This is an optimization exercise on Yosys and OpenROAD, whose aim is small area and a short achievable clock period, not a production implementation. Where RTL was checked, it was by simulation tests only, not by an equivalence proof against the original. The series may have gaps, and a smaller design here may also do less where the tests do not look. No functional check of the RTL was part of runs 3 to 7. Power figures rest on the tool's default switching activity, not on a simulated workload. No driver is modelled on the clock port, so clocking that relies on it looks cheaper here than on a real chip.

### Signal wires by layer, run 1

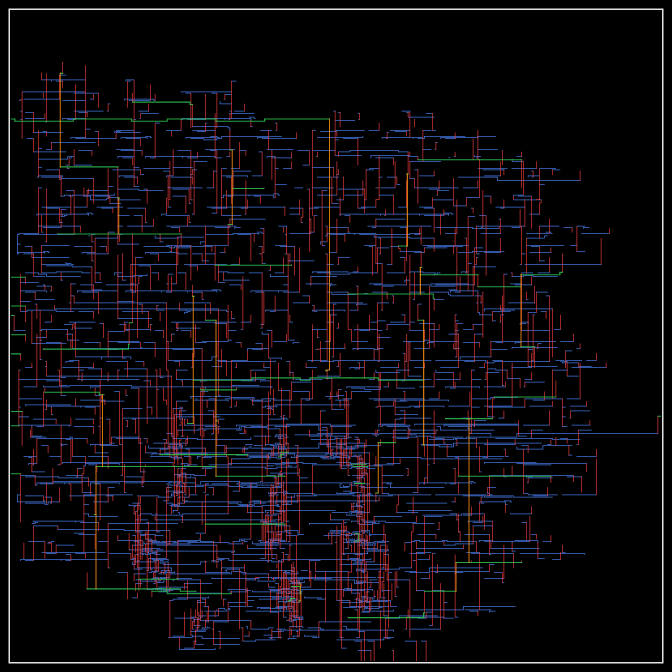
### CTS result over the die, run 1

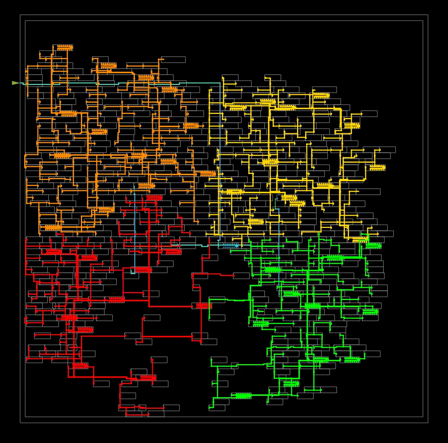
### Clock network drawn from the DEF, run 1

Scale bar: 50 um.
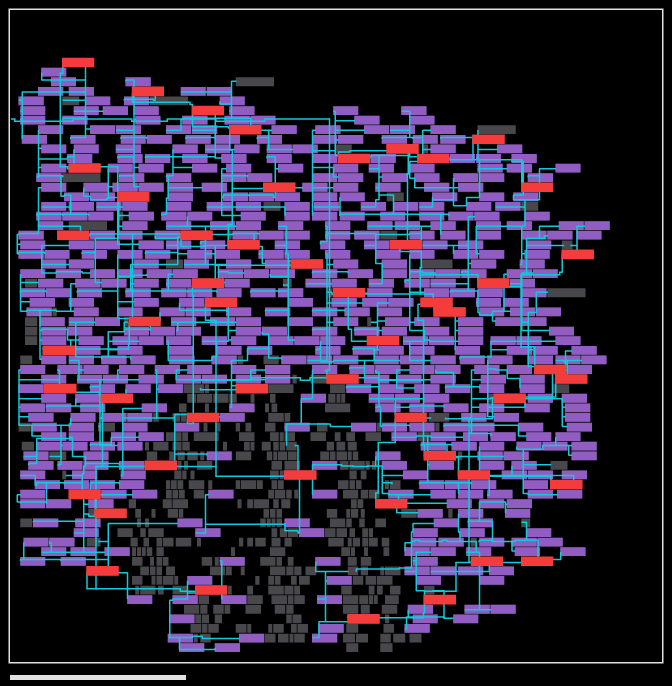
## config.mk

```make
export PLATFORM = sky130hd
export DESIGN_NAME = moving_avg_filt
export DESIGN_NICKNAME = moving_avg_filt
export VERILOG_FILES = /design/flow/design.v
export SDC_FILE = /design/flow/constraint.sdc
export NUM_CORES = 4
export LEC_CHECK = 0
export CAP_MARGIN = 20
export CORE_MARGIN = 2
export CORE_UTILIZATION = 40
export SLEW_MARGIN = 20
```

## run.sh

```bash
#!/bin/bash
# synth_recipe.tcl (not shown) runs the flow's synth.tcl, then flattens the netlist and writes it again
# the make line also repeats each setting of config.mk as NAME=value (left out here)
make -C /OpenROAD-flow-scripts/flow DESIGN_CONFIG=/design/flow/config.mk WORK_HOME=/design/flow/orfs CLKGATE_MAP_FILE= SYNTH_SCRIPT=/design/flow/synth_recipe.tcl finish
```

## constraint.sdc

```tcl
create_clock -name core_clock -period 8.0 [get_ports {clk}]
set_input_delay 1.6000 -clock core_clock [delete_from_list [all_inputs] [get_ports {clk}]]
set_output_delay 1.6000 -clock core_clock [all_outputs]
set_load 0.01 [all_outputs]
```

## design.v

```verilog
module moving_avg_filt(
  input clk,
  input signed [7:0] signal_in,
  output signed [7:0] signal_out
  );
  parameter N = 64;  
  reg signed [7:0] q [0:N];
  reg signed [13:0] sum;
  reg signed [13:0] acc;
  reg [5:0] phase;
  integer i;
  wire load = &phase;
  wire signed [13:0] base = load ? acc : (sum - q[N]);
  always @(posedge clk) begin
    q[0] <= signal_in;
    for (i = 0; i < N; i = i + 1)
      q[i + 1] <= q[i];
    phase <= phase + 6'd1;
    sum <= base + q[0];
    acc <= load ? 14'sd0 : acc + q[0];
  end
  assign signal_out = sum[13:6];
endmodule
```

==> impl_summary.txt, run 1 <==
----------------------------------------------------
[Hold path]
  Worst min path class ... reg -> reg
  Hold-critical path depth ... 0

[Logic synthesis]
  Post-synthesis average cell area ... 15.53 um2
  Proportion of synthesized flip-flops having asynchronous set or reset ... 0%
  Synth unique cells ... 40
  Commonest register cell after synthesis ... dfxtp_1
  Post-synthesis cell type with the largest combined area ... dfxtp_1
  Syn Inst Count ... 843
  Top cells by area in the synthesized netlist ... dfxtp_1 (85%), ha_1 (3.9%), xor2_1 (1.3%)

[Timing]
  Final max-slew violation count ... 0
  Worst Max-Slew Pin Slew ... 860.8 ps
  Max frequency ... 0.2710 GHz
  Hold Violations, Final ... 0
  Post-Route Skew ... 16.64 ps
  Final critical delay including setup and external delays ... 3690 ps
  Tcrit/Tclk final ... 46.12%

[Run]
  Total of max-cap violations ... 0

[Power and ir drop]
  Maximum VDD drop ... 0.0002296 V
  Pwr Density ... 396.5 mW/mm2

[Placed design]
  DP HPWL ... 8517 um
  Routability congestion estimate from global placement ... 0.7469

[Worst setup path]
  Depth of the worst register-to-register path ... 15
  CP Data Required Time ... 8460 ps
  Timing endpoint of the critical path ... sum[10]$_DFF_P_
  CP Capture Type ... flop
  Worst r2r dst ... sum[10]$_DFF_P_
  RR Startpoint ... phase[0]$_DFF_P_

[Routing]
  Residual antenna-violating net count after detailed routing ... 0
  Vias per cell ... 3.999

[Global route]
  Number of antenna violations at the first check in global routing ... 0
  Met1 Use GR ... 13.73%
  Maximum number of pins on one net before global-route repair ... 23
  Met3 demand-to-capacity share in global routing ... 2.930%

[Floorplan]
  I/O pin count ... 17
  Floorplan die area ... 0.03419 mm2
  Die Span Y ... 184.9 um

[Final layout]
  Area grow syn2layout ... 18.47%

[Clock network]
  Hold bufs inserted after CTS ... 0
  Number of buffers inserted to repair setup after CTS ... 0
  Clock tree from TritonCTS ... done
  Post-CTS Resized ... 0

[Status]
  Status ... finished clean

----------------------------------------------------
Back to the opening pictures, 'Signal wires by layer':
legend:
  met4:
    color: orange
    wire_length: 417 um
  met1:
    color: blue
    wire_length: 8220 um
  met3:
    color: green
    wire_length: 759 um
  met2:
    color: red
    wire_length: 5770 um
Routed WL per cell: 10.97 um
Vias: 5527
Total Routing Usage GR: 9.416%

Back to the opening pictures, 'CTS result over the die':
sequential cell count: 554
root buffer cell: clkbuf_16
H-tree levels: 2

Back to the opening pictures, 'Clock network drawn from the DEF':
legend:
  cells driving clock nets:
    color: red
    count: 50
  flip-flops:
    color: purple
    count: 554
  clock wires:
    color: cyan
    length: 5280 um
routed clock nets: 51

## run 1: registers in the layout, summed over array words and instances (netlist names)
register,count
phase,6
acc,14
sum,14
q,520
## run 1: logic make-up after synthesis
logic type / Yosys count / synth area share [%]
simple gates: 96 / 3.498
fa+ha+maj: 44 / 4.377
xor+xnor: 36 / 2.408
flops: 554 / 84.72
compound gates: 84 / 3.938
buf+inv: 29 / 1.061
## run 1: per-layer routing
metal | vias to the layer above | share of wire (%)
li1 | 2856 | -
met1 | 2534 | 54
met2 | 95 | 38
met3 | 42 | 5.0
met4 | 0 | 2.8
met5 | - | 0
## run 1: where the power goes
group	total, W	internal [W]	switching, W	leakage [nW]
Sequential	0.00302	0.00295	0.0000708	4.63
Clock	0.00246	0.00148	0.000976	0.874
Combinational	0.000678	0.000320	0.000358	0.971
Total	0.00615	0.00475	0.00141	6.47
## run 1: final cells by class
class / instances / area share (%)
Inverter: 17 / 0.4114
Timing Repair Buffer: 16 / 1.033
Sequential cell: 554 / 71.51
Tap cell: 442 / 3.566
Clock buffer: 69 / 9.374
Clock inverter: 24 / 2.106
Multi-Input combinational cell: 260 / 12.00
## run 1: layout by cell type, fill, tap and decap left out, types with 12 or more instances in the layout
| master | count |
|---|---|
| xor2_1 | 19 |
| clkbuf_16 | 51 |
| clkdlybuf4s50_1 | 16 |
| ha_1 | 41 |
| a21oi_1 | 30 |
| nor2_1 | 34 |
| inv_1 | 17 |
| xnor2_1 | 17 |
| nand3_1 | 12 |
| nand2_1 | 16 |
| o21ai_0 | 20 |
| dfxtp_1 | 554 |
## run 1: worst max-delay path: stages (launching register included)
cell     delay, ps
dfxtp_1        370
ha_1           190
and3_1         210
nand3_1        500
nor2_1         260
a21oi_1         70
ha_1           240
fa_1           410
a21o_1         170
a21oi_1        250
o21ai_0        130
a21oi_1        230
nor2b_1         70
o21ai_0        200
nor2b_1        180
xnor2_1        130
## run 1: through the flow
step                      std cells  hold slack (ps)  utilization [%]  cell area (um2)
after floorplan                 843            309.6                -            13090
after global placement         1289            310.0            42.41            13730
after detailed placement       1289            312.1            42.41            13730
after CTS                      1382            311.9            47.91            15510
after global routing           1382            319.3            47.91            15510
final                          1382            311.8            47.91            15510
### Metal 3, run 1

Scale bar: 50 um.
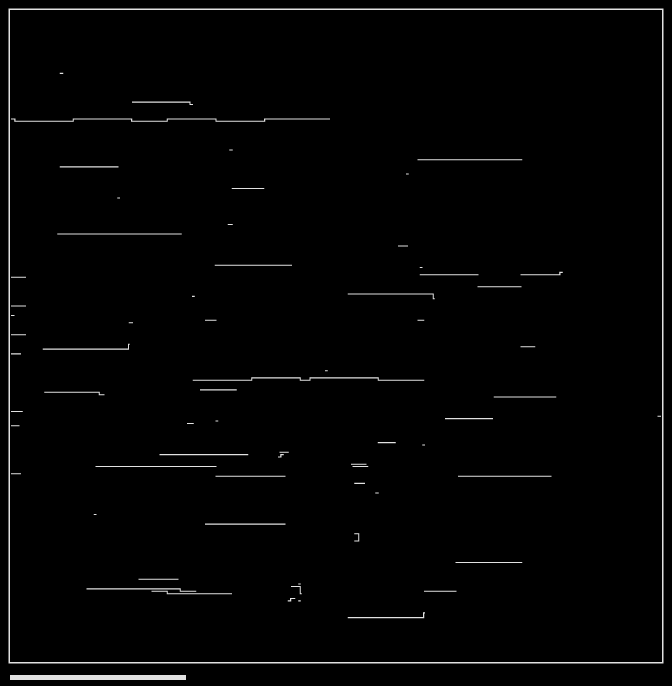

==> run 1 -> run 2 <==
--- a/config.mk
+++ b/config.mk
@@ -5,7 +5,11 @@
 export SDC_FILE = /design/flow/constraint.sdc
 export NUM_CORES = 4
 export LEC_CHECK = 0
+export ABC_CLOCK_PERIOD_IN_PS = 2000
 export CAP_MARGIN = 20
 export CORE_MARGIN = 2
-export CORE_UTILIZATION = 40
+export CORE_UTILIZATION = 60
+export HOLD_SLACK_MARGIN = 0
+export PLACE_DENSITY = 0.75
+export SETUP_SLACK_MARGIN = 5
 export SLEW_MARGIN = 20
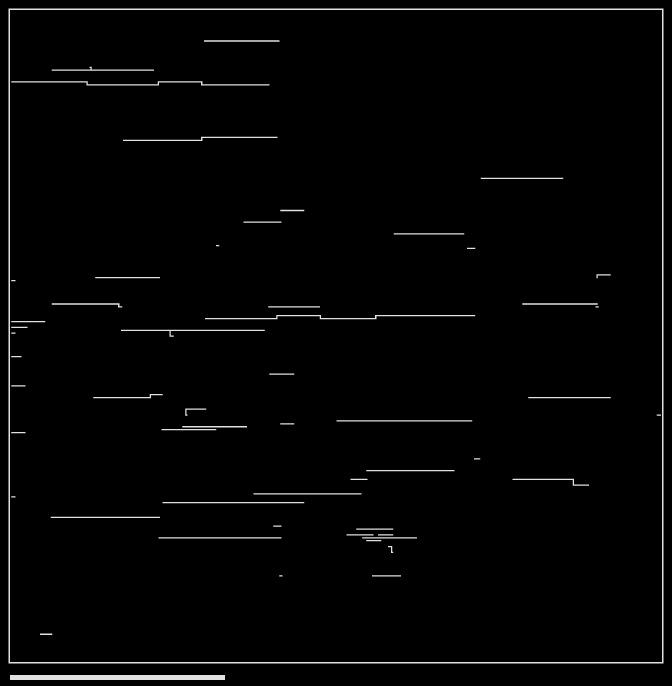
*Metal 3, run 2*
Scale bar: 50 um.
nets with wire on the layer: 29
main direction: horizontal
wire length on this layer: 685 um
share of all routed wire: 3.8%

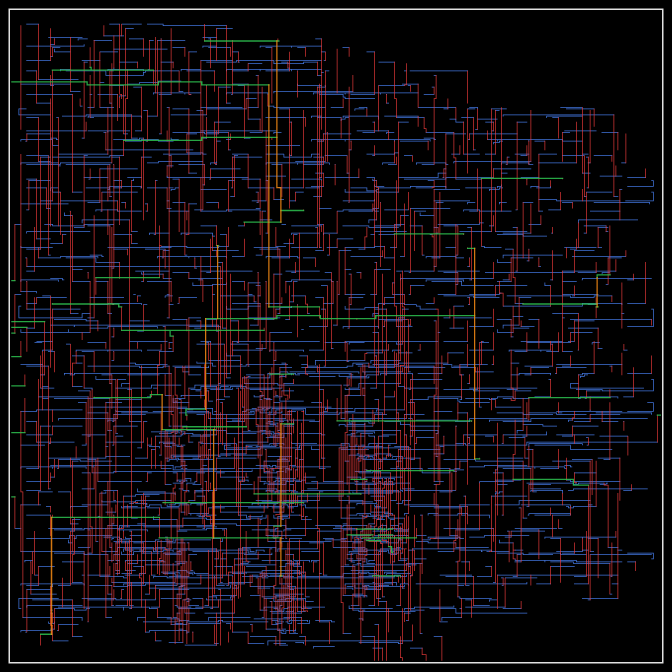
*Signal wires by layer, run 2*
legend:
  met3:
    color: green
    wire_length: 685 um
  met4:
    color: orange
    wire_length: 282 um
  met1:
    color: blue
    wire_length: 8600 um
  met2:
    color: red
    wire_length: 8280 um
Total Routing Usage GR: 15.90%
Vias: 5638
Routed WL per cell: 14.49 um
Routed WL: 17850 um

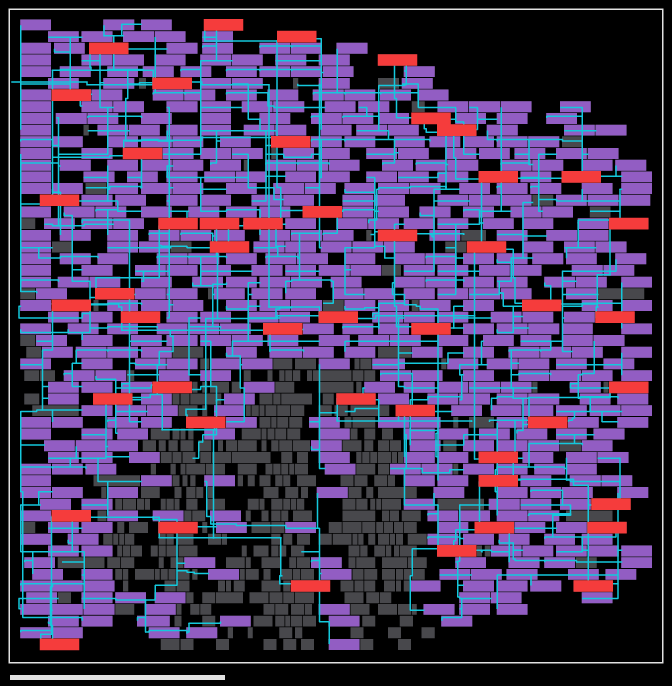
*Clock network drawn from the DEF, run 2*
Scale bar: 50 um.
legend:
  clock wires:
    color: cyan
    length: 5150 um
  flip-flops:
    color: purple
    count: 554
  cells driving clock nets:
    color: red
    count: 47
routed clock nets: 48
Post-Route Skew: 27.30 ps
later-pin clock latency in the skew report: 560 ps

==> run 2 against run 1 <==
  * Non-clock buffer count increased by 18
  * Largest power group unchanged
  * Register-to-register slack improved by 500 ps
  * Global-route usage increased by 6.5 points
  * Clock power decreased by 4%
  * Cell area about the same
==> impl_summary.txt, run 2 <==
----------------------------------------------------
[Clock network]
  CTS buffer count ... 47
  Root buffer cell ... clkbuf_16
  Hold bufs inserted after CTS ... 0 (unchanged)
  H-tree levels ... 2 (unchanged)

[Placed design]
  Area after detailed placement ... 0.01354 mm2 (-1.4%)
  DP HPWL ... 8739 um (+2.6%)
  Placed cell count ... 1128 (-12%)

[Timing]
  Worst Max-Slew Pin Slew ... 707.6 ps (-153.3 ps)
  Final critical delay including setup and external delays ... 3190 ps (-499.5 ps)
  Tcrit/Tclk final ... 39.88% (-6.2 points)
  Hold slack ... 308.5 ps (-3.285 ps)
  Final max-slew violation count ... 0 (unchanged)
  Max frequency ... 0.3135 GHz (+16%)

[Hold path]
  Worst min path class ... reg -> reg

[Logic synthesis]
  Syn Inst Count ... 843 (unchanged)
  Post-synthesis average cell area ... 15.53 um2 (unchanged)
  Commonest register cell after synthesis ... dfxtp_1
  Proportion of synthesized flip-flops having asynchronous set or reset ... 0% (unchanged)
  Synth unique cells ... 40 (unchanged)
  Post-synthesis cell type with the largest combined area ... dfxtp_1
  Top cells by area in the synthesized netlist ... dfxtp_1 (85%), ha_1 (3.9%), xor2_1 (1.3%)

[Final layout]
  Fraction of layout cells with a size suffix above 1 ... 13.97%
  Commonest non-fill, non-tap cells in the layout ... dfxtp_1 (551), clkbuf_16 (47), ha_1 (37)
  Most common cell after layout, fill and taps aside ... dfxtp_1
  Design Area, Final ... 0.01551 mm2 (about the same)
  Register ranked first by flip-flop count ... q
  Area grow syn2layout ... 18.46% (about the same)
  Max FFs per register ... 520 (unchanged)
  Largest regs ... q: 520 flops, acc: 14 flops, sum: 14 flops
  Final cell count without fillers ... 1232 (-11%)

[Floorplan]
  Die Span Y ... 151.7 um (-18%)
  I/O pin count ... 17 (unchanged)
  Floorplan die area ... 0.02302 mm2 (-33%)

[Status]
  Status ... finished clean

[Worst setup path]
  RR Startpoint ... sum[0]$_DFF_P_
  Critical Path Slowest Stage Cell ... fa_2
  Sum of buffers and inverters on the critical path ... 1 (+1)
  Logic depth of the worst path, buffers included ... 17 (+2)
  CP Capture Type ... flop
  Family with the most delay on the worst path ... compound AO/OA/AOI/OAI gates
  Critical Path Most Common Cell ... o21ai_1
  Worst stage delay on the critical path ... 350 ps (-150 ps)
  Depth of the worst register-to-register path ... 17 (+2)
  Sort of element at the start of the critical path ... flop
  Chain of cells forming the critical path ... inv_2 -> ha_4 -> fa_2 -> nor2b_2 -> o31a_1 -> o21ai_1 -> nand2b_1 -> xnor2_2 -> o21ai_1 -> ha_1 -> a211o_1 -> o21a_1 -> o21ai_1 -> nand2b_1 -> a21o_1 -> a21oi_2 -> xnor2_1

[Global route]
  Maximum number of pins on one net before global-route repair ... 18 (-22%)
  Number of antenna violations at the first check in global routing ... 0 (unchanged)
  Met1 Use GR ... 21.08% (+7.4 points)
  Met3 demand-to-capacity share in global routing ... 4.132% (+1.2 points)

[Routing]
  Residual antenna-violating net count after detailed routing ... 0 (unchanged)

[Run]
  Total of max-cap violations ... 0 (unchanged)

[Power and ir drop]
  Maximum VDD drop ... 0.0002543 V (+11%)
  Pwr Density ... 398.3 mW/mm2 (+0.43%)

----------------------------------------------------
run 2: cell types whose count changed in the layout (fill, tap and decap cells not counted), sizes merged:
cell	change
nand3	+1
clkdlybuf4s50	-8
buf	+18
clkbuf	-1
inv	-1
dlygate4sd2	+8
clkinvlp	-1
clkinv	-4
run 2: layout make-up:
| cell class | count | area [um2] |
|---|---|---|
| sequential | 554 | 11090 |
| timing repair buffer | 34 | 289.0 |
| multi-input combinational | 261 | 2046 |
| clock buffer | 68 | 1365 |
| tap | 280 | 350.3 |
| fill | 1333 | 6113 |
| inverter | 17 | 63.81 |
| clock inverter | 18 | 299.0 |
run 2: cells by family after synthesis:
family / Yosys count / synth area share [%]
XOR/XNOR: 36 / 2.408
AO/OA/AOI/OAI: 84 / 3.938
adder cells (fa/ha/maj): 44 / 4.377
buffers and inverters: 29 / 1.061
flip-flops: 554 / 84.72
AND/OR/NAND/NOR: 96 / 3.498
run 2: how the worst min path moves through the flow:
stage                          start                to  cells after the start
floorplan            q[9][0]$_DFF_P_  q[10][0]$_DFF_P_                      0
global placement    q[22][6]$_DFF_P_  q[23][6]$_DFF_P_                      0
detailed placement  q[34][2]$_DFF_P_  q[35][2]$_DFF_P_                      0
CTS                 q[25][7]$_DFF_P_  q[26][7]$_DFF_P_                      0
global route        q[25][7]$_DFF_P_  q[26][7]$_DFF_P_                      0
finish              q[25][7]$_DFF_P_  q[26][7]$_DFF_P_                      0
run 2: layer usage:
metal  up-vias  part of all wire [%]  routed length (um)
li1       2887                     -                   -
met1      2643                    48                8599
met2        82                    46                8282
met3        26                   3.8                 685
met4         0                   1.6                 281
met5         -                     0                   0
run 2: what timing repair did:
item	4_1_cts	5_1_grt
cloned	1	0
endpoints found under the hold margin	0	0
setup endpoints to repair	15	6
pin swaps	18	19
buffers inserted	11	6
gates resized for setup	29	22
run 2: report_power, final:
group          switching, W  internal, W
combinational      0.000410     0.000379
clock              0.000964      0.00140
sequential        0.0000814      0.00295
total               0.00145      0.00472
run 2: per-stage QoR:
step | utilization, % | total power [W]
floorplan | - | 0.003606
detailed placement | 62.63 | 0.003755
finish | 71.72 | 0.006176
CTS | 71.09 | 0.006171
global placement | 62.63 | 0.003731
global route | 71.72 | 0.006435
### CTS result over the die, run 2

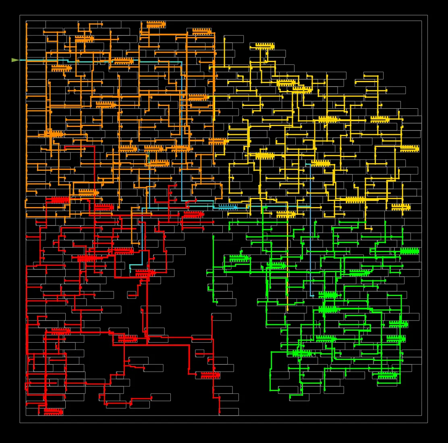

==> run 2 -> run 3 <==
==> design.v (replaced) <==
module moving_avg_filt(
  input clk,
  input signed [7:0] signal_in,
  output signed [7:0] signal_out
  );
  parameter N = 64;  
  reg signed [7:0] q [0:N-1];
  reg signed [8:0] d;
  reg signed [13:0] sum;
  reg signed [13:0] acc;
  reg [5:0] phase;
  integer i;
  wire load = &phase;
  always @(posedge clk) begin
    q[0] <= signal_in;
    for (i = 0; i < N - 1; i = i + 1)
      q[i + 1] <= q[i];
    d <= signal_in - q[N-1];
    phase <= phase + 6'd1;
    sum <= (load ? acc : sum) + d;
    acc <= (load ? 14'sd0 : acc) + q[0];
  end
  assign signal_out = sum[13:6];
endmodule
--- a/config.mk
+++ b/config.mk
@@ -9,6 +9,9 @@
 export CAP_MARGIN = 20
 export CORE_MARGIN = 2
 export CORE_UTILIZATION = 60
+export CTS_BUF_LIST = sky130_fd_sc_hd__clkbuf_8 sky130_fd_sc_hd__clkbuf_16
+export CTS_CLUSTER_DIAMETER = 50
+export CTS_CLUSTER_SIZE = 20
 export HOLD_SLACK_MARGIN = 0
 export PLACE_DENSITY = 0.75
 export SETUP_SLACK_MARGIN = 5
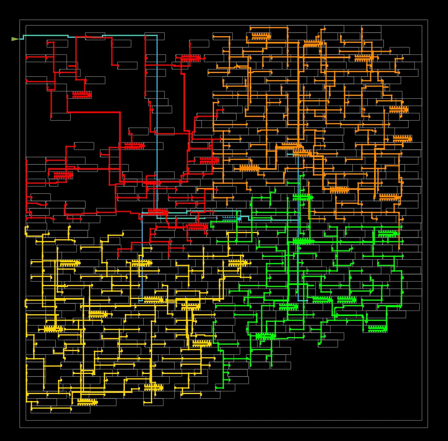
*CTS result over the die, run 3*
number of clock sinks seen by CTS: 555
sequential cell count: 555
CTS buffer count: 36

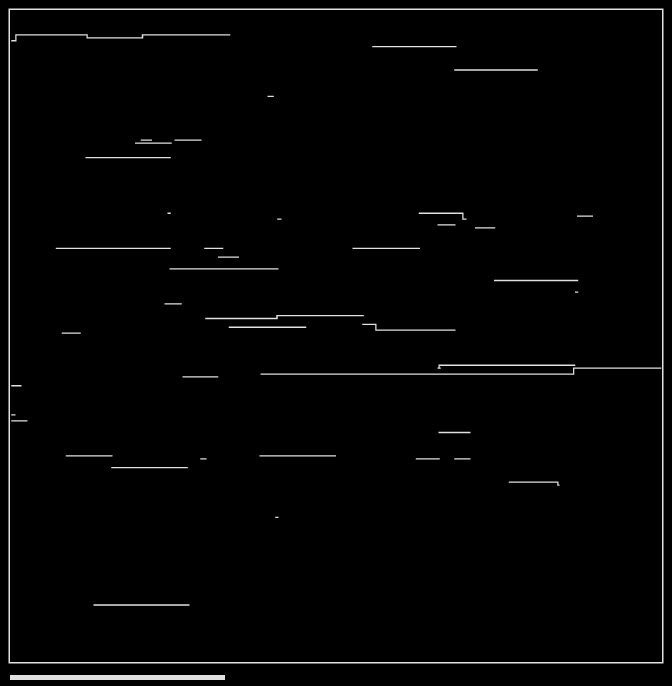
*Metal 3, run 3*
Scale bar: 50 um.
wire length on this layer: 573 um
nets with wire on the layer: 17
share of all routed wire: 3.5%
main direction: horizontal
longest straight run: 72.7 um
Vias: 5318
met3 demand-to-capacity share in global routing: 3.713%

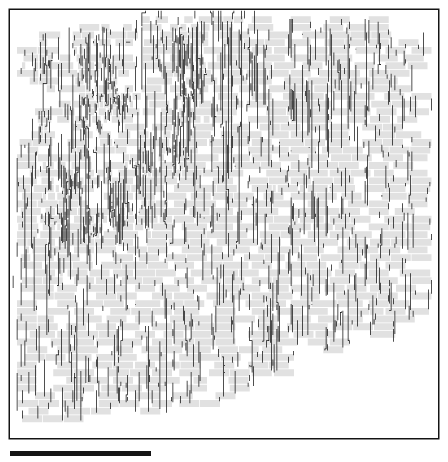
*The metal 2 layer, run 3*
Scale bar: 50 um. Cells faint in the background.
share of all routed wire: 43%
longest straight run: 53.0 um
wire length on this layer: 7110 um
main direction: vertical

==> run 3 against run 2 <==
  * Sequential cell count up 1
  * Via count down 5.7%
  * Hold slack better by 6.4 ps
  * Total power down 12%
==> impl_summary.txt, run 3 <==
----------------------------------------------------
[Status]
  Status ... finished clean

[Logic synthesis]
  Commonest register cell after synthesis ... dfxtp_1
  Syn Inst Count ... 818 (-3.0%)
  Synth unique cells ... 44 (+10%)
  Synthesis Warnings ... 2
  Number of synthesized flops with an enable pin ... 0
  Top cells by area in the synthesized netlist ... dfxtp_1 (85%), ha_1 (3.6%), xnor2_1 (1.7%)
  Flops & latches, synth ... 555
  Post-synthesis cell type with the largest combined area ... dfxtp_1
  Synthesized area ... 0.01308 mm2
  Post-synthesis average cell area ... 15.99 um2 (+3.0%)
  Proportion of synthesized flip-flops having asynchronous set or reset ... 0% (unchanged)
  Synth Net Count ... 868
  Area fraction of the dominant cell type after synthesis ... 84.94%
  Cell with the most instances after synthesis ... dfxtp_1

[Placed design]
  DP HPWL ... 8801 um (+0.70%)
  Port buffer count ... 16

[Clock network]
  Maximum clock path buffer count ... 3
  Later-pin clock latency in the skew report ... 520 ps (-40 ps)
  Root buffer cell ... clkbuf_16
  Clock tree from TritonCTS ... done
  Hold bufs inserted after CTS ... 0 (unchanged)
  CTS clk-pin slew, worst paths ... 80 ps
  H-tree levels ... 2 (unchanged)

[Worst setup path]
  CP Data Required Time ... 8410 ps
  Critical Path Most Common Cell ... o21a_1
  Critical Path Slowest Stage Cell ... clkdlybuf4s50_1
  Worst stage delay on the critical path ... 450 ps (+100 ps)
  Worst Path Arrival ... 3340 ps
  CP Capture Type ... flop
  Chain of cells forming the critical path ... clkdlybuf4s50_1 -> ha_1 -> nor2b_2 -> o21a_1 -> buf_4 -> o21a_1 -> o21ai_0 -> a21oi_1
  Highest net fanout along the worst path ... 3
  Kind of critical path ... in -> reg
  Sort of element at the start of the critical path ... primary input

[Final layout]
  Register ranked first by flip-flop count ... q
  Largest regs ... q: 512 flops, acc: 14 flops, sum: 14 flops
  Cell class ranked first by area ... sequential cells
  Number of non-clock inverters in the layout ... 20 (+3)
  Proportion of cell area spent on the clock network ... 7.282% (-3.4 points)
  Non-clock buffer area fraction after layout ... 1.627% (-0.24 points)
  Buffers outside the clock class ... 23 (-32%)
  Nets ... 918
  Commonest non-fill, non-tap cells in the layout ... dfxtp_1 (551), clkbuf_16 (37), ha_1 (36)
  Multi-Input Combinational ... 232 (-11%)
  Register area ... 0.01112 mm2 (+0.19%)
  Share of cell area taken by multi-input logic gates ... 12.53% (-0.66 points)
  Filler Cells Inserted ... 1430 (+7.3%)
  Number of clock buffers in the layout ... 39 (-43%)
  Most common cell after layout, fill and taps aside ... dfxtp_1
  Sequential share of cell area ... 75.67% (+4.1 points)
  Fraction of layout cells with a size suffix above 1 ... 9.784% (-4.2 points)
  Area grow syn2layout ... 12.30%
  Max FFs per register ... 512 (-1.5%)
  Multi-input logic area ... 0.001841 mm2 (-10%)

[Floorplan]
  Chip Width ... 151.7 um
  Tapcells inserted ... 280 (unchanged)
  Core footprint ... 0.02162 mm2
  I/O pin count ... 17 (unchanged)
  Initial core utilization ... 60.50%
  Row Count ... 54
  Floorplan die area ... 0.02300 mm2 (about the same)
  Die Span Y ... 151.7 um (about the same)

[Run]
  Total of max-cap violations ... 0 (unchanged)

[Global route]
  Number of global-route vias before repair ... 5210
  Congestion Overflow GR ... 0
  Number of antenna violations at the first check in global routing ... 1 (+1)
  First-pass GRT wire length ... 26460 um
  Maximum number of pins on one net before global-route repair ... 29 (+11)
  Total Routing Usage GR ... 14.85% (-1.1 points)

[Power and ir drop]
  Static Leak ... 6.157 nW
  Maximum VDD drop ... 0.0002387 V (-6.2%)
  Pwr Density ... 370.8 mW/mm2 (-6.9%)

[Routing]
  Number of search-and-repair iterations in the first detailed-routing pass ... 4
  Vias per cell ... 4.588
  Routed WL ... 16400 um (-8.1%)
  Routed WL per cell ... 14.15 um (-2.3%)
  Drt initial violations ... 190
  Number of remaining DRC errors ... 0
  Residual antenna-violating net count after detailed routing ... 0 (unchanged)

[Timing]
  Max frequency ... 0.3414 GHz (+8.9%)
  Hold Violations, Final ... 0
  RSZ-0062 raised after global routing ... true
  Aggregate negative setup slack ... 0 ps
  Final max-slew violation count ... 0 (unchanged)
  Post-Route Skew ... 19.58 ps (-7.720 ps)
  Worst Max-Slew Pin Slew ... 455.8 ps (-251.7 ps)
  Hold slack ... 314.9 ps (+6.369 ps)
  Final critical delay including setup and external delays ... 2929 ps (-261.2 ps)
  Tcrit/Tclk final ... 36.61% (-3.3 points)

[Hold path]
  Worst min path class ... reg -> reg

----------------------------------------------------
run 3: cell count changes in the layout (fill, tap and decap cells not counted), sizes merged, moves of 13 or more:
cell | before | now
a21oi | 32 | 17
clkbuf | 68 | 40
mux2 | 0 | 13
nor2 | 34 | 21
run 3: where the power goes:
part           total (W)  internal [W]  leakage [nW]  switching (W)
combinational   0.000672      0.000336         0.993       0.000336
sequential       0.00302       0.00296          4.64      0.0000671
clock            0.00175      0.000892         0.520       0.000859
total            0.00545       0.00418          6.16        0.00126
run 3: per-layer routing:
layer | vias up | share of wire (%) | global-route usage (%)
met2 | 58 | 43 | 21.85
met1 | 2495 | 51 | 21.43
met4 | 2 | 2.0 | 5.463
li1 | 2733 | - | -
met3 | 30 | 3.5 | 3.713
met5 | - | 0.061 | 0
run 3: timing repair:
item	in CTS	in global routing
setup buffers	2	3
gates resized for setup	12	14
setup endpoints to repair	12	10
cloned	0	1
pin swaps	4	4
endpoints found under the hold margin	0	0
run 3: cells by family after synthesis:
family | count (synthesis) | synth area share (%)
simple gates | 77 | 3.003
compound gates | 68 | 3.472
xor+xnor | 32 | 2.143
fa+ha+maj | 41 | 4.094
buf+inv | 31 | 1.157
flops | 555 | 84.94
mux | 14 | 1.196
run 3: path summary, 6_finish.rpt:
check / cells past startpoint / end / from / slack (ps)
worst max-delay path: 8 / d[6]$_DFF_P_ / signal_in[2] / 5070
worst min-delay path: 0 / q[35][4]$_DFF_P_ / q[34][4]$_DFF_P_ / 310
worst max register to register: 11 / sum[12]$_DFF_P_ / phase[1]$_DFF_P_ / 5140
worst min register to register: 0 / q[35][4]$_DFF_P_ / q[34][4]$_DFF_P_ / 310
run 3: critical path: cells and delay by family:
| kind | cells | cell delay, ps |
|---|---|---|
| adders and majority gates | 1 | 370 |
| buffers and inverters | 2 | 590 |
| AOI/OAI and AO/OA | 4 | 600 |
| and+or+nand+nor | 1 | 170 |
run 3: stage by stage:
| step | setup WS [ps] | std cells | total power [W] | util, % | cell area, um2 |
|---|---|---|---|---|---|
| final | 5071 | 1159 | 0.005447 | 67.95 | 14690 |
| after global routing | 4967 | 1159 | 0.005701 | 67.95 | 14690 |
| after CTS | 4993 | 1155 | 0.005504 | 67.58 | 14610 |
| after detailed placement | 4415 | 1104 | 0.003761 | 62.55 | 13520 |
| after global placement | 4488 | 1104 | 0.003743 | 62.55 | 13520 |
| after floorplan | 5083 | 818 | 0.003618 | - | 13080 |
### Clock network drawn from the DEF, run 3

Scale bar: 50 um.
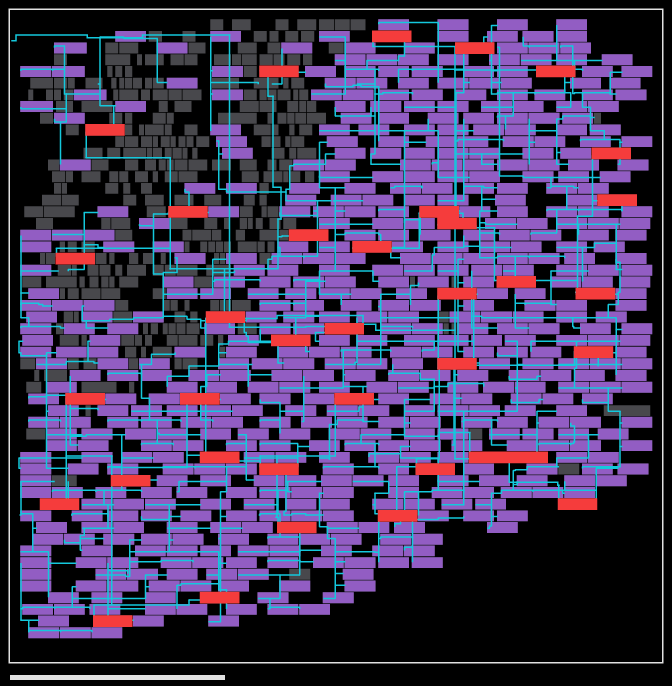

==> run 3 -> run 4 <==
==> flow/run.sh (new file) <==
#!/bin/bash
# Standard ORFS layout with port buffers of a plain buffer cell and no CTS dummy loads.
set -euo pipefail
bash standard.sh \
  BUFFER_PORTS_ARGS="-buffer_cell sky130_fd_sc_hd__buf_2" \
  CTS_ARGS="-sink_clustering_enable -repair_clock_nets -dont_use_dummy_load -sink_clustering_size 20 -sink_clustering_max_diameter 50 -buf_list {sky130_fd_sc_hd__clkbuf_8 sky130_fd_sc_hd__clkbuf_16}" \
  finish > flow.log 2>&1
==> standard.sh (new file) <==
#!/bin/bash
# synth_recipe.tcl (not shown) runs the flow's synth.tcl, then flattens the netlist and writes it again
# the make line also repeats each setting of config.mk as NAME=value (left out here)
make -C /OpenROAD-flow-scripts/flow DESIGN_CONFIG=/design/flow/config.mk WORK_HOME=/design/flow/orfs CLKGATE_MAP_FILE= SYNTH_SCRIPT=/design/flow/synth_recipe.tcl "${@:-finish}"
removed: run.sh
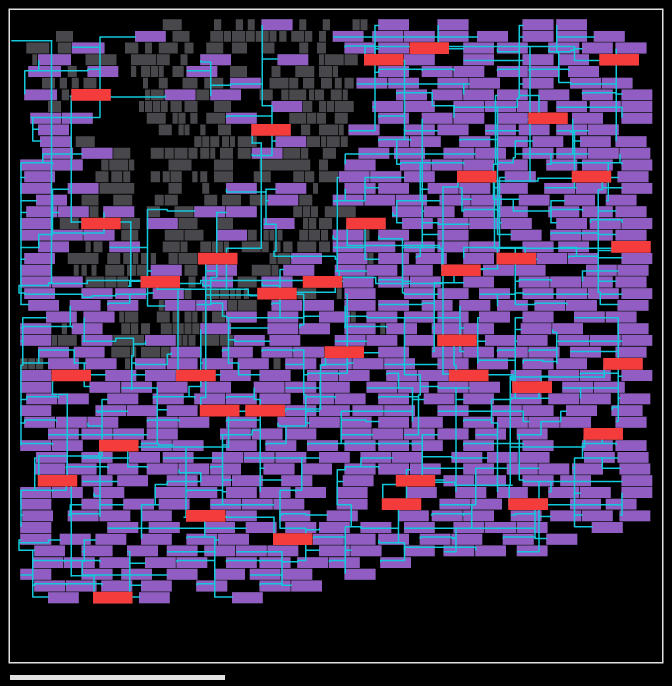
*Clock network drawn from the DEF, run 4*
Scale bar: 50 um.
legend:
  clock wires:
    color: cyan
    length: 4640 um
  cells driving clock nets:
    color: red
    count: 35
  flip-flops:
    color: purple
    count: 555
routed clock nets: 36
flops lie: spread over the die

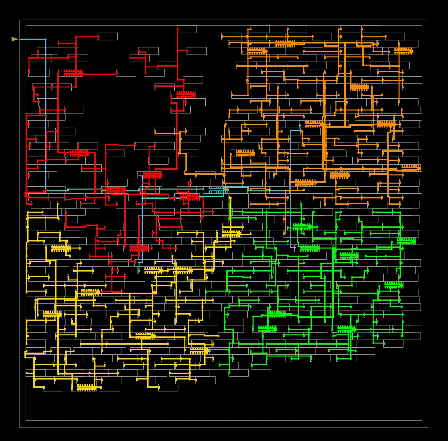
*CTS result over the die, run 4*
CTS buffer count: 35

==> run 4 against run 3 <==
  * Still clean
  * Clock power decreased by 11%
  * Largest power group unchanged
  * Wire length decreased by 1.3%
  * Clock-buffer cell count fell by 4
==> impl_summary.txt, run 4 <==
----------------------------------------------------
[Final layout]
  Fraction of layout cells with a size suffix above 1 ... 9.419% (-0.37 points)
  Nets ... 912 (-0.65%)
  Max FFs per register ... 512 (unchanged)
  Final cell count without fillers ... 1140 (-1.6%)
  Area grow syn2layout ... 9.966%
  Commonest non-fill, non-tap cells in the layout ... dfxtp_1 (551), ha_1 (37), clkbuf_16 (35)
  Largest regs ... q: 512 flops, acc: 14 flops, sum: 14 flops

[Logic synthesis]
  Share of the synthesized area in compound gates (AO/OA/AOI/OAI) ... 3.472% (unchanged)
  Post-synthesis cell type with the largest combined area ... dfxtp_1
  Main combinational cell family by area after synthesis ... adder cells
  Post-synthesis average cell area ... 15.99 um2 (unchanged)
  Number of synthesized flops with an enable pin ... 0 (unchanged)
  Cell with the most instances after synthesis ... dfxtp_1
  Synth Net Count ... 868 (unchanged)
  XOR/XNOR share of the synthesized area ... 2.143% (unchanged)
  Proportion of synthesized flip-flops having asynchronous set or reset ... 0% (unchanged)
  Area fraction of the dominant cell type after synthesis ... 84.94% (unchanged)
  Commonest register cell after synthesis ... dfxtp_1
  Mux contribution to synthesized area ... 1.196% (unchanged)
  Top cells by area in the synthesized netlist ... dfxtp_1 (85%), ha_1 (3.6%), xnor2_1 (1.7%)
  Synth unique cells ... 44 (unchanged)
  Syn Inst Count ... 818 (unchanged)

[Timing]
  Tcrit/Tclk final ... 35.65% (-0.97 points)
  Final max-slew violation count ... 0 (unchanged)
  Worst Max-Slew Pin Slew ... 497.1 ps (+41.27 ps)
  Hold Violations, Final ... 0 (unchanged)
  Worst setup margin ... 5148 ps (+77.36 ps)
  Aggregate negative setup slack ... 0 ps (unchanged)
  Hold slack ... 288.8 ps (-26.08 ps)
  Max frequency ... 0.3507 GHz (+2.7%)

[Clock network]
  Root buffer cell ... clkbuf_16
  Later-pin clock latency in the skew report ... 520 ps (about the same)
  Number of buffers inserted to repair setup after CTS ... 0 (-2)
  Number of clock sinks seen by CTS ... 555 (unchanged)
  CTS clk-pin slew, worst paths ... 70 ps (about the same)

[Power and ir drop]
  Static Leak ... 6.021 nW (-2.2%)
  Proportion of total power due to net switching ... 22.70% (-0.48 points)
  Pwr Density ... 365.0 mW/mm2 (-1.5%)
  Combinational share of power ... 12.7% (+0.4 points)
  Fraction of power consumed by the clock network ... 29.8% (-2.3 points)
  Maximum VDD drop ... 0.0002511 V (+5.2%)

[Placed design]
  Port buffer count ... 16 (unchanged)
  Area after detailed placement ... 0.01344 mm2 (-0.59%)
  Setup WS pre-CTS ... 4855 ps (+439.4 ps)
  Placed cell count ... 1104 (unchanged)

[Status]
  Status ... finished clean

[Global route]
  Maximum number of pins on one net before global-route repair ... 21 (-28%)
  Number of antenna violations at the first check in global routing ... 1 (unchanged)
  Total Routing Usage GR ... 14.57% (-0.28 points)
  First-pass GRT wire length ... 26140 um (-1.2%)
  Congestion Overflow GR ... 0 (unchanged)
  Number of global-route vias before repair ... 5211 (+0.019%)

[Routing]
  Number of search-and-repair iterations in the first detailed-routing pass ... 4 (unchanged)
  Number of remaining DRC errors ... 0 (unchanged)
  Vias ... 5171 (-2.8%)
  Drt initial violations ... 173 (-8.9%)
  Vias per cell ... 4.536 (-1.1%)
  Residual antenna-violating net count after detailed routing ... 0 (unchanged)

[Floorplan]
  Die Span Y ... 151.7 um (unchanged)
  Floorplan die area ... 0.02300 mm2 (unchanged)
  I/O pin count ... 17 (unchanged)
  Row Count ... 54 (unchanged)

[Worst setup path]
  Worst Path Arrival ... 3200 ps (-140 ps)
  Chain of cells forming the critical path ... ha_2 -> and3_4 -> buf_12 -> mux2_2 -> ha_1 -> fa_2 -> a21o_1 -> a22o_1 -> o21ai_0 -> o21ai_0 -> xor2_1
  Highest net fanout along the worst path ... 14 (+11)
  Critical Path Slowest Stage Cell ... fa_2
  Worst stage delay on the critical path ... 360 ps (-90 ps)
  Sort of element at the start of the critical path ... flop
  Kind of critical path ... reg -> reg

[Hold path]
  Worst min path class ... reg -> reg

----------------------------------------------------
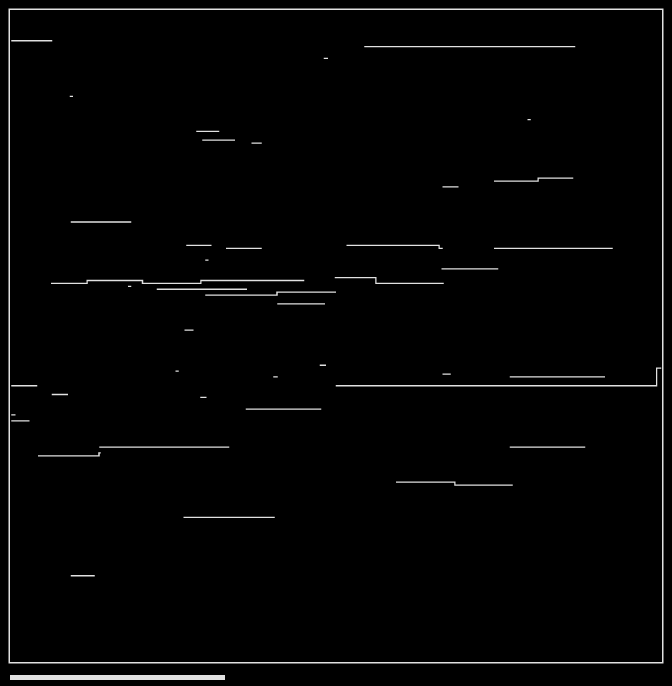
*Metal 3, run 4*
Scale bar: 50 um.
share of all routed wire: 3.7%
longest straight run: 74.5 um
met3 demand-to-capacity share in global routing: 3.383%
Routed WL: 16190 um

[run 4: final timing paths]
path | from | end | slack (ps) | cells past startpoint
setup / recovery | phase[0]$_DFF_P_ | sum[12]$_DFF_P_ | 5150 | 11
setup reg to reg | phase[0]$_DFF_P_ | sum[12]$_DFF_P_ | 5150 | 11
hold reg to reg | q[49][0]$_DFF_P_ | q[50][0]$_DFF_P_ | 290 | 0
hold / removal | q[49][0]$_DFF_P_ | q[50][0]$_DFF_P_ | 290 | 0
[run 4: power by group through the flow]
stage	Combinational, W	Clock [W]	Sequential [W]
floorplan	0.000562	0	0.00306
global placement	0.000643	0	0.00308
detailed placement	0.000653	0	0.00309
CTS	0.000659	0.00161	0.00303
global route	0.000751	0.00171	0.00304
finish	0.000666	0.00156	0.00302
[run 4: area by class of cell]
cell class,instances,area [um2]
repair buffers,18,132.6
fillers,1500,7236
multi-input cells,232,1836
flip-flops and latches,555,11120
inverters,20,75.07
well taps,280,350.3
clock buffers,35,875.8
[run 4: per-stage QoR]
| step | util [%] | total power (W) |
|---|---|---|
| after global routing | 66.53 | 0.005500 |
| after CTS | 66.47 | 0.005293 |
| after floorplan | - | 0.003618 |
| after detailed placement | 62.18 | 0.003739 |
| after global placement | 62.18 | 0.003724 |
| final | 66.53 | 0.005251 |
[run 4: layer usage]
layer,wire length (um),track usage (%)
met3,590,3.383
met4,420,5.417
met1,8300,20.61
met5,13,0
met2,6863,22.05
[run 4: logic make-up after synthesis]
family / count (synthesis)
muxes: 14
xor gates and xnor gates: 32
buffers and inverters: 31
and+or+nand+nor: 77
adders and majority gates: 41
AOI/OAI and AO/OA: 68
DFF: 555
[run 4: repair_timing]
item	CTS	global route
gates resized for setup	6	8
setup endpoints to repair	4	4
cloned	1	0
pin swaps	1	1
### Signal wires by layer, run 4

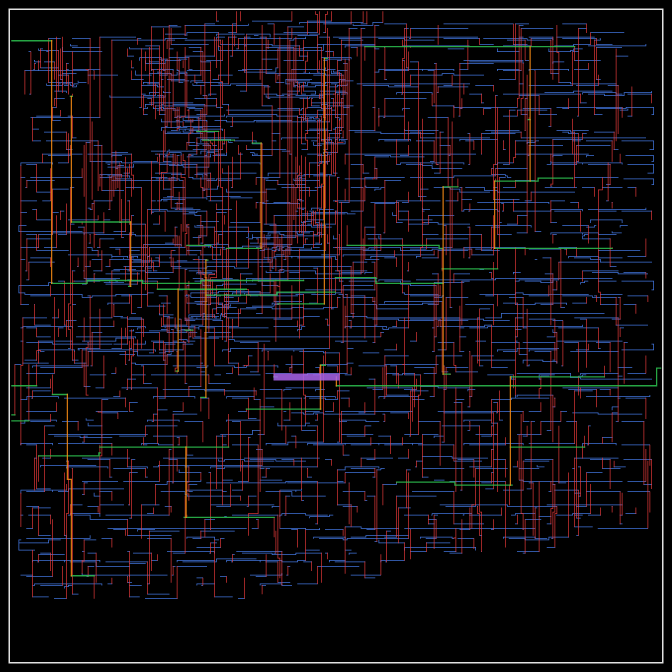

==> run 4 -> run 5 <==
--- a/design.v
+++ b/design.v
@@ -9,14 +9,15 @@
   reg signed [13:0] sum;
   reg signed [13:0] acc;
   reg [5:0] phase;
+  reg load;    
   integer i;
-  wire load = &phase;
   always @(posedge clk) begin
     q[0] <= signal_in;
     for (i = 0; i < N - 1; i = i + 1)
       q[i + 1] <= q[i];
     d <= signal_in - q[N-1];
     phase <= phase + 6'd1;
+    load <= (phase == 6'd62);
     sum <= (load ? acc : sum) + d;
     acc <= (load ? 14'sd0 : acc) + q[0];
   end
==> flow/run.sh (replaced) <==
#!/bin/bash
# Standard ORFS layout (standard synthesis unchanged) with port buffers of a
# plain buffer cell, no CTS dummy loads, and a tighter setup repair target.
set -euo pipefail
bash standard.sh \
  BUFFER_PORTS_ARGS="-buffer_cell sky130_fd_sc_hd__buf_2" \
  CTS_ARGS="-sink_clustering_enable -repair_clock_nets -dont_use_dummy_load -sink_clustering_size 20 -sink_clustering_max_diameter 50 -buf_list {sky130_fd_sc_hd__clkbuf_8 sky130_fd_sc_hd__clkbuf_16}" \
  SETUP_SLACK_MARGIN=5.6 \
  finish > flow.log 2>&1
--- a/config.mk
+++ b/config.mk
@@ -9,10 +9,6 @@
 export CAP_MARGIN = 20
 export CORE_MARGIN = 2
 export CORE_UTILIZATION = 60
-export CTS_BUF_LIST = sky130_fd_sc_hd__clkbuf_8 sky130_fd_sc_hd__clkbuf_16
-export CTS_CLUSTER_DIAMETER = 50
-export CTS_CLUSTER_SIZE = 20
 export HOLD_SLACK_MARGIN = 0
 export PLACE_DENSITY = 0.75
-export SETUP_SLACK_MARGIN = 5
 export SLEW_MARGIN = 20
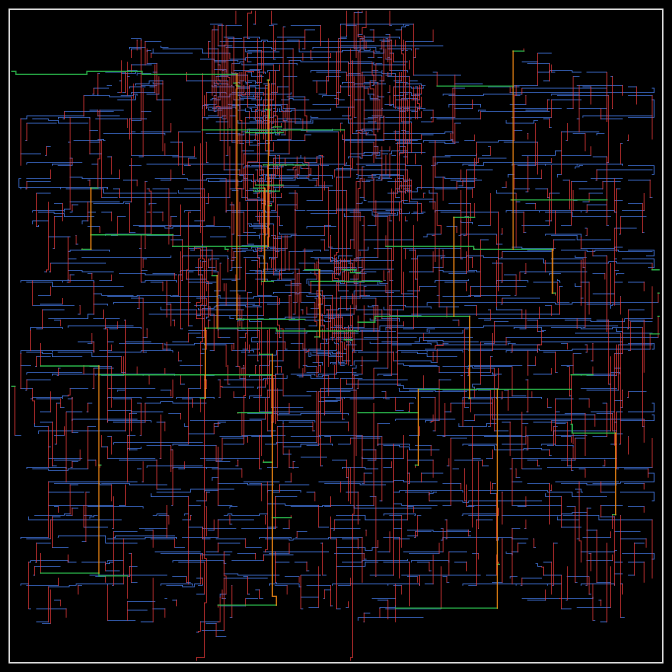
*Signal wires by layer, run 5*
legend:
  met1:
    color: blue
    wire_length: 8410 um
  met4:
    color: orange
    wire_length: 470 um
  met3:
    color: green
    wire_length: 579 um
  met2:
    color: red
    wire_length: 6660 um
Total Routing Usage GR: 14.24%
Routed WL per cell: 13.87 um
Routed WL: 16120 um
Vias: 5371

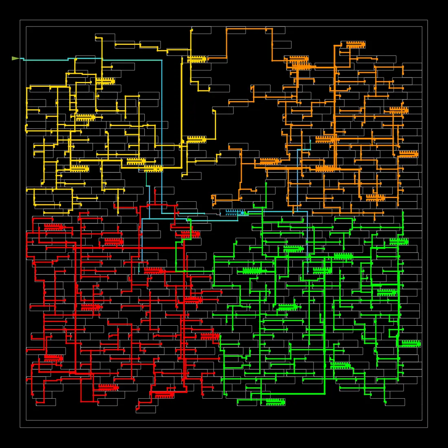
*CTS result over the die, run 5*
CTS buffer count: 37
number of clock sinks seen by CTS: 556
sequential cell count: 556

==> run 5 against run 4 <==
  * Still clean
  * First-iteration DRC count up 4.6%
  * Via count up 3.9%
  * Non-clock buffer count up 9
  * Clock-buffer cell count up 2
  * Synthesized area up 0.51%
  * Combinational power up 11%
  * Clock skew up 13 ps
  * Setup slack better by 330 ps
  * Hold slack worse by 3.1 ps
  * Sequential share of layout area down 1.8 points
  * Critical path type is now reg -> out
  * Largest cell class unchanged
  * Highest routed layer is now met4
==> impl_summary.txt, run 5 <==
----------------------------------------------------
[Status]
  Status ... finished clean

[Worst setup path]
  Critical Path Slowest Stage Cell ... dfxtp_2
  Highest net fanout along the worst path ... 2 (-12)
  Worst r2r dst ... acc[10]$_DFF_P_
  Worst stage delay on the critical path ... 330 ps (-30 ps)
  Sort of element at the start of the critical path ... flop
  Setup slack, reg-to-reg ... 5620 ps (+470 ps)
  Worst Path Arrival ... 920 ps (-2280 ps)

[Routing]
  Drt initial violations ... 181 (+4.6%)
  Number of search-and-repair iterations in the first detailed-routing pass ... 4 (unchanged)
  Vias per cell ... 4.622 (+1.9%)

[Placed design]
  Port buffer count ... 16 (unchanged)
  Setup WS pre-CTS ... 4885 ps (+30.47 ps)
  Area after detailed placement ... 0.01355 mm2 (+0.80%)

[Hold path]
  Worst min path class ... reg -> reg
  Capture endpoint of the worst hold path ... q[23][1]$_DFF_P_

[Timing]
  Tcrit/Tclk final ... 31.55% (-4.1 points)
  Worst Max-Slew Pin Slew ... 424.7 ps (-72.40 ps)
  Aggregate negative setup slack ... 0 ps (unchanged)
  Max frequency ... 0.3962 GHz (+13%)
  Worst setup margin ... 5476 ps (+327.6 ps)
  Final max-slew violation count ... 0 (unchanged)
  Hold Violations, Final ... 0 (unchanged)

[Final layout]
  Area grow syn2layout ... 12.25%
  Fraction of the core area covered by cells at the end of the flow ... 68.05% (+1.5 points)
  Register area ... 0.01114 mm2 (+0.26%)
  Largest regs ... q: 512 flops, acc: 14 flops, sum: 14 flops
  Max FFs per register ... 512 (unchanged)
  Fraction of layout cells with a size suffix above 1 ... 11.45% (+2.0 points)
  Commonest non-fill, non-tap cells in the layout ... dfxtp_1 (547), clkbuf_16 (38), ha_1 (30)

[Global route]
  Maximum number of pins on one net before global-route repair ... 21 (unchanged)
  Congestion Overflow GR ... 0 (unchanged)
  Number of antenna violations at the first check in global routing ... 0 (-1)
  First-pass GRT wire length ... 26710 um (+2.2%)

[Power and ir drop]
  Pwr Density ... 365.3 mW/mm2 (about the same)
  Maximum VDD drop ... 0.0002394 V (-4.7%)
  Static Leak ... 6.158 nW (+2.3%)

[Clock network]
  CTS clk-pin slew, worst paths ... 70 ps (about the same)
  Root buffer cell ... clkbuf_16

[Logic synthesis]
  Main combinational cell family by area after synthesis ... adder cells
  Synth Net Count ... 880 (+1.4%)
  Cell with the most instances after synthesis ... dfxtp_1
  Syn Inst Count ... 832 (+1.7%)
  Synth unique cells ... 51 (+16%)
  Post-synthesis cell type with the largest combined area ... dfxtp_1
  Post-synthesis average cell area ... 15.80 um2 (-1.2%)
  Commonest register cell after synthesis ... dfxtp_1
  Proportion of synthesized flip-flops having asynchronous set or reset ... 0% (unchanged)

[Floorplan]
  I/O pin count ... 17 (unchanged)
  Die Span Y ... 152.0 um (+0.25%)

----------------------------------------------------
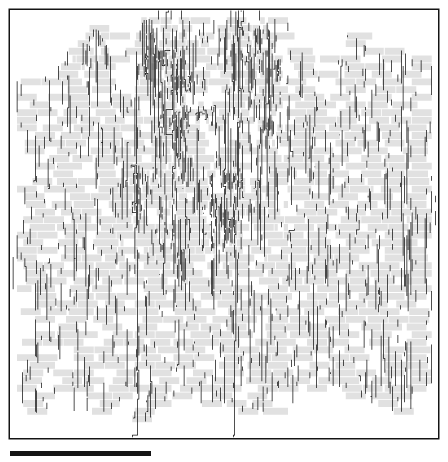
*The metal 2 layer, run 5*
Scale bar: 50 um. Cells faint in the background.
share of all routed wire: 41%
nets with wire on the layer: 806
wire length on this layer: 6660 um
longest straight run: 42.7 um

-- run 5: cell types whose count changed in the layout (fill, tap and decap cells not counted), moves of 5 or more --
cell / change
ha_1: -7
mux2_2: -11
o21ai_0: -10
inv_1: +5
nand2b_1: +5
buf_6: +8
buf_2: -9
buf_4: +8
mux2_1: +10
a21oi_2: +5
-- run 5: kinds of logic after synthesis --
kind of cell	Yosys count
adders and majority gates	39
DFF	556
muxes	15
AOI/OAI and AO/OA	63
xor gates and xnor gates	28
and+or+nand+nor	90
buffers and inverters	41
-- run 5: report_power, final --
part           switching (W)  leakage [nW]  total (W)  internal, W
Clock               0.000793         0.456    0.00161     0.000819
Sequential         0.0000726          4.65    0.00304      0.00297
Combinational       0.000370          1.05   0.000739     0.000370
Total                0.00124          6.16    0.00539      0.00416
-- run 5: metrics by stage --
step                      hold WS, ps  cells  power, W
after floorplan                 309.6    832  0.003633
after global placement          310.4   1115  0.003732
after detailed placement        312.1   1115  0.003751
after CTS                       284.9   1156  0.005405
after global routing            292.4   1162  0.005641
final                           285.8   1162  0.005392
-- run 5: layout make-up --
| class | count | area share [%] |
|---|---|---|
| tap | 280 | 2.374 |
| sequential | 556 | 75.51 |
| clock buffer | 37 | 6.274 |
| inverter | 27 | 0.7376 |
| multi-input combinational | 235 | 13.22 |
| timing repair buffer | 27 | 1.882 |
-- run 5: worst max-delay path by stage --
| stage | startpoint | to | slack, ps | cells after the start |
|---|---|---|---|---|
| after floorplan | signal_in[0] | d[8]$_DFF_P_ | 5160 | 8 |
| after global placement | signal_in[0] | d[8]$_DFF_P_ | 4890 | 9 |
| after detailed placement | signal_in[0] | d[8]$_DFF_P_ | 4890 | 9 |
| after CTS | sum[10]$_DFF_P_ | signal_out[4] | 5460 | 1 |
| after global routing | sum[10]$_DFF_P_ | signal_out[4] | 5450 | 1 |
| final | sum[10]$_DFF_P_ | signal_out[4] | 5480 | 1 |
-- run 5: what timing repair did --
item | in CTS | in global routing
endpoints found under the hold margin | 0 | 0
resized for setup | 25 | 18
buffers inserted | 3 | 5
pin swaps | 6 | 3
hold buffers | 0 | 0
endpoints found under the setup margin | 21 | 19
cloned | 1 | 1
-- run 5: metal layers --
layer  part of all wire [%]  GRT usage [%]  vias to the layer above
met5                      0              0                        -
met4                    2.9          5.073                        0
met3                    3.6          3.023                       44
met2                     41          20.74                       78
met1                     52          21.25                     2488
li1                       -              -                     2761
### Metal 3, run 5

Scale bar: 50 um.
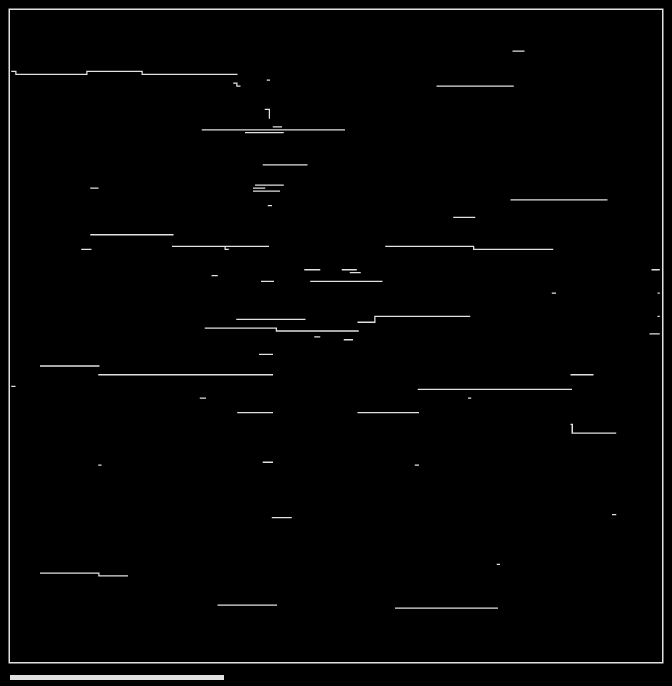

==> run 5 -> run 6 <==
==> flow/run.sh (replaced) <==
#!/bin/bash
set -euo pipefail
bash standard.sh \
  BUFFER_PORTS_ARGS="-buffer_cell sky130_fd_sc_hd__buf_2" \
  CTS_ARGS="-sink_clustering_enable -repair_clock_nets -dont_use_dummy_load -sink_clustering_size 30 -sink_clustering_max_diameter 60 -buf_list {sky130_fd_sc_hd__clkbuf_16}" \
  SETUP_SLACK_MARGIN=5.6 \
  finish > flow.log 2>&1
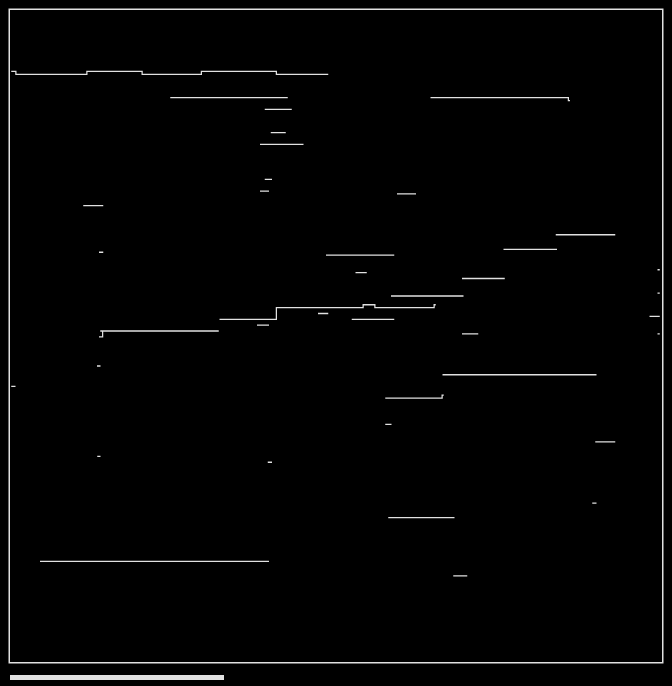
*Metal 3, run 6*
Scale bar: 50 um.
nets with wire on the layer: 16
wire length on this layer: 472 um
Routed WL: 15580 um
met3 demand-to-capacity share in global routing: 2.624%
Vias: 5248

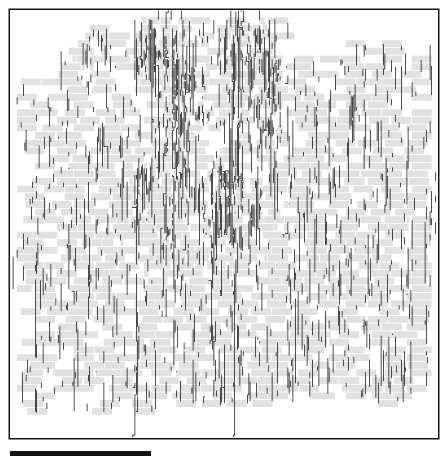
*The metal 2 layer, run 6*
Scale bar: 50 um. Cells faint in the background.
nets with wire on the layer: 794
main direction: vertical

==> run 6 against run 5 <==
  * Critical path depth stayed put
  * Hold slack worse by 19 ps
  * Clock skew is 13 ps lower
  * Register-to-register slack hardly changed
  * Core utilization is 1.3 points lower
  * Sequential cell count stayed put
  * Total power is 5.0% lower
  * Clock-buffer cell count is 10 lower
  * Global-route usage is 0.60 points lower
  * Clock power is 16% lower
  * Highest routed layer unchanged
  * Cell area is 2.0% lower
  * Sequential share of layout area is 1.5 points higher
==> impl_summary.txt, run 6 <==
----------------------------------------------------
[Final layout]
  Diode count ... 0
  Most common cell after layout, fill and taps aside ... dfxtp_1
  Fraction of the core area covered by cells at the end of the flow ... 66.70% (-1.3 points)
  Largest regs ... q: 512 flops, acc: 14 flops, sum: 14 flops
  Fraction of layout cells with a size suffix above 1 ... 9.770% (-1.7 points)
  Area grow syn2layout ... 10.03%
  Max FFs per register ... 512 (unchanged)
  Commonest non-fill, non-tap cells in the layout ... dfxtp_1 (547), ha_1 (33), clkbuf_16 (27)

[Routing]
  Vias per cell ... 4.563 (-1.3%)
  Drt initial violations ... 170 (-6.1%)
  Routed WL per cell ... 13.55 um (-2.3%)
  Residual antenna-violating net count after detailed routing ... 0
  Number of search-and-repair iterations in the first detailed-routing pass ... 4 (unchanged)

[Logic synthesis]
  Commonest register cell after synthesis ... dfxtp_1
  Synthesis Warnings ... 2
  Cell with the most instances after synthesis ... dfxtp_1
  Syn Inst Count ... 832 (unchanged)
  Synth unique cells ... 51 (unchanged)
  Proportion of synthesized flip-flops having asynchronous set or reset ... 0% (unchanged)
  Synth Net Count ... 880 (unchanged)
  Post-synthesis cell type with the largest combined area ... dfxtp_1
  Post-synthesis average cell area ... 15.80 um2 (unchanged)
  Flops & latches, synth ... 556

[Placed design]
  Port buffer count ... 16 (unchanged)
  Setup WS pre-CTS ... 4885 ps (unchanged)
  Routability congestion estimate from global placement ... 0.8434
  DP HPWL ... 8850 um

[Floorplan]
  I/O pin count ... 17 (unchanged)
  Chip Width ... 152.0 um
  Die Span Y ... 152.0 um (unchanged)
  Floorplan die area ... 0.02311 mm2

[Timing]
  Hold slack ... 266.5 ps (-19.26 ps)
  Final critical delay including setup and external delays ... 2560 ps
  Aggregate negative setup slack ... 0 ps (unchanged)
  Worst Max-Slew Pin Slew ... 446.0 ps (+21.26 ps)
  Max frequency ... 0.3906 GHz (-1.4%)
  Hold Violations, Final ... 0 (unchanged)
  RSZ-0062 raised after global routing ... true
  Worst setup margin ... 5440 ps (-35.84 ps)
  Final max-slew violation count ... 0 (unchanged)
  Tcrit/Tclk final ... 32.00% (+0.45 points)

[Power and ir drop]
  Pwr Density ... 354.0 mW/mm2 (-3.1%)
  Maximum VDD drop ... 0.0002013 V (-16%)
  Final Power ... 0.005121 W (-5.0%)
  Static Leak ... 6.024 nW (-2.2%)

[Worst setup path]
  Worst r2r dst ... acc[10]$_DFF_P_
  Critical Path Slowest Stage Cell ... dfxtp_2
  Family with the most delay on the worst path ... flip-flops
  Setup slack, reg-to-reg ... 5620 ps (about the same)
  Sort of element at the start of the critical path ... flop
  Worst Path Arrival ... 960 ps (+40 ps)
  Sum of buffers and inverters on the critical path ... 1
  Highest net fanout along the worst path ... 2 (unchanged)
  Worst stage delay on the critical path ... 330 ps (about the same)
  Depth of the worst register-to-register path ... 10

[Global route]
  Congestion Overflow GR ... 0 (unchanged)
  First-pass GRT wire length ... 25960 um (-2.8%)
  Total Routing Usage GR ... 13.63% (-0.60 points)
  Maximum number of pins on one net before global-route repair ... 31 (+48%)
  Number of antenna violations at the first check in global routing ... 0 (unchanged)

[Clock network]
  Root buffer cell ... clkbuf_16
  Number of clock sinks seen by CTS ... 556 (unchanged)
  CTS clk-pin slew, worst paths ... 100 ps (+30 ps)

[Hold path]
  Capture endpoint of the worst hold path ... q[23][1]$_DFF_P_
  Worst min-delay path startpoint ... q[22][1]$_DFF_P_
  Worst min path class ... reg -> reg

[Status]
  Status ... finished clean

----------------------------------------------------
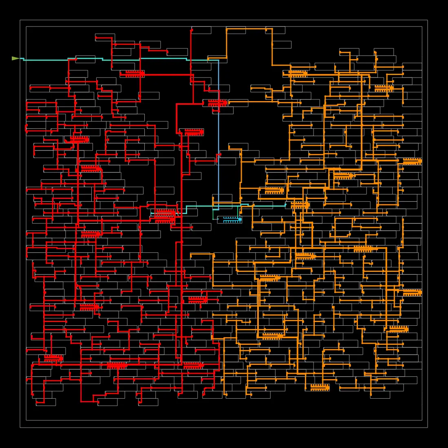
*CTS result over the die, run 6*
H-tree levels: 1
CTS buffer count: 27

run 6: cell counts after synthesis:
No cell type changed its count.
run 6: final cells by class:
cell class,count,area (um2)
timing repair buffer,25,257.7
tap,280,350.3
inverter,27,108.9
multi-input combinational,235,1929
fill,1488,7222
sequential,556,11140
clock buffer,27,675.6
run 6: routing by layer:
layer / vias to the layer above / GRT usage [%] / routed length [um]
met5: - / 0 / 0
met4: 0 / 3.249 / 313
met3: 25 / 2.624 / 471
met2: 58 / 20.36 / 6297
met1: 2430 / 20.80 / 8495
li1: 2735 / - / -
run 6: how the worst max path moves through the flow:
stage,startpoint,endpoint,slack (ps),cells past startpoint
after floorplan,signal_in[0],d[8]$_DFF_P_,5160,8
after global placement,signal_in[0],d[8]$_DFF_P_,4890,9
after detailed placement,signal_in[0],d[8]$_DFF_P_,4890,9
after CTS,sum[10]$_DFF_P_,signal_out[4],5420,1
after global routing,sum[10]$_DFF_P_,signal_out[4],5410,1
final,sum[10]$_DFF_P_,signal_out[4],5440,1
run 6: through the flow:
| stage | instance area, um2 | cells |
|---|---|---|
| detailed placement | 13550 | 1115 |
| CTS | 14370 | 1145 |
| floorplan | 13210 | 832 |
| finish | 14470 | 1150 |
| global placement | 13550 | 1115 |
| global route | 14470 | 1150 |
run 6: report_power, final:
group	switching [W]	leakage, nW	internal, W
logic	0.000367	1.04	0.000363
clock network	0.000751	0.333	0.000601
registers	0.0000725	4.65	0.00297
total	0.00119	6.02	0.00393
run 6: logic make-up (layout without fill, tap and decap cells):
kind of cell	count (synthesis)	after routing	share of synthesized area (%)
xor gates and xnor gates	28	28	1.865
muxes	15	15	1.256
buffers and inverters	41	79	1.408
AOI/OAI and AO/OA	63	63	3.188
adders and majority gates	39	39	3.883
and+or+nand+nor	90	90	3.740
DFF	556	556	84.66
run 6: what timing repair did:
action | CTS | global route
cloned | 1 | 0
setup endpoints to repair | 20 | 19
hold buffers | 0 | 0
buffers inserted | 2 | 5
resized for setup | 26 | 12
pin swaps | 6 | 7
### Clock network drawn from the DEF, run 6

Scale bar: 50 um.
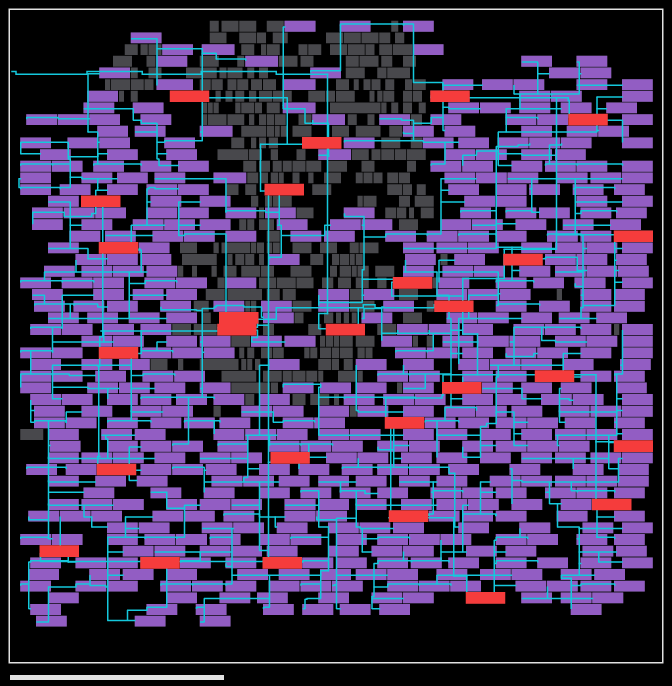

==> run 6 -> run 7 <==
==> flow/run.sh (replaced) <==
#!/bin/bash
set -euo pipefail
bash standard.sh \
  BUFFER_PORTS_ARGS="-buffer_cell sky130_fd_sc_hd__buf_2" \
  CTS_ARGS="-sink_clustering_enable -repair_clock_nets -dont_use_dummy_load -sink_clustering_size 34 -sink_clustering_max_diameter 70 -buf_list {sky130_fd_sc_hd__clkbuf_16}" \
  SETUP_SLACK_MARGIN=5.6 \
  finish > flow.log 2>&1
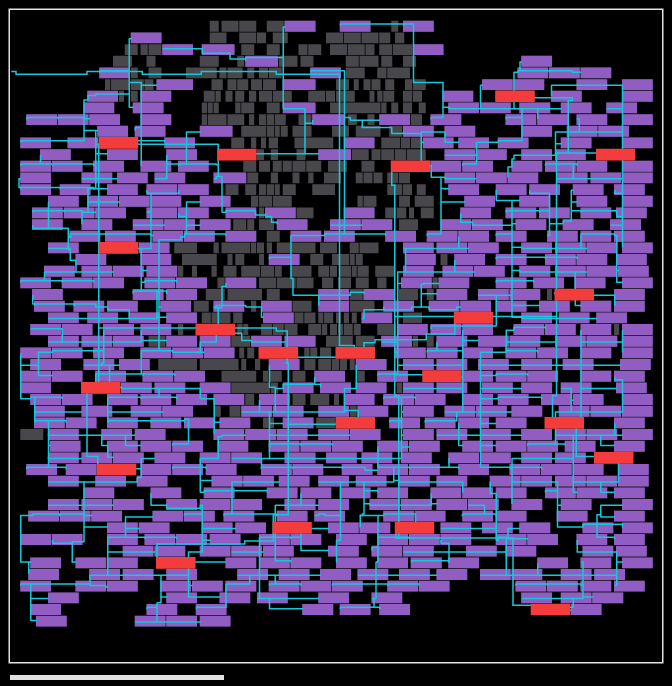
*Clock network drawn from the DEF, run 7*
Scale bar: 50 um.
legend:
  cells driving clock nets:
    color: red
    count: 21
  flip-flops:
    color: purple
    count: 556
  clock wires:
    color: cyan
    length: 4440 um
flops lie: spread over the die
later-pin clock latency in the skew report: 530 ps
Post-Route Skew: 43.49 ps

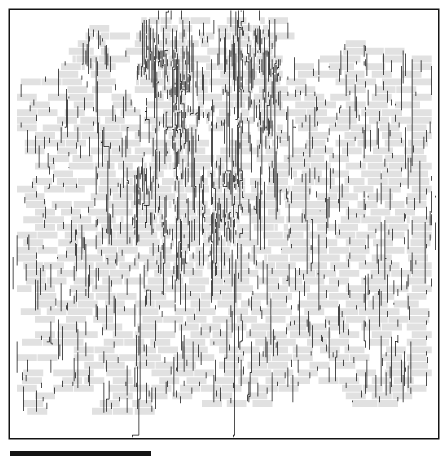
*The metal 2 layer, run 7*
Scale bar: 50 um. Cells faint in the background.
main direction: vertical
share of all routed wire: 40%
longest straight run: 57.3 um
global-route met2 utilization: 19.05%
Routed WL: 15590 um
Vias: 5226

==> run 7 against run 6 <==
  * Total power decreased by 2.7%
  * Via count decreased by 0.42%
  * Clock power decreased by 11%
  * Setup slack improved by 13 ps
  * Clock-buffer cell count decreased by 6
  * Largest power group unchanged
  * Sequential power about the same
  * Wire length about the same
  * Clock skew decreased by 10 ps
  * First-iteration DRC count increased by 1.8%
  * Highest routed layer unchanged
  * Sequential cell count unchanged
  * Critical path type unchanged
  * Critical endpoint is now signal_out[0]
==> impl_summary.txt, run 7 <==
----------------------------------------------------
[Timing]
  RSZ-0062 raised after global routing ... true
  Hold Violations, Final ... 0 (unchanged)
  Final critical delay including setup and external delays ... 2547 ps (-13.34 ps)
  Final max-slew violation count ... 0 (unchanged)
  Tcrit/Tclk final ... 31.83% (-0.17 points)
  Max frequency ... 0.3927 GHz (+0.52%)
  Worst Max-Slew Pin Slew ... 449.0 ps (+3.001 ps)
  Hold slack ... 288.6 ps (+22.12 ps)
  Aggregate negative setup slack ... 0 ps (unchanged)

[Worst setup path]
  Family with the most delay on the worst path ... flip-flops
  Sum of buffers and inverters on the critical path ... 1 (unchanged)
  Worst r2r dst ... acc[10]$_DFF_P_
  Depth of the worst register-to-register path ... 10 (unchanged)
  Critical Path Slowest Stage Cell ... dfxtp_2
  Worst stage delay on the critical path ... 350 ps (+20 ps)
  Highest net fanout along the worst path ... 2 (unchanged)
  Sort of element at the start of the critical path ... flop
  Logic depth of the worst path, buffers included ... 1 (unchanged)
  Setup slack, reg-to-reg ... 5650 ps (+30 ps)
  Worst Path Arrival ... 950 ps (about the same)
  CP Data Required Time ... 6400 ps

[Logic synthesis]
  Post-synthesis cell type with the largest combined area ... dfxtp_1
  XOR/XNOR share of the synthesized area ... 1.865% (unchanged)
  Post-synthesis average cell area ... 15.80 um2 (unchanged)
  Commonest register cell after synthesis ... dfxtp_1
  Cell with the most instances after synthesis ... dfxtp_1
  Share of the synthesized area in compound gates (AO/OA/AOI/OAI) ... 3.188% (unchanged)
  Post-Synth Simple-Gate Area ... 3.740% (unchanged)
  Synthesis Warnings ... 2 (unchanged)
  Proportion of synthesized flip-flops having asynchronous set or reset ... 0% (unchanged)
  Mux contribution to synthesized area ... 1.256% (unchanged)
  Synthesized-area fraction occupied by adder cells ... 3.883% (unchanged)
  Syn Inst Count ... 832 (unchanged)
  Flops & latches, synth ... 556 (unchanged)
  Number of synthesized flops with an enable pin ... 0
  Synth Net Count ... 880 (unchanged)
  Main combinational cell family by area after synthesis ... adder cells
  Synth unique cells ... 51 (unchanged)

[Global route]
  Total Routing Usage GR ... 13.41% (-0.22 points)
  Met3 demand-to-capacity share in global routing ... 2.481% (-0.14 points)
  Maximum number of pins on one net before global-route repair ... 35 (+13%)
  Met1 Use GR ... 21.25% (+0.45 points)
  First-pass GRT wire length ... 25480 um (-1.8%)
  Number of antenna violations at the first check in global routing ... 0 (unchanged)
  Congestion Overflow GR ... 0 (unchanged)
  Global routing's busiest layer ... met1

[Floorplan]
  Die Span Y ... 152.0 um (unchanged)
  I/O pin count ... 17 (unchanged)
  Chip Width ... 152.0 um (unchanged)
  Core footprint ... 0.02169 mm2
  Floorplan die area ... 0.02311 mm2 (unchanged)

[Routing]
  Residual antenna-violating net count after detailed routing ... 0 (unchanged)
  Drt initial violations ... 173 (+1.8%)
  Routed WL per cell ... 13.59 um (+0.35%)
  Vias per cell ... 4.556 (-0.16%)
  Number of search-and-repair iterations in the first detailed-routing pass ... 4 (unchanged)

[Clock network]
  Number of clock sinks seen by CTS ... 556 (unchanged)
  CTS clk-pin slew, worst paths ... 110 ps (about the same)
  Root buffer cell ... clkbuf_16
  H-tree levels ... 1 (unchanged)
  Hold bufs inserted after CTS ... 0 (unchanged)
  CTS buffer count ... 21 (-22%)

[Power and ir drop]
  Proportion of total power due to net switching ... 23.42% (+0.18 points)
  Pwr Density ... 346.6 mW/mm2 (-2.1%)
  Static Leak ... 5.974 nW (-0.83%)
  Proportion of power drawn by flip-flops and latches ... 61.0% (+1.6 points)
  Maximum VDD drop ... 0.0002114 V (+5.0%)
  Combinational share of power ... 14.9% (+0.7 points)
  Internal power consumption ... 0.003818 W (-2.9%)
  Fraction of power consumed by the clock network ... 24.1% (-2.3 points)
  Total net switching power ... 0.001167 W (-1.9%)

[Final layout]
  Area grow syn2layout ... 9.393%
  Register ranked first by flip-flop count ... q
  Commonest non-fill, non-tap cells in the layout ... dfxtp_1 (547), ha_1 (31), inv_1 (26)
  Max FFs per register ... 512 (unchanged)
  Diode count ... 0 (unchanged)
  Largest regs ... q: 512 flops, acc: 14 flops, sum: 14 flops
  Most common cell after layout, fill and taps aside ... dfxtp_1
  Fraction of layout cells with a size suffix above 1 ... 10.03% (+0.26 points)
  Filler Cells Inserted ... 1490 (+0.13%)

[Hold path]
  Worst min-delay path startpoint ... q[7][1]$_DFF_P_
  Worst min path class ... reg -> reg
  Capture endpoint of the worst hold path ... q[8][1]$_DFF_P_

[Placed design]
  DP HPWL ... 8850 um (unchanged)
  Routability congestion estimate from global placement ... 0.8434 (unchanged)
  Port buffer count ... 16 (unchanged)

[Status]
  Status ... finished clean

----------------------------------------------------
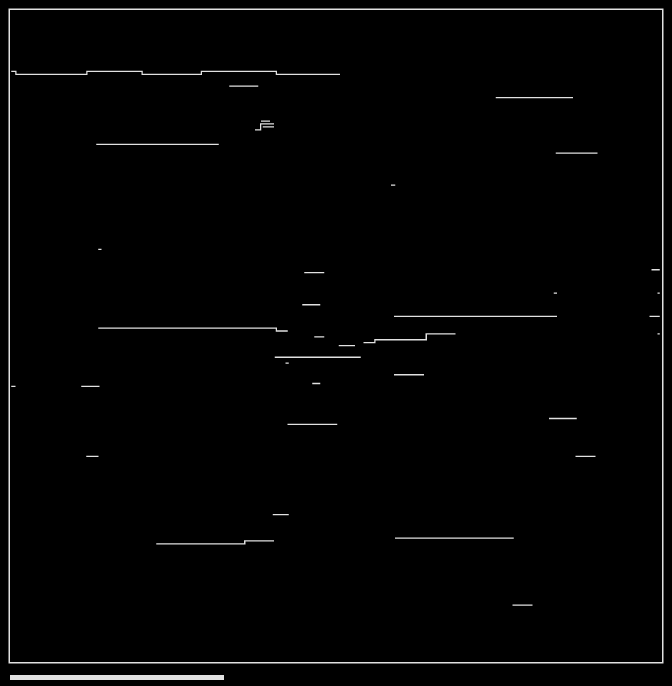
*Metal 3, run 7*
Scale bar: 50 um.
longest straight run: 41.4 um
wire length on this layer: 396 um
main direction: horizontal
share of all routed wire: 2.5%

## run 7: changes by cell type in the layout (fill, tap and decap cells not counted), sizes merged
cell / change
clkbuf: -5
buf: +2
## run 7: cell type report
cell class	count	area, um2	area share [%]
tap	280	350.3	2.436
sequential	556	11140	77.49
clock buffer	21	525.5	3.654
multi-input combinational	235	1968	13.68
inverter	27	108.9	0.7569
timing repair buffer	28	285.3	1.983
## run 7: power groups by stage
stage | clock network [W] | logic (W) | registers [W]
detailed placement | 0 | 0.000659 | 0.00309
floorplan | 0 | 0.000573 | 0.00306
global route | 0.00133 | 0.000829 | 0.00306
global placement | 0 | 0.000642 | 0.00309
CTS | 0.00124 | 0.000695 | 0.00304
finish | 0.00120 | 0.000745 | 0.00304
## run 7: timing repair
item                                    4_1_cts  5_1_grt
gates cloned                                  1        1
endpoints found under the setup margin       20       19
pin swaps                                     6        7
resized for setup                            26       20
buffers inserted                              3        6
## run 7: how the worst max path moves through the flow
stage / startpoint / endpoint / slack (ps)
floorplan: signal_in[0] / d[8]$_DFF_P_ / 5160
global placement: signal_in[0] / d[8]$_DFF_P_ / 4890
detailed placement: signal_in[0] / d[8]$_DFF_P_ / 4890
CTS: sum[6]$_DFF_P_ / signal_out[0] / 5420
global route: sum[6]$_DFF_P_ / signal_out[0] / 5410
finish: sum[6]$_DFF_P_ / signal_out[0] / 5450
## run 7: per-layer routing
| layer | part of all wire (%) | routed length [um] | vias to the layer above |
|---|---|---|---|
| met5 | 0 | 0 | - |
| met4 | 2.5 | 389 | 0 |
| met3 | 2.5 | 395 | 29 |
| met2 | 40 | 6190 | 44 |
| met1 | 55 | 8616 | 2421 |
| li1 | - | - | 2732 |
## run 7: per-stage QoR
stage / setup slack [ps] / power [W] / util (%) / std cells / area, um2
2_1_floorplan: 5162 / 0.003633 / - / 832 / 13210
3_3_place_gp: 4888 / 0.003732 / 62.48 / 1115 / 13550
3_5_place_dp: 4885 / 0.003751 / 62.48 / 1115 / 13550
4_1_cts: 5424 / 0.004976 / 65.59 / 1140 / 14220
5_1_grt: 5408 / 0.005221 / 66.31 / 1147 / 14380
6_report: 5453 / 0.004985 / 66.31 / 1147 / 14380
### Signal wires by layer, run 7

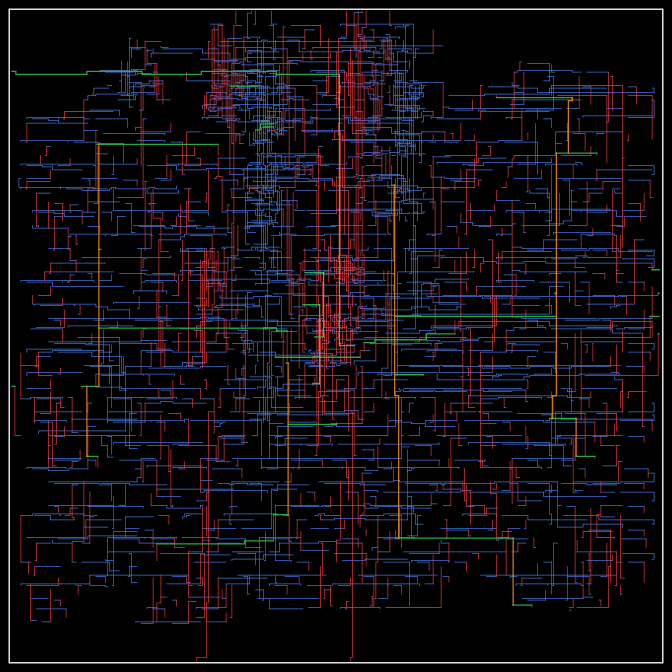

==> run 7 -> run 8 <==
--- a/design.v
+++ b/design.v
@@ -7,9 +7,10 @@
   reg signed [7:0] q [0:N-1];
   reg signed [8:0] d;
   reg signed [13:0] sum;
-  reg signed [13:0] acc;
+  reg [13:0] acc;
   reg [5:0] phase;
   reg load;    
+  wire signed [13:0] acc_sum = {~acc[13], acc[12:0]};
   integer i;
   always @(posedge clk) begin
     q[0] <= signal_in;
@@ -18,8 +19,8 @@
     d <= signal_in - q[N-1];
     phase <= phase + 6'd1;
     load <= (phase == 6'd62);
-    sum <= (load ? acc : sum) + d;
-    acc <= (load ? 14'sd0 : acc) + q[0];
+    sum <= (load ? acc_sum : sum) + d;
+    acc <= (load ? 14'd0 : acc) + {~q[0][7], q[0][6:0]};
   end
   assign signal_out = sum[13:6];
 endmodule
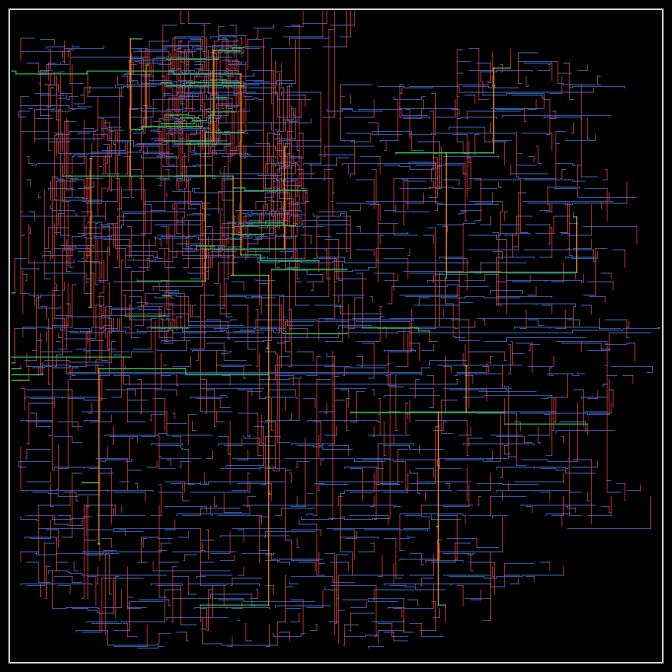
*Signal wires by layer, run 8*
legend:
  met4:
    color: orange
    wire_length: 460 um
  met2:
    color: red
    wire_length: 6560 um
  met3:
    color: green
    wire_length: 637 um
  met1:
    color: blue
    wire_length: 8230 um

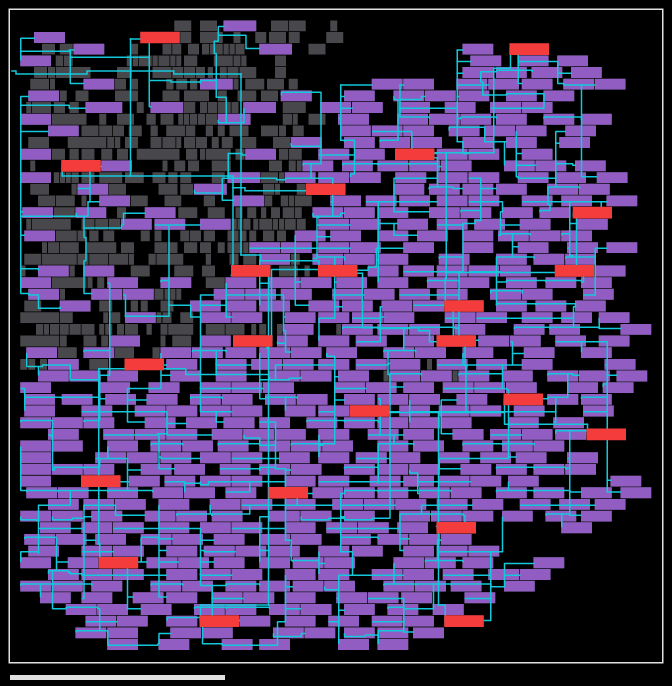
*Clock network drawn from the DEF, run 8*
Scale bar: 50 um.
legend:
  cells driving clock nets:
    color: red
    count: 22
  clock wires:
    color: cyan
    length: 4500 um
  flip-flops:
    color: purple
    count: 556
flops lie: spread over the die
Post-Route Skew: 42.79 ps
later-pin clock latency in the skew report: 540 ps
Power Clock: 0.00123 W
fraction of power consumed by the clock network: 24.5%

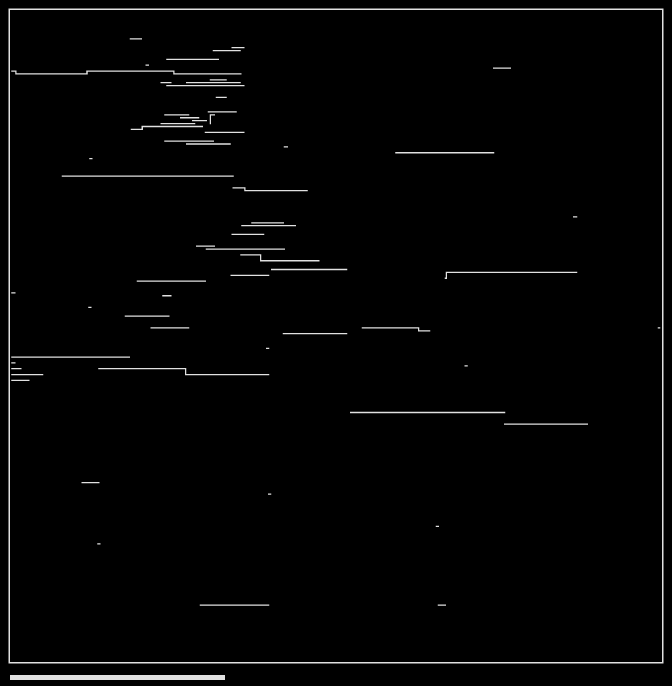
*Metal 3, run 8*
Scale bar: 50 um.
main direction: horizontal
wire length on this layer: 637 um
longest straight run: 39.8 um
share of all routed wire: 4.0%
nets with wire on the layer: 36
met3 demand-to-capacity share in global routing: 2.653%
Routed WL: 15890 um

==> run 8 against run 7 <==
  * Core utilization up 0.35 points
  * Wire length grew 1.9%
  * Non-clock buffer count grew 5
  * Critical path type unchanged
  * Highest routed layer unchanged
==> impl_summary.txt, run 8 <==
----------------------------------------------------
[Status]
  Status ... finished clean

[Power and ir drop]
  Pwr Density ... 349.4 mW/mm2 (+0.80%)
  Final Power ... 0.005035 W (+1.0%)
  Maximum VDD drop ... 0.0002581 V (+22%)
  Static Leak ... 5.952 nW (-0.35%)

[Worst setup path]
  Sum of buffers and inverters on the critical path ... 1 (unchanged)
  Worst stage delay on the critical path ... 370 ps (+20 ps)
  Worst Path Arrival ... 1010 ps (+60 ps)
  CP Data Required Time ... 6400 ps (about the same)
  Depth of the worst register-to-register path ... 9 (-1)
  Worst r2r dst ... sum[12]$_DFF_P_
  Sort of element at the start of the critical path ... flop

[Routing]
  Vias ... 5426 (+3.8%)
  Routed WL per cell ... 13.74 um (+1.1%)
  Vias per cell ... 4.694 (+3.0%)
  Residual antenna-violating net count after detailed routing ... 0 (unchanged)
  Drt initial violations ... 290 (+68%)

[Timing]
  Final max-slew violation count ... 0 (unchanged)
  RSZ-0062 raised after global routing ... true
  Worst setup margin ... 5390 ps (-63.07 ps)
  Aggregate negative setup slack ... 0 ps (unchanged)
  Hold slack ... 298.0 ps (+9.358 ps)
  Tcrit/Tclk final ... 32.62% (+0.79 points)

[Logic synthesis]
  Synth Net Count ... 875 (-0.57%)
  Cell with the most instances after synthesis ... dfxtp_1
  Commonest register cell after synthesis ... dfxtp_1
  Flops & latches, synth ... 556 (unchanged)
  Synth unique cells ... 49 (-3.9%)
  Post-synthesis cell type with the largest combined area ... dfxtp_1
  Synthesis Warnings ... 2 (unchanged)
  Proportion of synthesized flip-flops having asynchronous set or reset ... 0% (unchanged)
  Post-synthesis average cell area ... 15.78 um2 (-0.14%)

[Final layout]
  Commonest non-fill, non-tap cells in the layout ... dfxtp_1 (547), inv_1 (27), ha_1 (26)
  Diode count ... 0 (unchanged)
  Largest regs ... q: 512 flops, acc: 14 flops, sum: 14 flops
  Area grow syn2layout ... 9.778%
  Most common cell after layout, fill and taps aside ... dfxtp_1
  Fraction of layout cells with a size suffix above 1 ... 11.99% (+2.0 points)
  Register ranked first by flip-flop count ... q

[Placed design]
  Setup WS pre-CTS ... 4881 ps (-3.970 ps)
  DP HPWL ... 9023 um (+2.0%)
  Port buffer count ... 16 (unchanged)

[Hold path]
  Worst min path class ... reg -> reg
  Capture endpoint of the worst hold path ... q[41][5]$_DFF_P_

[Floorplan]
  Core footprint ... 0.02162 mm2 (-0.31%)
  Chip Width ... 151.9 um (about the same)
  I/O pin count ... 17 (unchanged)

[Clock network]
  Number of clock sinks seen by CTS ... 556 (unchanged)
  CTS clk-pin slew, worst paths ... 110 ps (about the same)
  Hold bufs inserted after CTS ... 0 (unchanged)
  Root buffer cell ... clkbuf_16

[Global route]
  Congestion Overflow GR ... 0 (unchanged)
  First-pass GRT wire length ... 26280 um (+3.1%)

----------------------------------------------------
run 8: cell type report:
cell class,instances,area [um2]
Sequential cell,556,11140
Fill cell,1516,7208
Multi-Input combinational cell,237,1979
Clock buffer,22,550.5
Tap cell,280,350.3
Timing Repair Buffer,33,275.3
Inverter,28,112.6
run 8: kinds of logic after synthesis:
family | count (synthesis) | synth area share, %
multiplexers | 16 | 1.382
flip-flops | 556 | 84.78
adder cells (fa/ha/maj) | 34 | 3.412
XOR/XNOR | 20 | 1.334
AO/OA/AOI/OAI | 75 | 4.079
buffers and inverters | 39 | 1.344
AND/OR/NAND/NOR | 92 | 3.669
run 8: power breakdown:
| part | switching [W] | internal (W) |
|---|---|---|
| clock | 0.000736 | 0.000497 |
| sequential | 0.0000820 | 0.00296 |
| combinational | 0.000379 | 0.000377 |
| total | 0.00120 | 0.00384 |
run 8: per-stage QoR:
| stage | util (%) | cells | cell area [um2] |
|---|---|---|---|
| 5_1_grt | 66.66 | 1156 | 14410 |
| 4_1_cts | 66.06 | 1149 | 14280 |
| 3_5_place_dp | 62.63 | 1117 | 13540 |
| 2_1_floorplan | - | 832 | 13190 |
| 6_report | 66.66 | 1156 | 14410 |
| 3_3_place_gp | 62.63 | 1117 | 13540 |
run 8: routing by layer:
metal / vias to the layer above / global-route usage [%] / part of all wire [%]
li1: 2772 / - / -
met1: 2524 / 20.43 / 52
met2: 94 / 20.98 / 41
met3: 36 / 2.653 / 4.0
met4: 0 / 3.783 / 2.9
met5: - / 0 / 0
run 8: worst max path at each step:
stage	end	from	depth (start not counted)	slack (ps)
2_1_floorplan	d[8]$_DFF_P_	signal_in[0]	8	5160
3_3_place_gp	d[8]$_DFF_P_	signal_in[0]	9	4920
3_5_place_dp	d[8]$_DFF_P_	signal_in[0]	9	4880
4_1_cts	signal_out[0]	sum[6]$_DFF_P_	1	5350
5_1_grt	signal_out[0]	sum[6]$_DFF_P_	1	5340
6_report	signal_out[0]	sum[6]$_DFF_P_	1	5390
run 8: repair_timing:
| item | CTS | global route |
|---|---|---|
| resized for setup | 29 | 16 |
| cloned | 0 | 0 |
| endpoints found under the setup margin | 23 | 16 |
| buffers inserted | 10 | 7 |
| pin swaps | 8 | 12 |
### CTS result over the die, run 8

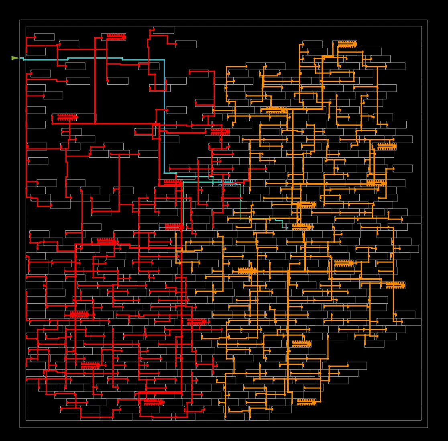

==> run 8 -> run 9 <==
==> flow/run.sh (replaced) <==
#!/bin/bash
set -euo pipefail
bash standard.sh \
  BUFFER_PORTS_ARGS="-buffer_cell sky130_fd_sc_hd__buf_2" \
  CTS_ARGS="-sink_clustering_enable -repair_clock_nets -dont_use_dummy_load -sink_clustering_size 34 -sink_clustering_max_diameter 70 -buf_list {sky130_fd_sc_hd__clkbuf_16}" \
  SETUP_SLACK_MARGIN=5.2 \
  finish > flow.log 2>&1
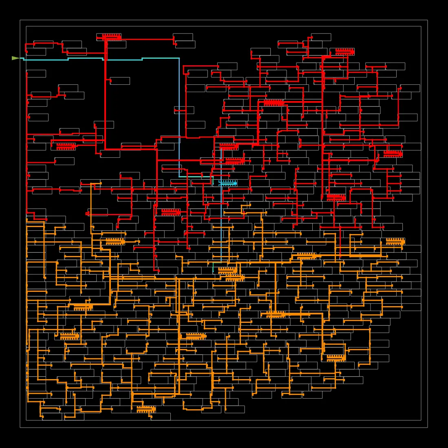
*CTS result over the die, run 9*
CTS buffer count: 21

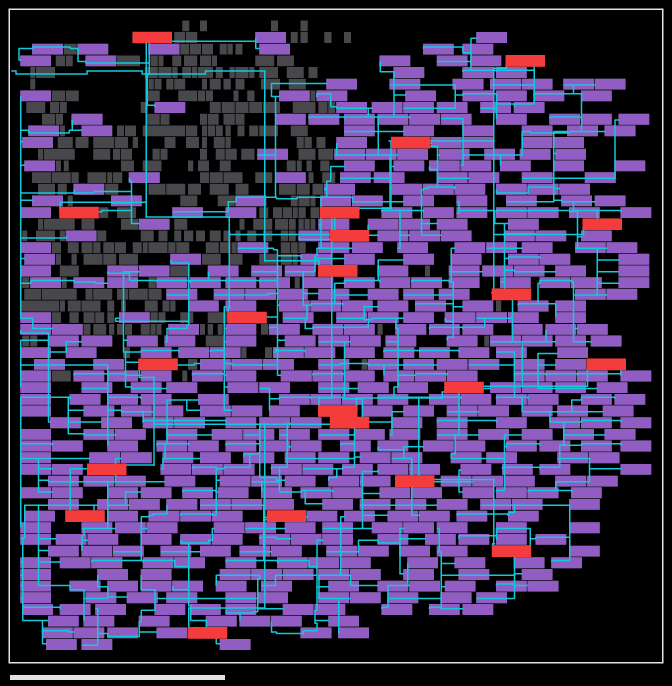
*Clock network drawn from the DEF, run 9*
Scale bar: 50 um.
legend:
  flip-flops:
    color: purple
    count: 556
  cells driving clock nets:
    color: red
    count: 21
  clock wires:
    color: cyan
    length: 4470 um
flops lie: spread over the die

==> run 9 against run 8 <==
  * Cell count decreased by 1.5%
  * Hold slack got worse by 4.7 ps
  * Largest power group unchanged
  * Sequential cell count stayed put
  * Combinational power decreased by 14%
  * Sequential share of layout area is 1.9 points higher
  * Wire length down 1.7%
  * Critical path type is now reg -> reg
  * Non-clock buffer count fell by 16
  * Cell area shrank 2.5%
  * Critical path depth up 9
==> impl_summary.txt, run 9 <==
----------------------------------------------------
[Routing]
  Residual antenna-violating net count after detailed routing ... 0 (unchanged)
  DRT met1 WL ... 8400 um (+2.1%)
  Number of remaining DRC errors ... 0
  Drt initial violations ... 344 (+19%)
  Met3 WL ... 497 um (-22%)
  Met2 layer wire length in the routed design ... 6337 um (-3.4%)
  Highest metal used ... met4
  Number of search-and-repair iterations in the first detailed-routing pass ... 4
  Vias per cell ... 4.671 (-0.49%)
  Vias ... 5320 (-2.0%)

[Logic synthesis]
  Syn Inst Count ... 832
  Cell with the most instances after synthesis ... dfxtp_1
  Synth Net Count ... 875 (unchanged)
  Area fraction of the dominant cell type after synthesis ... 84.78%
  Post-synthesis average cell area ... 15.78 um2 (unchanged)
  Seq/Total Area, Yosys ... 84.78%
  Flops & latches, synth ... 556 (unchanged)
  Synthesized area ... 0.01313 mm2
  Top cells by area in the synthesized netlist ... dfxtp_1 (85%), ha_1 (3.0%), xnor2_1 (1.1%)
  Synthesis Warnings ... 2 (unchanged)
  Synth unique cells ... 49 (unchanged)
  Commonest register cell after synthesis ... dfxtp_1
  Number of synthesized flops with an enable pin ... 0
  Post-synth top cells ... dfxtp_1 (556), ha_1 (31), inv_1 (28), nor2_1 (21)
  Post-synthesis cell type with the largest combined area ... dfxtp_1
  Proportion of synthesized flip-flops having asynchronous set or reset ... 0% (unchanged)

[Worst setup path]
  CP Capture Type ... flop
  Sum of buffers and inverters on the critical path ... 2 (+1)
  Critical Path Slowest Stage Cell ... o311ai_0
  Worst stage delay on the critical path ... 410 ps (+40 ps)
  Kind of critical path ... reg -> reg
  Family with the most delay on the worst path ... compound AO/OA/AOI/OAI gates
  Worst Path Arrival ... 3040 ps (+2030 ps)
  CP Data Required Time ... 8340 ps (+1940 ps)
  Chain of cells forming the critical path ... buf_8 -> mux2_2 -> ha_1 -> inv_1 -> fa_1 -> nor2b_4 -> o31a_1 -> o21a_1 -> o311ai_0 -> nand3_1
  Sort of element at the start of the critical path ... flop
  Highest net fanout along the worst path ... 34

[Clock network]
  Number of buffers inserted to repair setup after CTS ... 0 (-10)
  Maximum clock path buffer count ... 3
  H-tree levels ... 1
  Clock tree from TritonCTS ... done
  CTS clk-pin slew, worst paths ... 110 ps (about the same)
  Later-pin clock latency in the skew report ... 520 ps (-20 ps)
  Hold bufs inserted after CTS ... 0 (unchanged)
  Number of clock sinks seen by CTS ... 556 (unchanged)
  Post-CTS Resized ... 0 (-100%)
  Root buffer cell ... clkbuf_16

[Final layout]
  Most common cell after layout, fill and taps aside ... dfxtp_1
  Area grow syn2layout ... 7.033%
  Largest regs ... q: 512 flops, acc: 14 flops, sum: 14 flops
  Commonest non-fill, non-tap cells in the layout ... dfxtp_1 (556), ha_1 (30), inv_1 (27)
  Design Area, Final ... 0.01405 mm2 (-2.5%)
  Register ranked first by flip-flop count ... q
  Max FFs per register ... 512
  Diode count ... 0 (unchanged)
  Nets ... 904
  Fraction of layout cells with a size suffix above 1 ... 6.985% (-5.0 points)

[Global route]
  Number of antenna violations at the first check in global routing ... 1
  Congestion Overflow GR ... 0 (unchanged)
  First-pass GRT wire length ... 26070 um (-0.79%)
  Number of global-route vias before repair ... 5270
  Total Routing Usage GR ... 13.69%
  Maximum number of pins on one net before global-route repair ... 35

[Floorplan]
  Die Span Y ... 151.9 um
  I/O pin count ... 17 (unchanged)
  Row Count ... 54
  Core footprint ... 0.02162 mm2 (unchanged)
  Initial core utilization ... 60.72%
  Chip Width ... 151.9 um (unchanged)
  Floorplan die area ... 0.02308 mm2

[Timing]
  Final max-slew violation count ... 0 (unchanged)
  Normalized max-slew margin ... 63.67%
  Worst Max-Slew Pin Slew ... 543.5 ps
  Aggregate negative setup slack ... 0 ps (unchanged)
  RSZ-0062 raised after global routing ... false
  Hold Violations, Final ... 0
  Tcrit/Tclk final ... 33.77% (+1.1 points)
  Final critical delay including setup and external delays ... 2702 ps
  Final setup violating endpoints ... 0
  Hold slack ... 293.3 ps (-4.677 ps)
  Post-Route Skew ... 57.41 ps (+14.63 ps)
  Max frequency ... 0.3702 GHz

[Power and ir drop]
  Maximum VDD drop ... 0.0002505 V (-2.9%)
  Total net switching power ... 0.001154 W (-3.6%)
  Static Leak ... 5.815 nW (-2.3%)
  Proportion of power drawn by flip-flops and latches ... 62.1% (+1.6 points)
  Combinational share of power ... 13.3% (-1.7 points)
  Pwr Density ... 347.8 mW/mm2 (-0.44%)
  Fraction of power consumed by the clock network ... 24.7% (+0.2 points)
  Proportion of total power due to net switching ... 23.61% (-0.16 points)
  Internal power consumption ... 0.003734 W (-2.7%)

[Run]
  Total of max-cap violations ... 0

[Placed design]
  DP HPWL ... 9054 um (+0.34%)
  Area after detailed placement ... 0.01352 mm2 (-0.17%)
  Routability congestion estimate from global placement ... 0.8189
  Port buffer count ... 16 (unchanged)

[Status]
  Status ... finished clean

[Hold path]
  Worst min path class ... reg -> reg

----------------------------------------------------
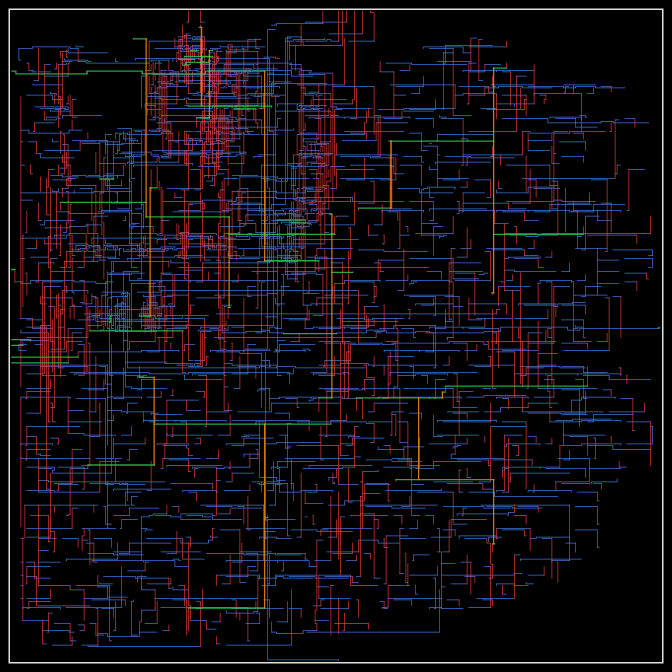
*Signal wires by layer, run 9*
legend:
  met4:
    color: orange
    wire_length: 380 um
  met3:
    color: green
    wire_length: 497 um
  met2:
    color: red
    wire_length: 6340 um
  met1:
    color: blue
    wire_length: 8400 um
Routed WL: 15620 um
Routed WL per cell: 13.71 um

## run 9: cell count changes in the layout (fill, tap and decap cells not counted), sizes merged
cell / previous run / this run
buf: 33 / 17
clkbuf: 22 / 21
## run 9: cell families (layout without fill, tap and decap cells)
logic type | count (synthesis) | count (layout) | share of synthesized area [%]
AND/OR/NAND/NOR | 92 | 92 | 3.669
flip-flops | 556 | 556 | 84.78
XOR/XNOR | 20 | 20 | 1.334
buffers and inverters | 39 | 66 | 1.344
AO/OA/AOI/OAI | 75 | 75 | 4.079
adder cells (fa/ha/maj) | 34 | 34 | 3.412
multiplexers | 16 | 16 | 1.382
## run 9: power groups by stage
| stage | combinational, W | clock [W] | sequential [W] |
|---|---|---|---|
| floorplan | 0.000545 | 0 | 0.00306 |
| global placement | 0.000620 | 0 | 0.00309 |
| detailed placement | 0.000638 | 0 | 0.00310 |
| CTS | 0.000644 | 0.00125 | 0.00304 |
| global route | 0.000728 | 0.00134 | 0.00305 |
| finish | 0.000648 | 0.00121 | 0.00303 |
## run 9: cell type report
cell class              instances  area, um2
well taps                     280      350.3
inverters                      28      112.6
fillers                      1566       7569
clock buffers                  21      525.5
multi-input cells             237       1838
flip-flops and latches        556      11130
repair buffers                 17      95.09
## run 9: layer usage
layer	global-route usage, %	vias to the layer above
met2	20.25	60
met1	20.91	2486
li1	-	2739
met4	3.827	0
met3	2.453	35
met5	0	-
## run 9: worst paths after layout
check	from	to	slack, ps	cells past startpoint
hold reg to reg	q[1][2]$_DFF_P_	q[2][2]$_DFF_P_	290	0
setup reg to reg	load$_DFF_P_	sum[12]$_DFF_P_	5300	10
hold / removal	q[1][2]$_DFF_P_	q[2][2]$_DFF_P_	290	0
setup / recovery	load$_DFF_P_	sum[12]$_DFF_P_	5300	10
## run 9: per-stage QoR
stage	instances	total power [W]	setup WS, ps	utilization (%)
after floorplan	832	0.003609	5161	-
after global placement	1118	0.003712	4914	62.52
after detailed placement	1118	0.003733	4816	62.52
after CTS	1139	0.004925	5224	64.95
after global routing	1139	0.005123	5209	64.99
final	1139	0.004888	5298	64.99
### Metal 3, run 9

Scale bar: 50 um.
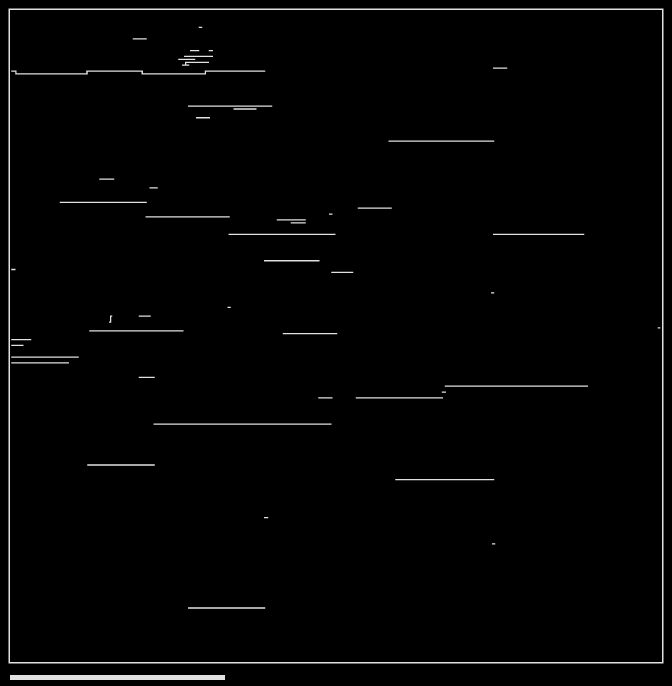

==> run 9 -> run 10 <==
==> flow/run.sh (replaced) <==
#!/bin/bash
set -euo pipefail
bash standard.sh \
  BUFFER_PORTS_ARGS="-buffer_cell sky130_fd_sc_hd__buf_2" \
  CTS_ARGS="-sink_clustering_enable -repair_clock_nets -dont_use_dummy_load -sink_clustering_size 34 -sink_clustering_max_diameter 70 -buf_list {sky130_fd_sc_hd__clkbuf_16}" \
  SETUP_SLACK_MARGIN=5.4 \
  finish > flow.log 2>&1
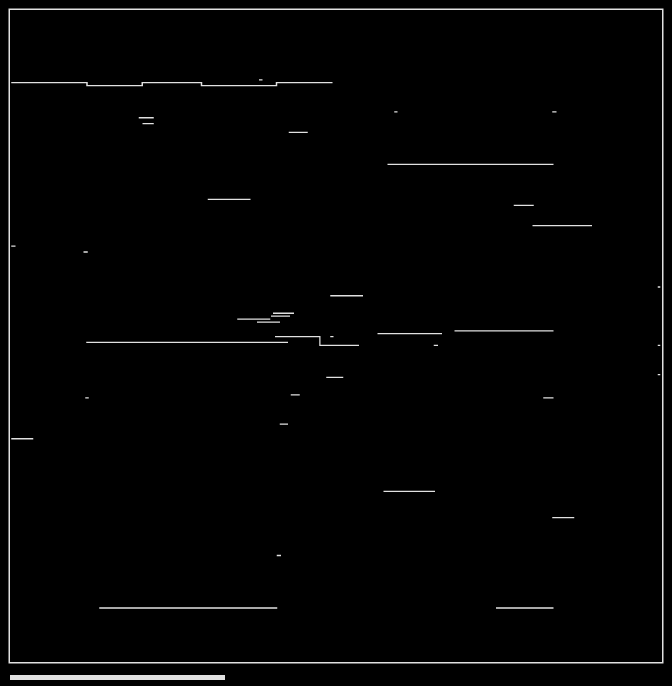
*Metal 3, run 10*
Scale bar: 50 um.
main direction: horizontal
longest straight run: 46.7 um
nets with wire on the layer: 20
wire length on this layer: 377 um
Routed WL: 15600 um
met3 demand-to-capacity share in global routing: 2.225%

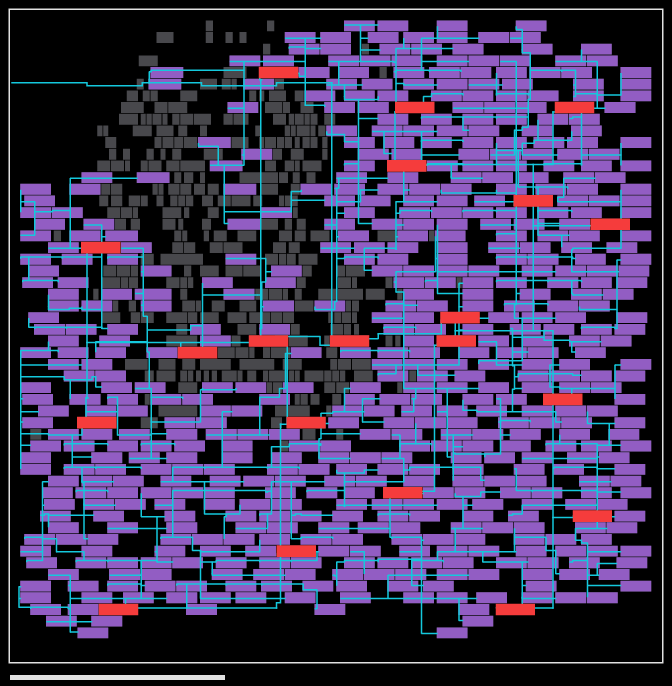
*Clock network drawn from the DEF, run 10*
Scale bar: 50 um.
legend:
  flip-flops:
    color: purple
    count: 556
  clock wires:
    color: cyan
    length: 4400 um
  cells driving clock nets:
    color: red
    count: 20
flops lie: spread over the die
routed clock nets: 21

==> run 10 against run 9 <==
  * Largest power group unchanged
  * First-iteration DRC count shrank 26%
  * Sequential power about the same
  * Critical endpoint is now signal_out[7]
  * Highest routed layer unchanged
  * Die area is the same
  * Still clean
  * Via count fell by 1.8%
  * Wire length about the same
  * Sequential share of layout area down 0.34 points
  * Critical path depth down 9
==> impl_summary.txt, run 10 <==
----------------------------------------------------
[Status]
  Status ... finished clean

[Final layout]
  Area grow syn2layout ... 7.624%
  Diode count ... 0 (unchanged)
  Max FFs per register ... 512 (unchanged)
  Commonest non-fill, non-tap cells in the layout ... dfxtp_1 (547), ha_1 (29), inv_1 (27)
  Register ranked first by flip-flop count ... q
  Fraction of layout cells with a size suffix above 1 ... 9.186% (+2.2 points)
  Nets ... 905 (+0.11%)
  Largest regs ... q: 512 flops, acc: 14 flops, sum: 14 flops
  Filler Cells Inserted ... 1537 (-1.9%)
  Most common cell after layout, fill and taps aside ... dfxtp_1
  Fraction of the core area covered by cells at the end of the flow ... 65.35% (+0.36 points)

[Routing]
  Residual antenna-violating net count after detailed routing ... 0 (unchanged)
  Drt initial violations ... 256 (-26%)
  Vias ... 5225 (-1.8%)
  Routed WL per cell ... 13.68 um (-0.18%)
  Number of remaining DRC errors ... 0 (unchanged)
  Vias per cell ... 4.583 (-1.9%)
  Number of search-and-repair iterations in the first detailed-routing pass ... 4 (unchanged)

[Floorplan]
  I/O pin count ... 17 (unchanged)
  Core footprint ... 0.02162 mm2 (unchanged)
  Floorplan die area ... 0.02308 mm2 (unchanged)
  Die Span Y ... 151.9 um (unchanged)
  Chip Width ... 151.9 um (unchanged)
  Row Count ... 54 (unchanged)
  Initial core utilization ... 60.72% (unchanged)

[Placed design]
  DP HPWL ... 8955 um (-1.1%)
  Routability congestion estimate from global placement ... 0.7740 (-5.5%)
  Setup WS pre-CTS ... 4895 ps (+79.12 ps)
  Port buffer count ... 16 (unchanged)

[Worst setup path]
  Sum of buffers and inverters on the critical path ... 1 (-1)
  Highest net fanout along the worst path ... 2 (-94%)
  RR Startpoint ... load$_DFF_P_
  Chain of cells forming the critical path ... buf_2
  Family with the most delay on the worst path ... flip-flops
  Worst r2r dst ... sum[10]$_DFF_P_
  Sort of element at the start of the critical path ... flop
  CP Capture Type ... primary output
  Worst stage delay on the critical path ... 340 ps (-70 ps)
  Depth of the worst register-to-register path ... 8 (-2)
  Kind of critical path ... reg -> out
  Critical Path Slowest Stage Cell ... dfxtp_2
  CP Data Required Time ... 6400 ps (-1940 ps)
  Setup slack, reg-to-reg ... 5520 ps (+220 ps)
  Worst Path Arrival ... 960 ps (-2080 ps)

[Logic synthesis]
  Cell with the most instances after synthesis ... dfxtp_1
  Synthesis Warnings ... 2 (unchanged)
  Proportion of synthesized flip-flops having asynchronous set or reset ... 0% (unchanged)
  Post-synthesis average cell area ... 15.78 um2 (unchanged)
  Synth Net Count ... 875 (unchanged)
  Area fraction of the dominant cell type after synthesis ... 84.78% (unchanged)
  Top cells by area in the synthesized netlist ... dfxtp_1 (85%), ha_1 (3.0%), xnor2_1 (1.1%)
  Post-synth top cells ... dfxtp_1 (556), ha_1 (31), inv_1 (28), nor2_1 (21)
  Flops & latches, synth ... 556 (unchanged)
  Syn Inst Count ... 832 (unchanged)
  Post-synthesis cell type with the largest combined area ... dfxtp_1
  Synthesized area ... 0.01313 mm2 (unchanged)
  Seq/Total Area, Yosys ... 84.78% (unchanged)
  Synth unique cells ... 49 (unchanged)
  Number of synthesized flops with an enable pin ... 0 (unchanged)
  Commonest register cell after synthesis ... dfxtp_1

[Hold path]
  Hold-critical path depth ... 0 (unchanged)
  Worst min-delay path startpoint ... q[1][7]$_DFF_P_
  Capture endpoint of the worst hold path ... q[2][7]$_DFF_P_
  Worst min path class ... reg -> reg

[Timing]
  RSZ-0062 raised after global routing ... false
  Aggregate negative setup slack ... 0 ps (unchanged)
  Hold Violations, Final ... 0 (unchanged)
  Final setup violating endpoints ... 0 (unchanged)
  Worst setup margin ... 5440 ps (+141.3 ps)
  Final critical delay including setup and external delays ... 2560 ps (-141.3 ps)
  Worst Max-Slew Pin Slew ... 427.8 ps (-115.7 ps)
  Normalized max-slew margin ... 70.74% (+7.1 points)
  Max frequency ... 0.3906 GHz (+5.5%)
  Final max-slew violation count ... 0 (unchanged)
  Post-Route Skew ... 54.50 ps (-2.918 ps)
  Tcrit/Tclk final ... 32.00% (-1.8 points)

[Run]
  Total of max-cap violations ... 0 (unchanged)

[Global route]
  Number of antenna violations at the first check in global routing ... 0 (-1)
  Total Routing Usage GR ... 13.47% (-0.21 points)
  Maximum number of pins on one net before global-route repair ... 35 (unchanged)
  Number of global-route vias before repair ... 5142 (-2.4%)
  Congestion Overflow GR ... 0 (unchanged)
  First-pass GRT wire length ... 25600 um (-1.8%)

[Clock network]
  Root buffer cell ... clkbuf_16
  CTS clk-pin slew, worst paths ... 110 ps (about the same)
  Maximum clock path buffer count ... 3 (unchanged)
  Number of clock sinks seen by CTS ... 556 (unchanged)
  Later-pin clock latency in the skew report ... 540 ps (+20 ps)
  H-tree levels ... 1 (unchanged)
  Clock tree from TritonCTS ... done
  CTS buffer count ... 20 (-4.8%)

[Power and ir drop]
  Maximum VDD drop ... 0.0002290 V (-8.6%)
  Pwr Density ... 345.1 mW/mm2 (-0.79%)
  Static Leak ... 5.833 nW (+0.31%)

----------------------------------------------------
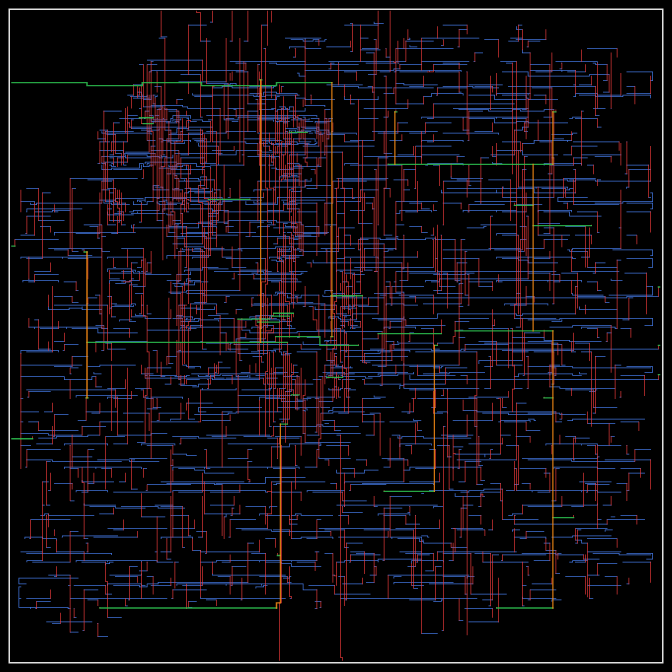
*Signal wires by layer, run 10*
legend:
  met1:
    color: blue
    wire_length: 8420 um
  met3:
    color: green
    wire_length: 377 um
  met2:
    color: red
    wire_length: 6440 um
  met4:
    color: orange
    wire_length: 360 um

==> run 10: worst register-to-register path: cells and delay by family, from the launching register on <==
family                   cells  cell delay (ps)
flip-flops                   1              410
AND/OR/NAND/NOR              2              230
adder cells (fa/ha/maj)      1              330
AO/OA/AOI/OAI                3              890
buffers and inverters        1              160
multiplexers                 1              350
==> run 10: report_power, final <==
part	total, W	internal, W	switching (W)
sequential	0.00304	0.00296	0.0000733
clock	0.00118	0.000455	0.000722
combinational	0.000662	0.000309	0.000353
==> run 10: worst max path at each step <==
stage / endpoint / depth (start not counted) / slack (ps) / start
after global routing: signal_out[2] / 1 / 5400 / sum[8]$_DFF_P_
after global placement: d[8]$_DFF_P_ / 9 / 4900 / signal_in[0]
after floorplan: d[8]$_DFF_P_ / 8 / 5160 / signal_in[0]
after detailed placement: d[8]$_DFF_P_ / 9 / 4900 / signal_in[0]
after CTS: sum[13]$_DFF_P_ / 8 / 5400 / load$_DFF_P_
final: signal_out[7] / 1 / 5440 / sum[13]$_DFF_P_
==> run 10: kinds of logic after synthesis <==
group,synth area share (%)
buffers and inverters,1.344
adders and majority gates,3.412
AOI/OAI and AO/OA,4.079
DFF,84.78
xor gates and xnor gates,1.334
and+or+nand+nor,3.669
muxes,1.382
==> run 10: repair_timing <==
| action | CTS | global route |
|---|---|---|
| gates resized for setup | 11 | 15 |
| cloned | 0 | 1 |
| hold buffers | 0 | 0 |
| pin swaps | 0 | 3 |
| buffers inserted | 0 | 1 |
| setup endpoints to repair | 10 | 12 |
==> run 10: layout make-up <==
cell class	count	area [um2]	share of cell area [%]
multi-input combinational	237	1881	13.31
sequential	556	11140	78.87
inverter	28	112.6	0.7970
clock buffer	20	500.5	3.542
timing repair buffer	19	141.4	1.001
tap	280	350.3	2.479
==> run 10: through the flow <==
| step | total power (W) | cell area (um2) | hold slack, ps | std cells |
|---|---|---|---|---|
| final | 0.004876 | 14130 | 274.6 | 1140 |
| after global routing | 0.005098 | 14130 | 276.7 | 1140 |
| after CTS | 0.004897 | 14050 | 280.0 | 1138 |
| after floorplan | 0.003609 | 13160 | 309.6 | 832 |
| after detailed placement | 0.003731 | 13530 | 312.1 | 1118 |
| after global placement | 0.003710 | 13530 | 310.4 | 1118 |
==> run 10: layer usage <==
metal	global-route usage [%]	up-vias	routed length [um]
li1	-	2730	-
met1	20.72	2419	8424
met2	20.06	52	6439
met3	2.225	24	376
met4	3.560	0	359
met5	0	-	0

==> gallery <==
The metal 2 layer.
Scale bar: 50 um. Cells faint in the background.
picture 1
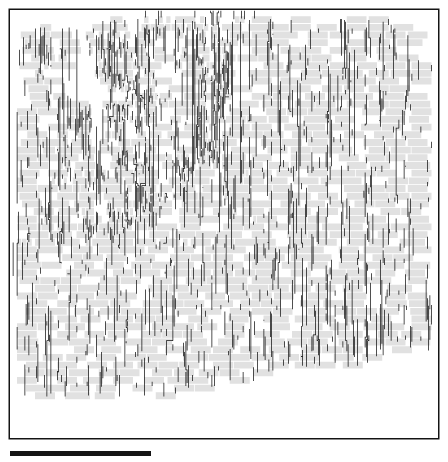
picture 2
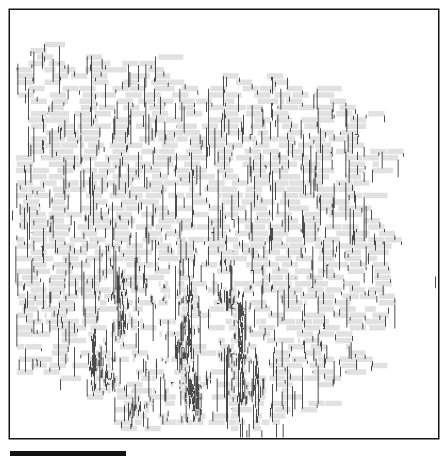
picture 3
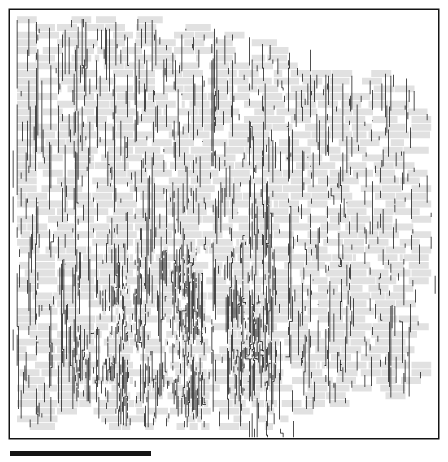
run 2 -> picture 3
run 1 -> picture 2
run 4 -> picture 1
- largest die: picture 2

==> separate check: timing with driven ports <==
No port has a modelled driver above. Below, the same layouts with a new extraction and two added sets of constraints. Step 1: set_driving_cell puts a clkbuf_16 on clk and a buf_2 on each other input, an assumption about the parent block. Step 2, shift: input delay + t, output delay - t, t = (earliest + latest rising clock arrival at the registers) / 2. This alone moves slack from input paths to output paths. Three values: ideal, step 1, step 2; two values: the first two.
| run | shift t [ns] | slack for setup (ns) | hold WS [ns] | latest minus earliest clock arrival (ns) |
|---|---|---|---|---|
| run 1 | 0.591 | 4.310 / 4.310 / 4.310 | 0.312 / 0.312 / 0.312 | 0.024 / 0.023 |
| run 2 | 0.587 | 4.810 / 4.810 / 4.810 | 0.309 / 0.309 / 0.309 | 0.030 / 0.031 |
| run 3 | 0.556 | 5.071 / 5.095 / 4.539 | 0.315 / 0.315 / 0.315 | 0.020 / 0.020 |
| run 4 | 0.540 | 5.148 / 5.148 / 4.800 | 0.289 / 0.289 / 0.289 | 0.054 / 0.054 |
| run 5 | 0.536 | 5.476 / 5.431 / 5.004 | 0.286 / 0.286 / 0.286 | 0.067 / 0.067 |
| run 6 | 0.567 | 5.440 / 5.394 / 4.978 | 0.267 / 0.267 / 0.267 | 0.057 / 0.057 |
| run 7 | 0.557 | 5.453 / 5.405 / 5.014 | 0.289 / 0.289 / 0.289 | 0.045 / 0.046 |
| run 8 | 0.560 | 5.390 / 5.347 / 5.073 | 0.298 / 0.298 / 0.298 | 0.045 / 0.045 |
| run 9 | 0.549 | 5.298 / 5.277 / 4.841 | 0.293 / 0.293 / 0.293 | 0.073 / 0.073 |
| run 10 | 0.556 | 5.440 / 5.395 / 4.947 | 0.275 / 0.275 / 0.275 | 0.061 / 0.062 |
After both steps every run listed still meets setup and hold. For run 3, which loses most, drivers alone change the setup slack by +0.024 ns; drivers and shift together by -0.532 ns.
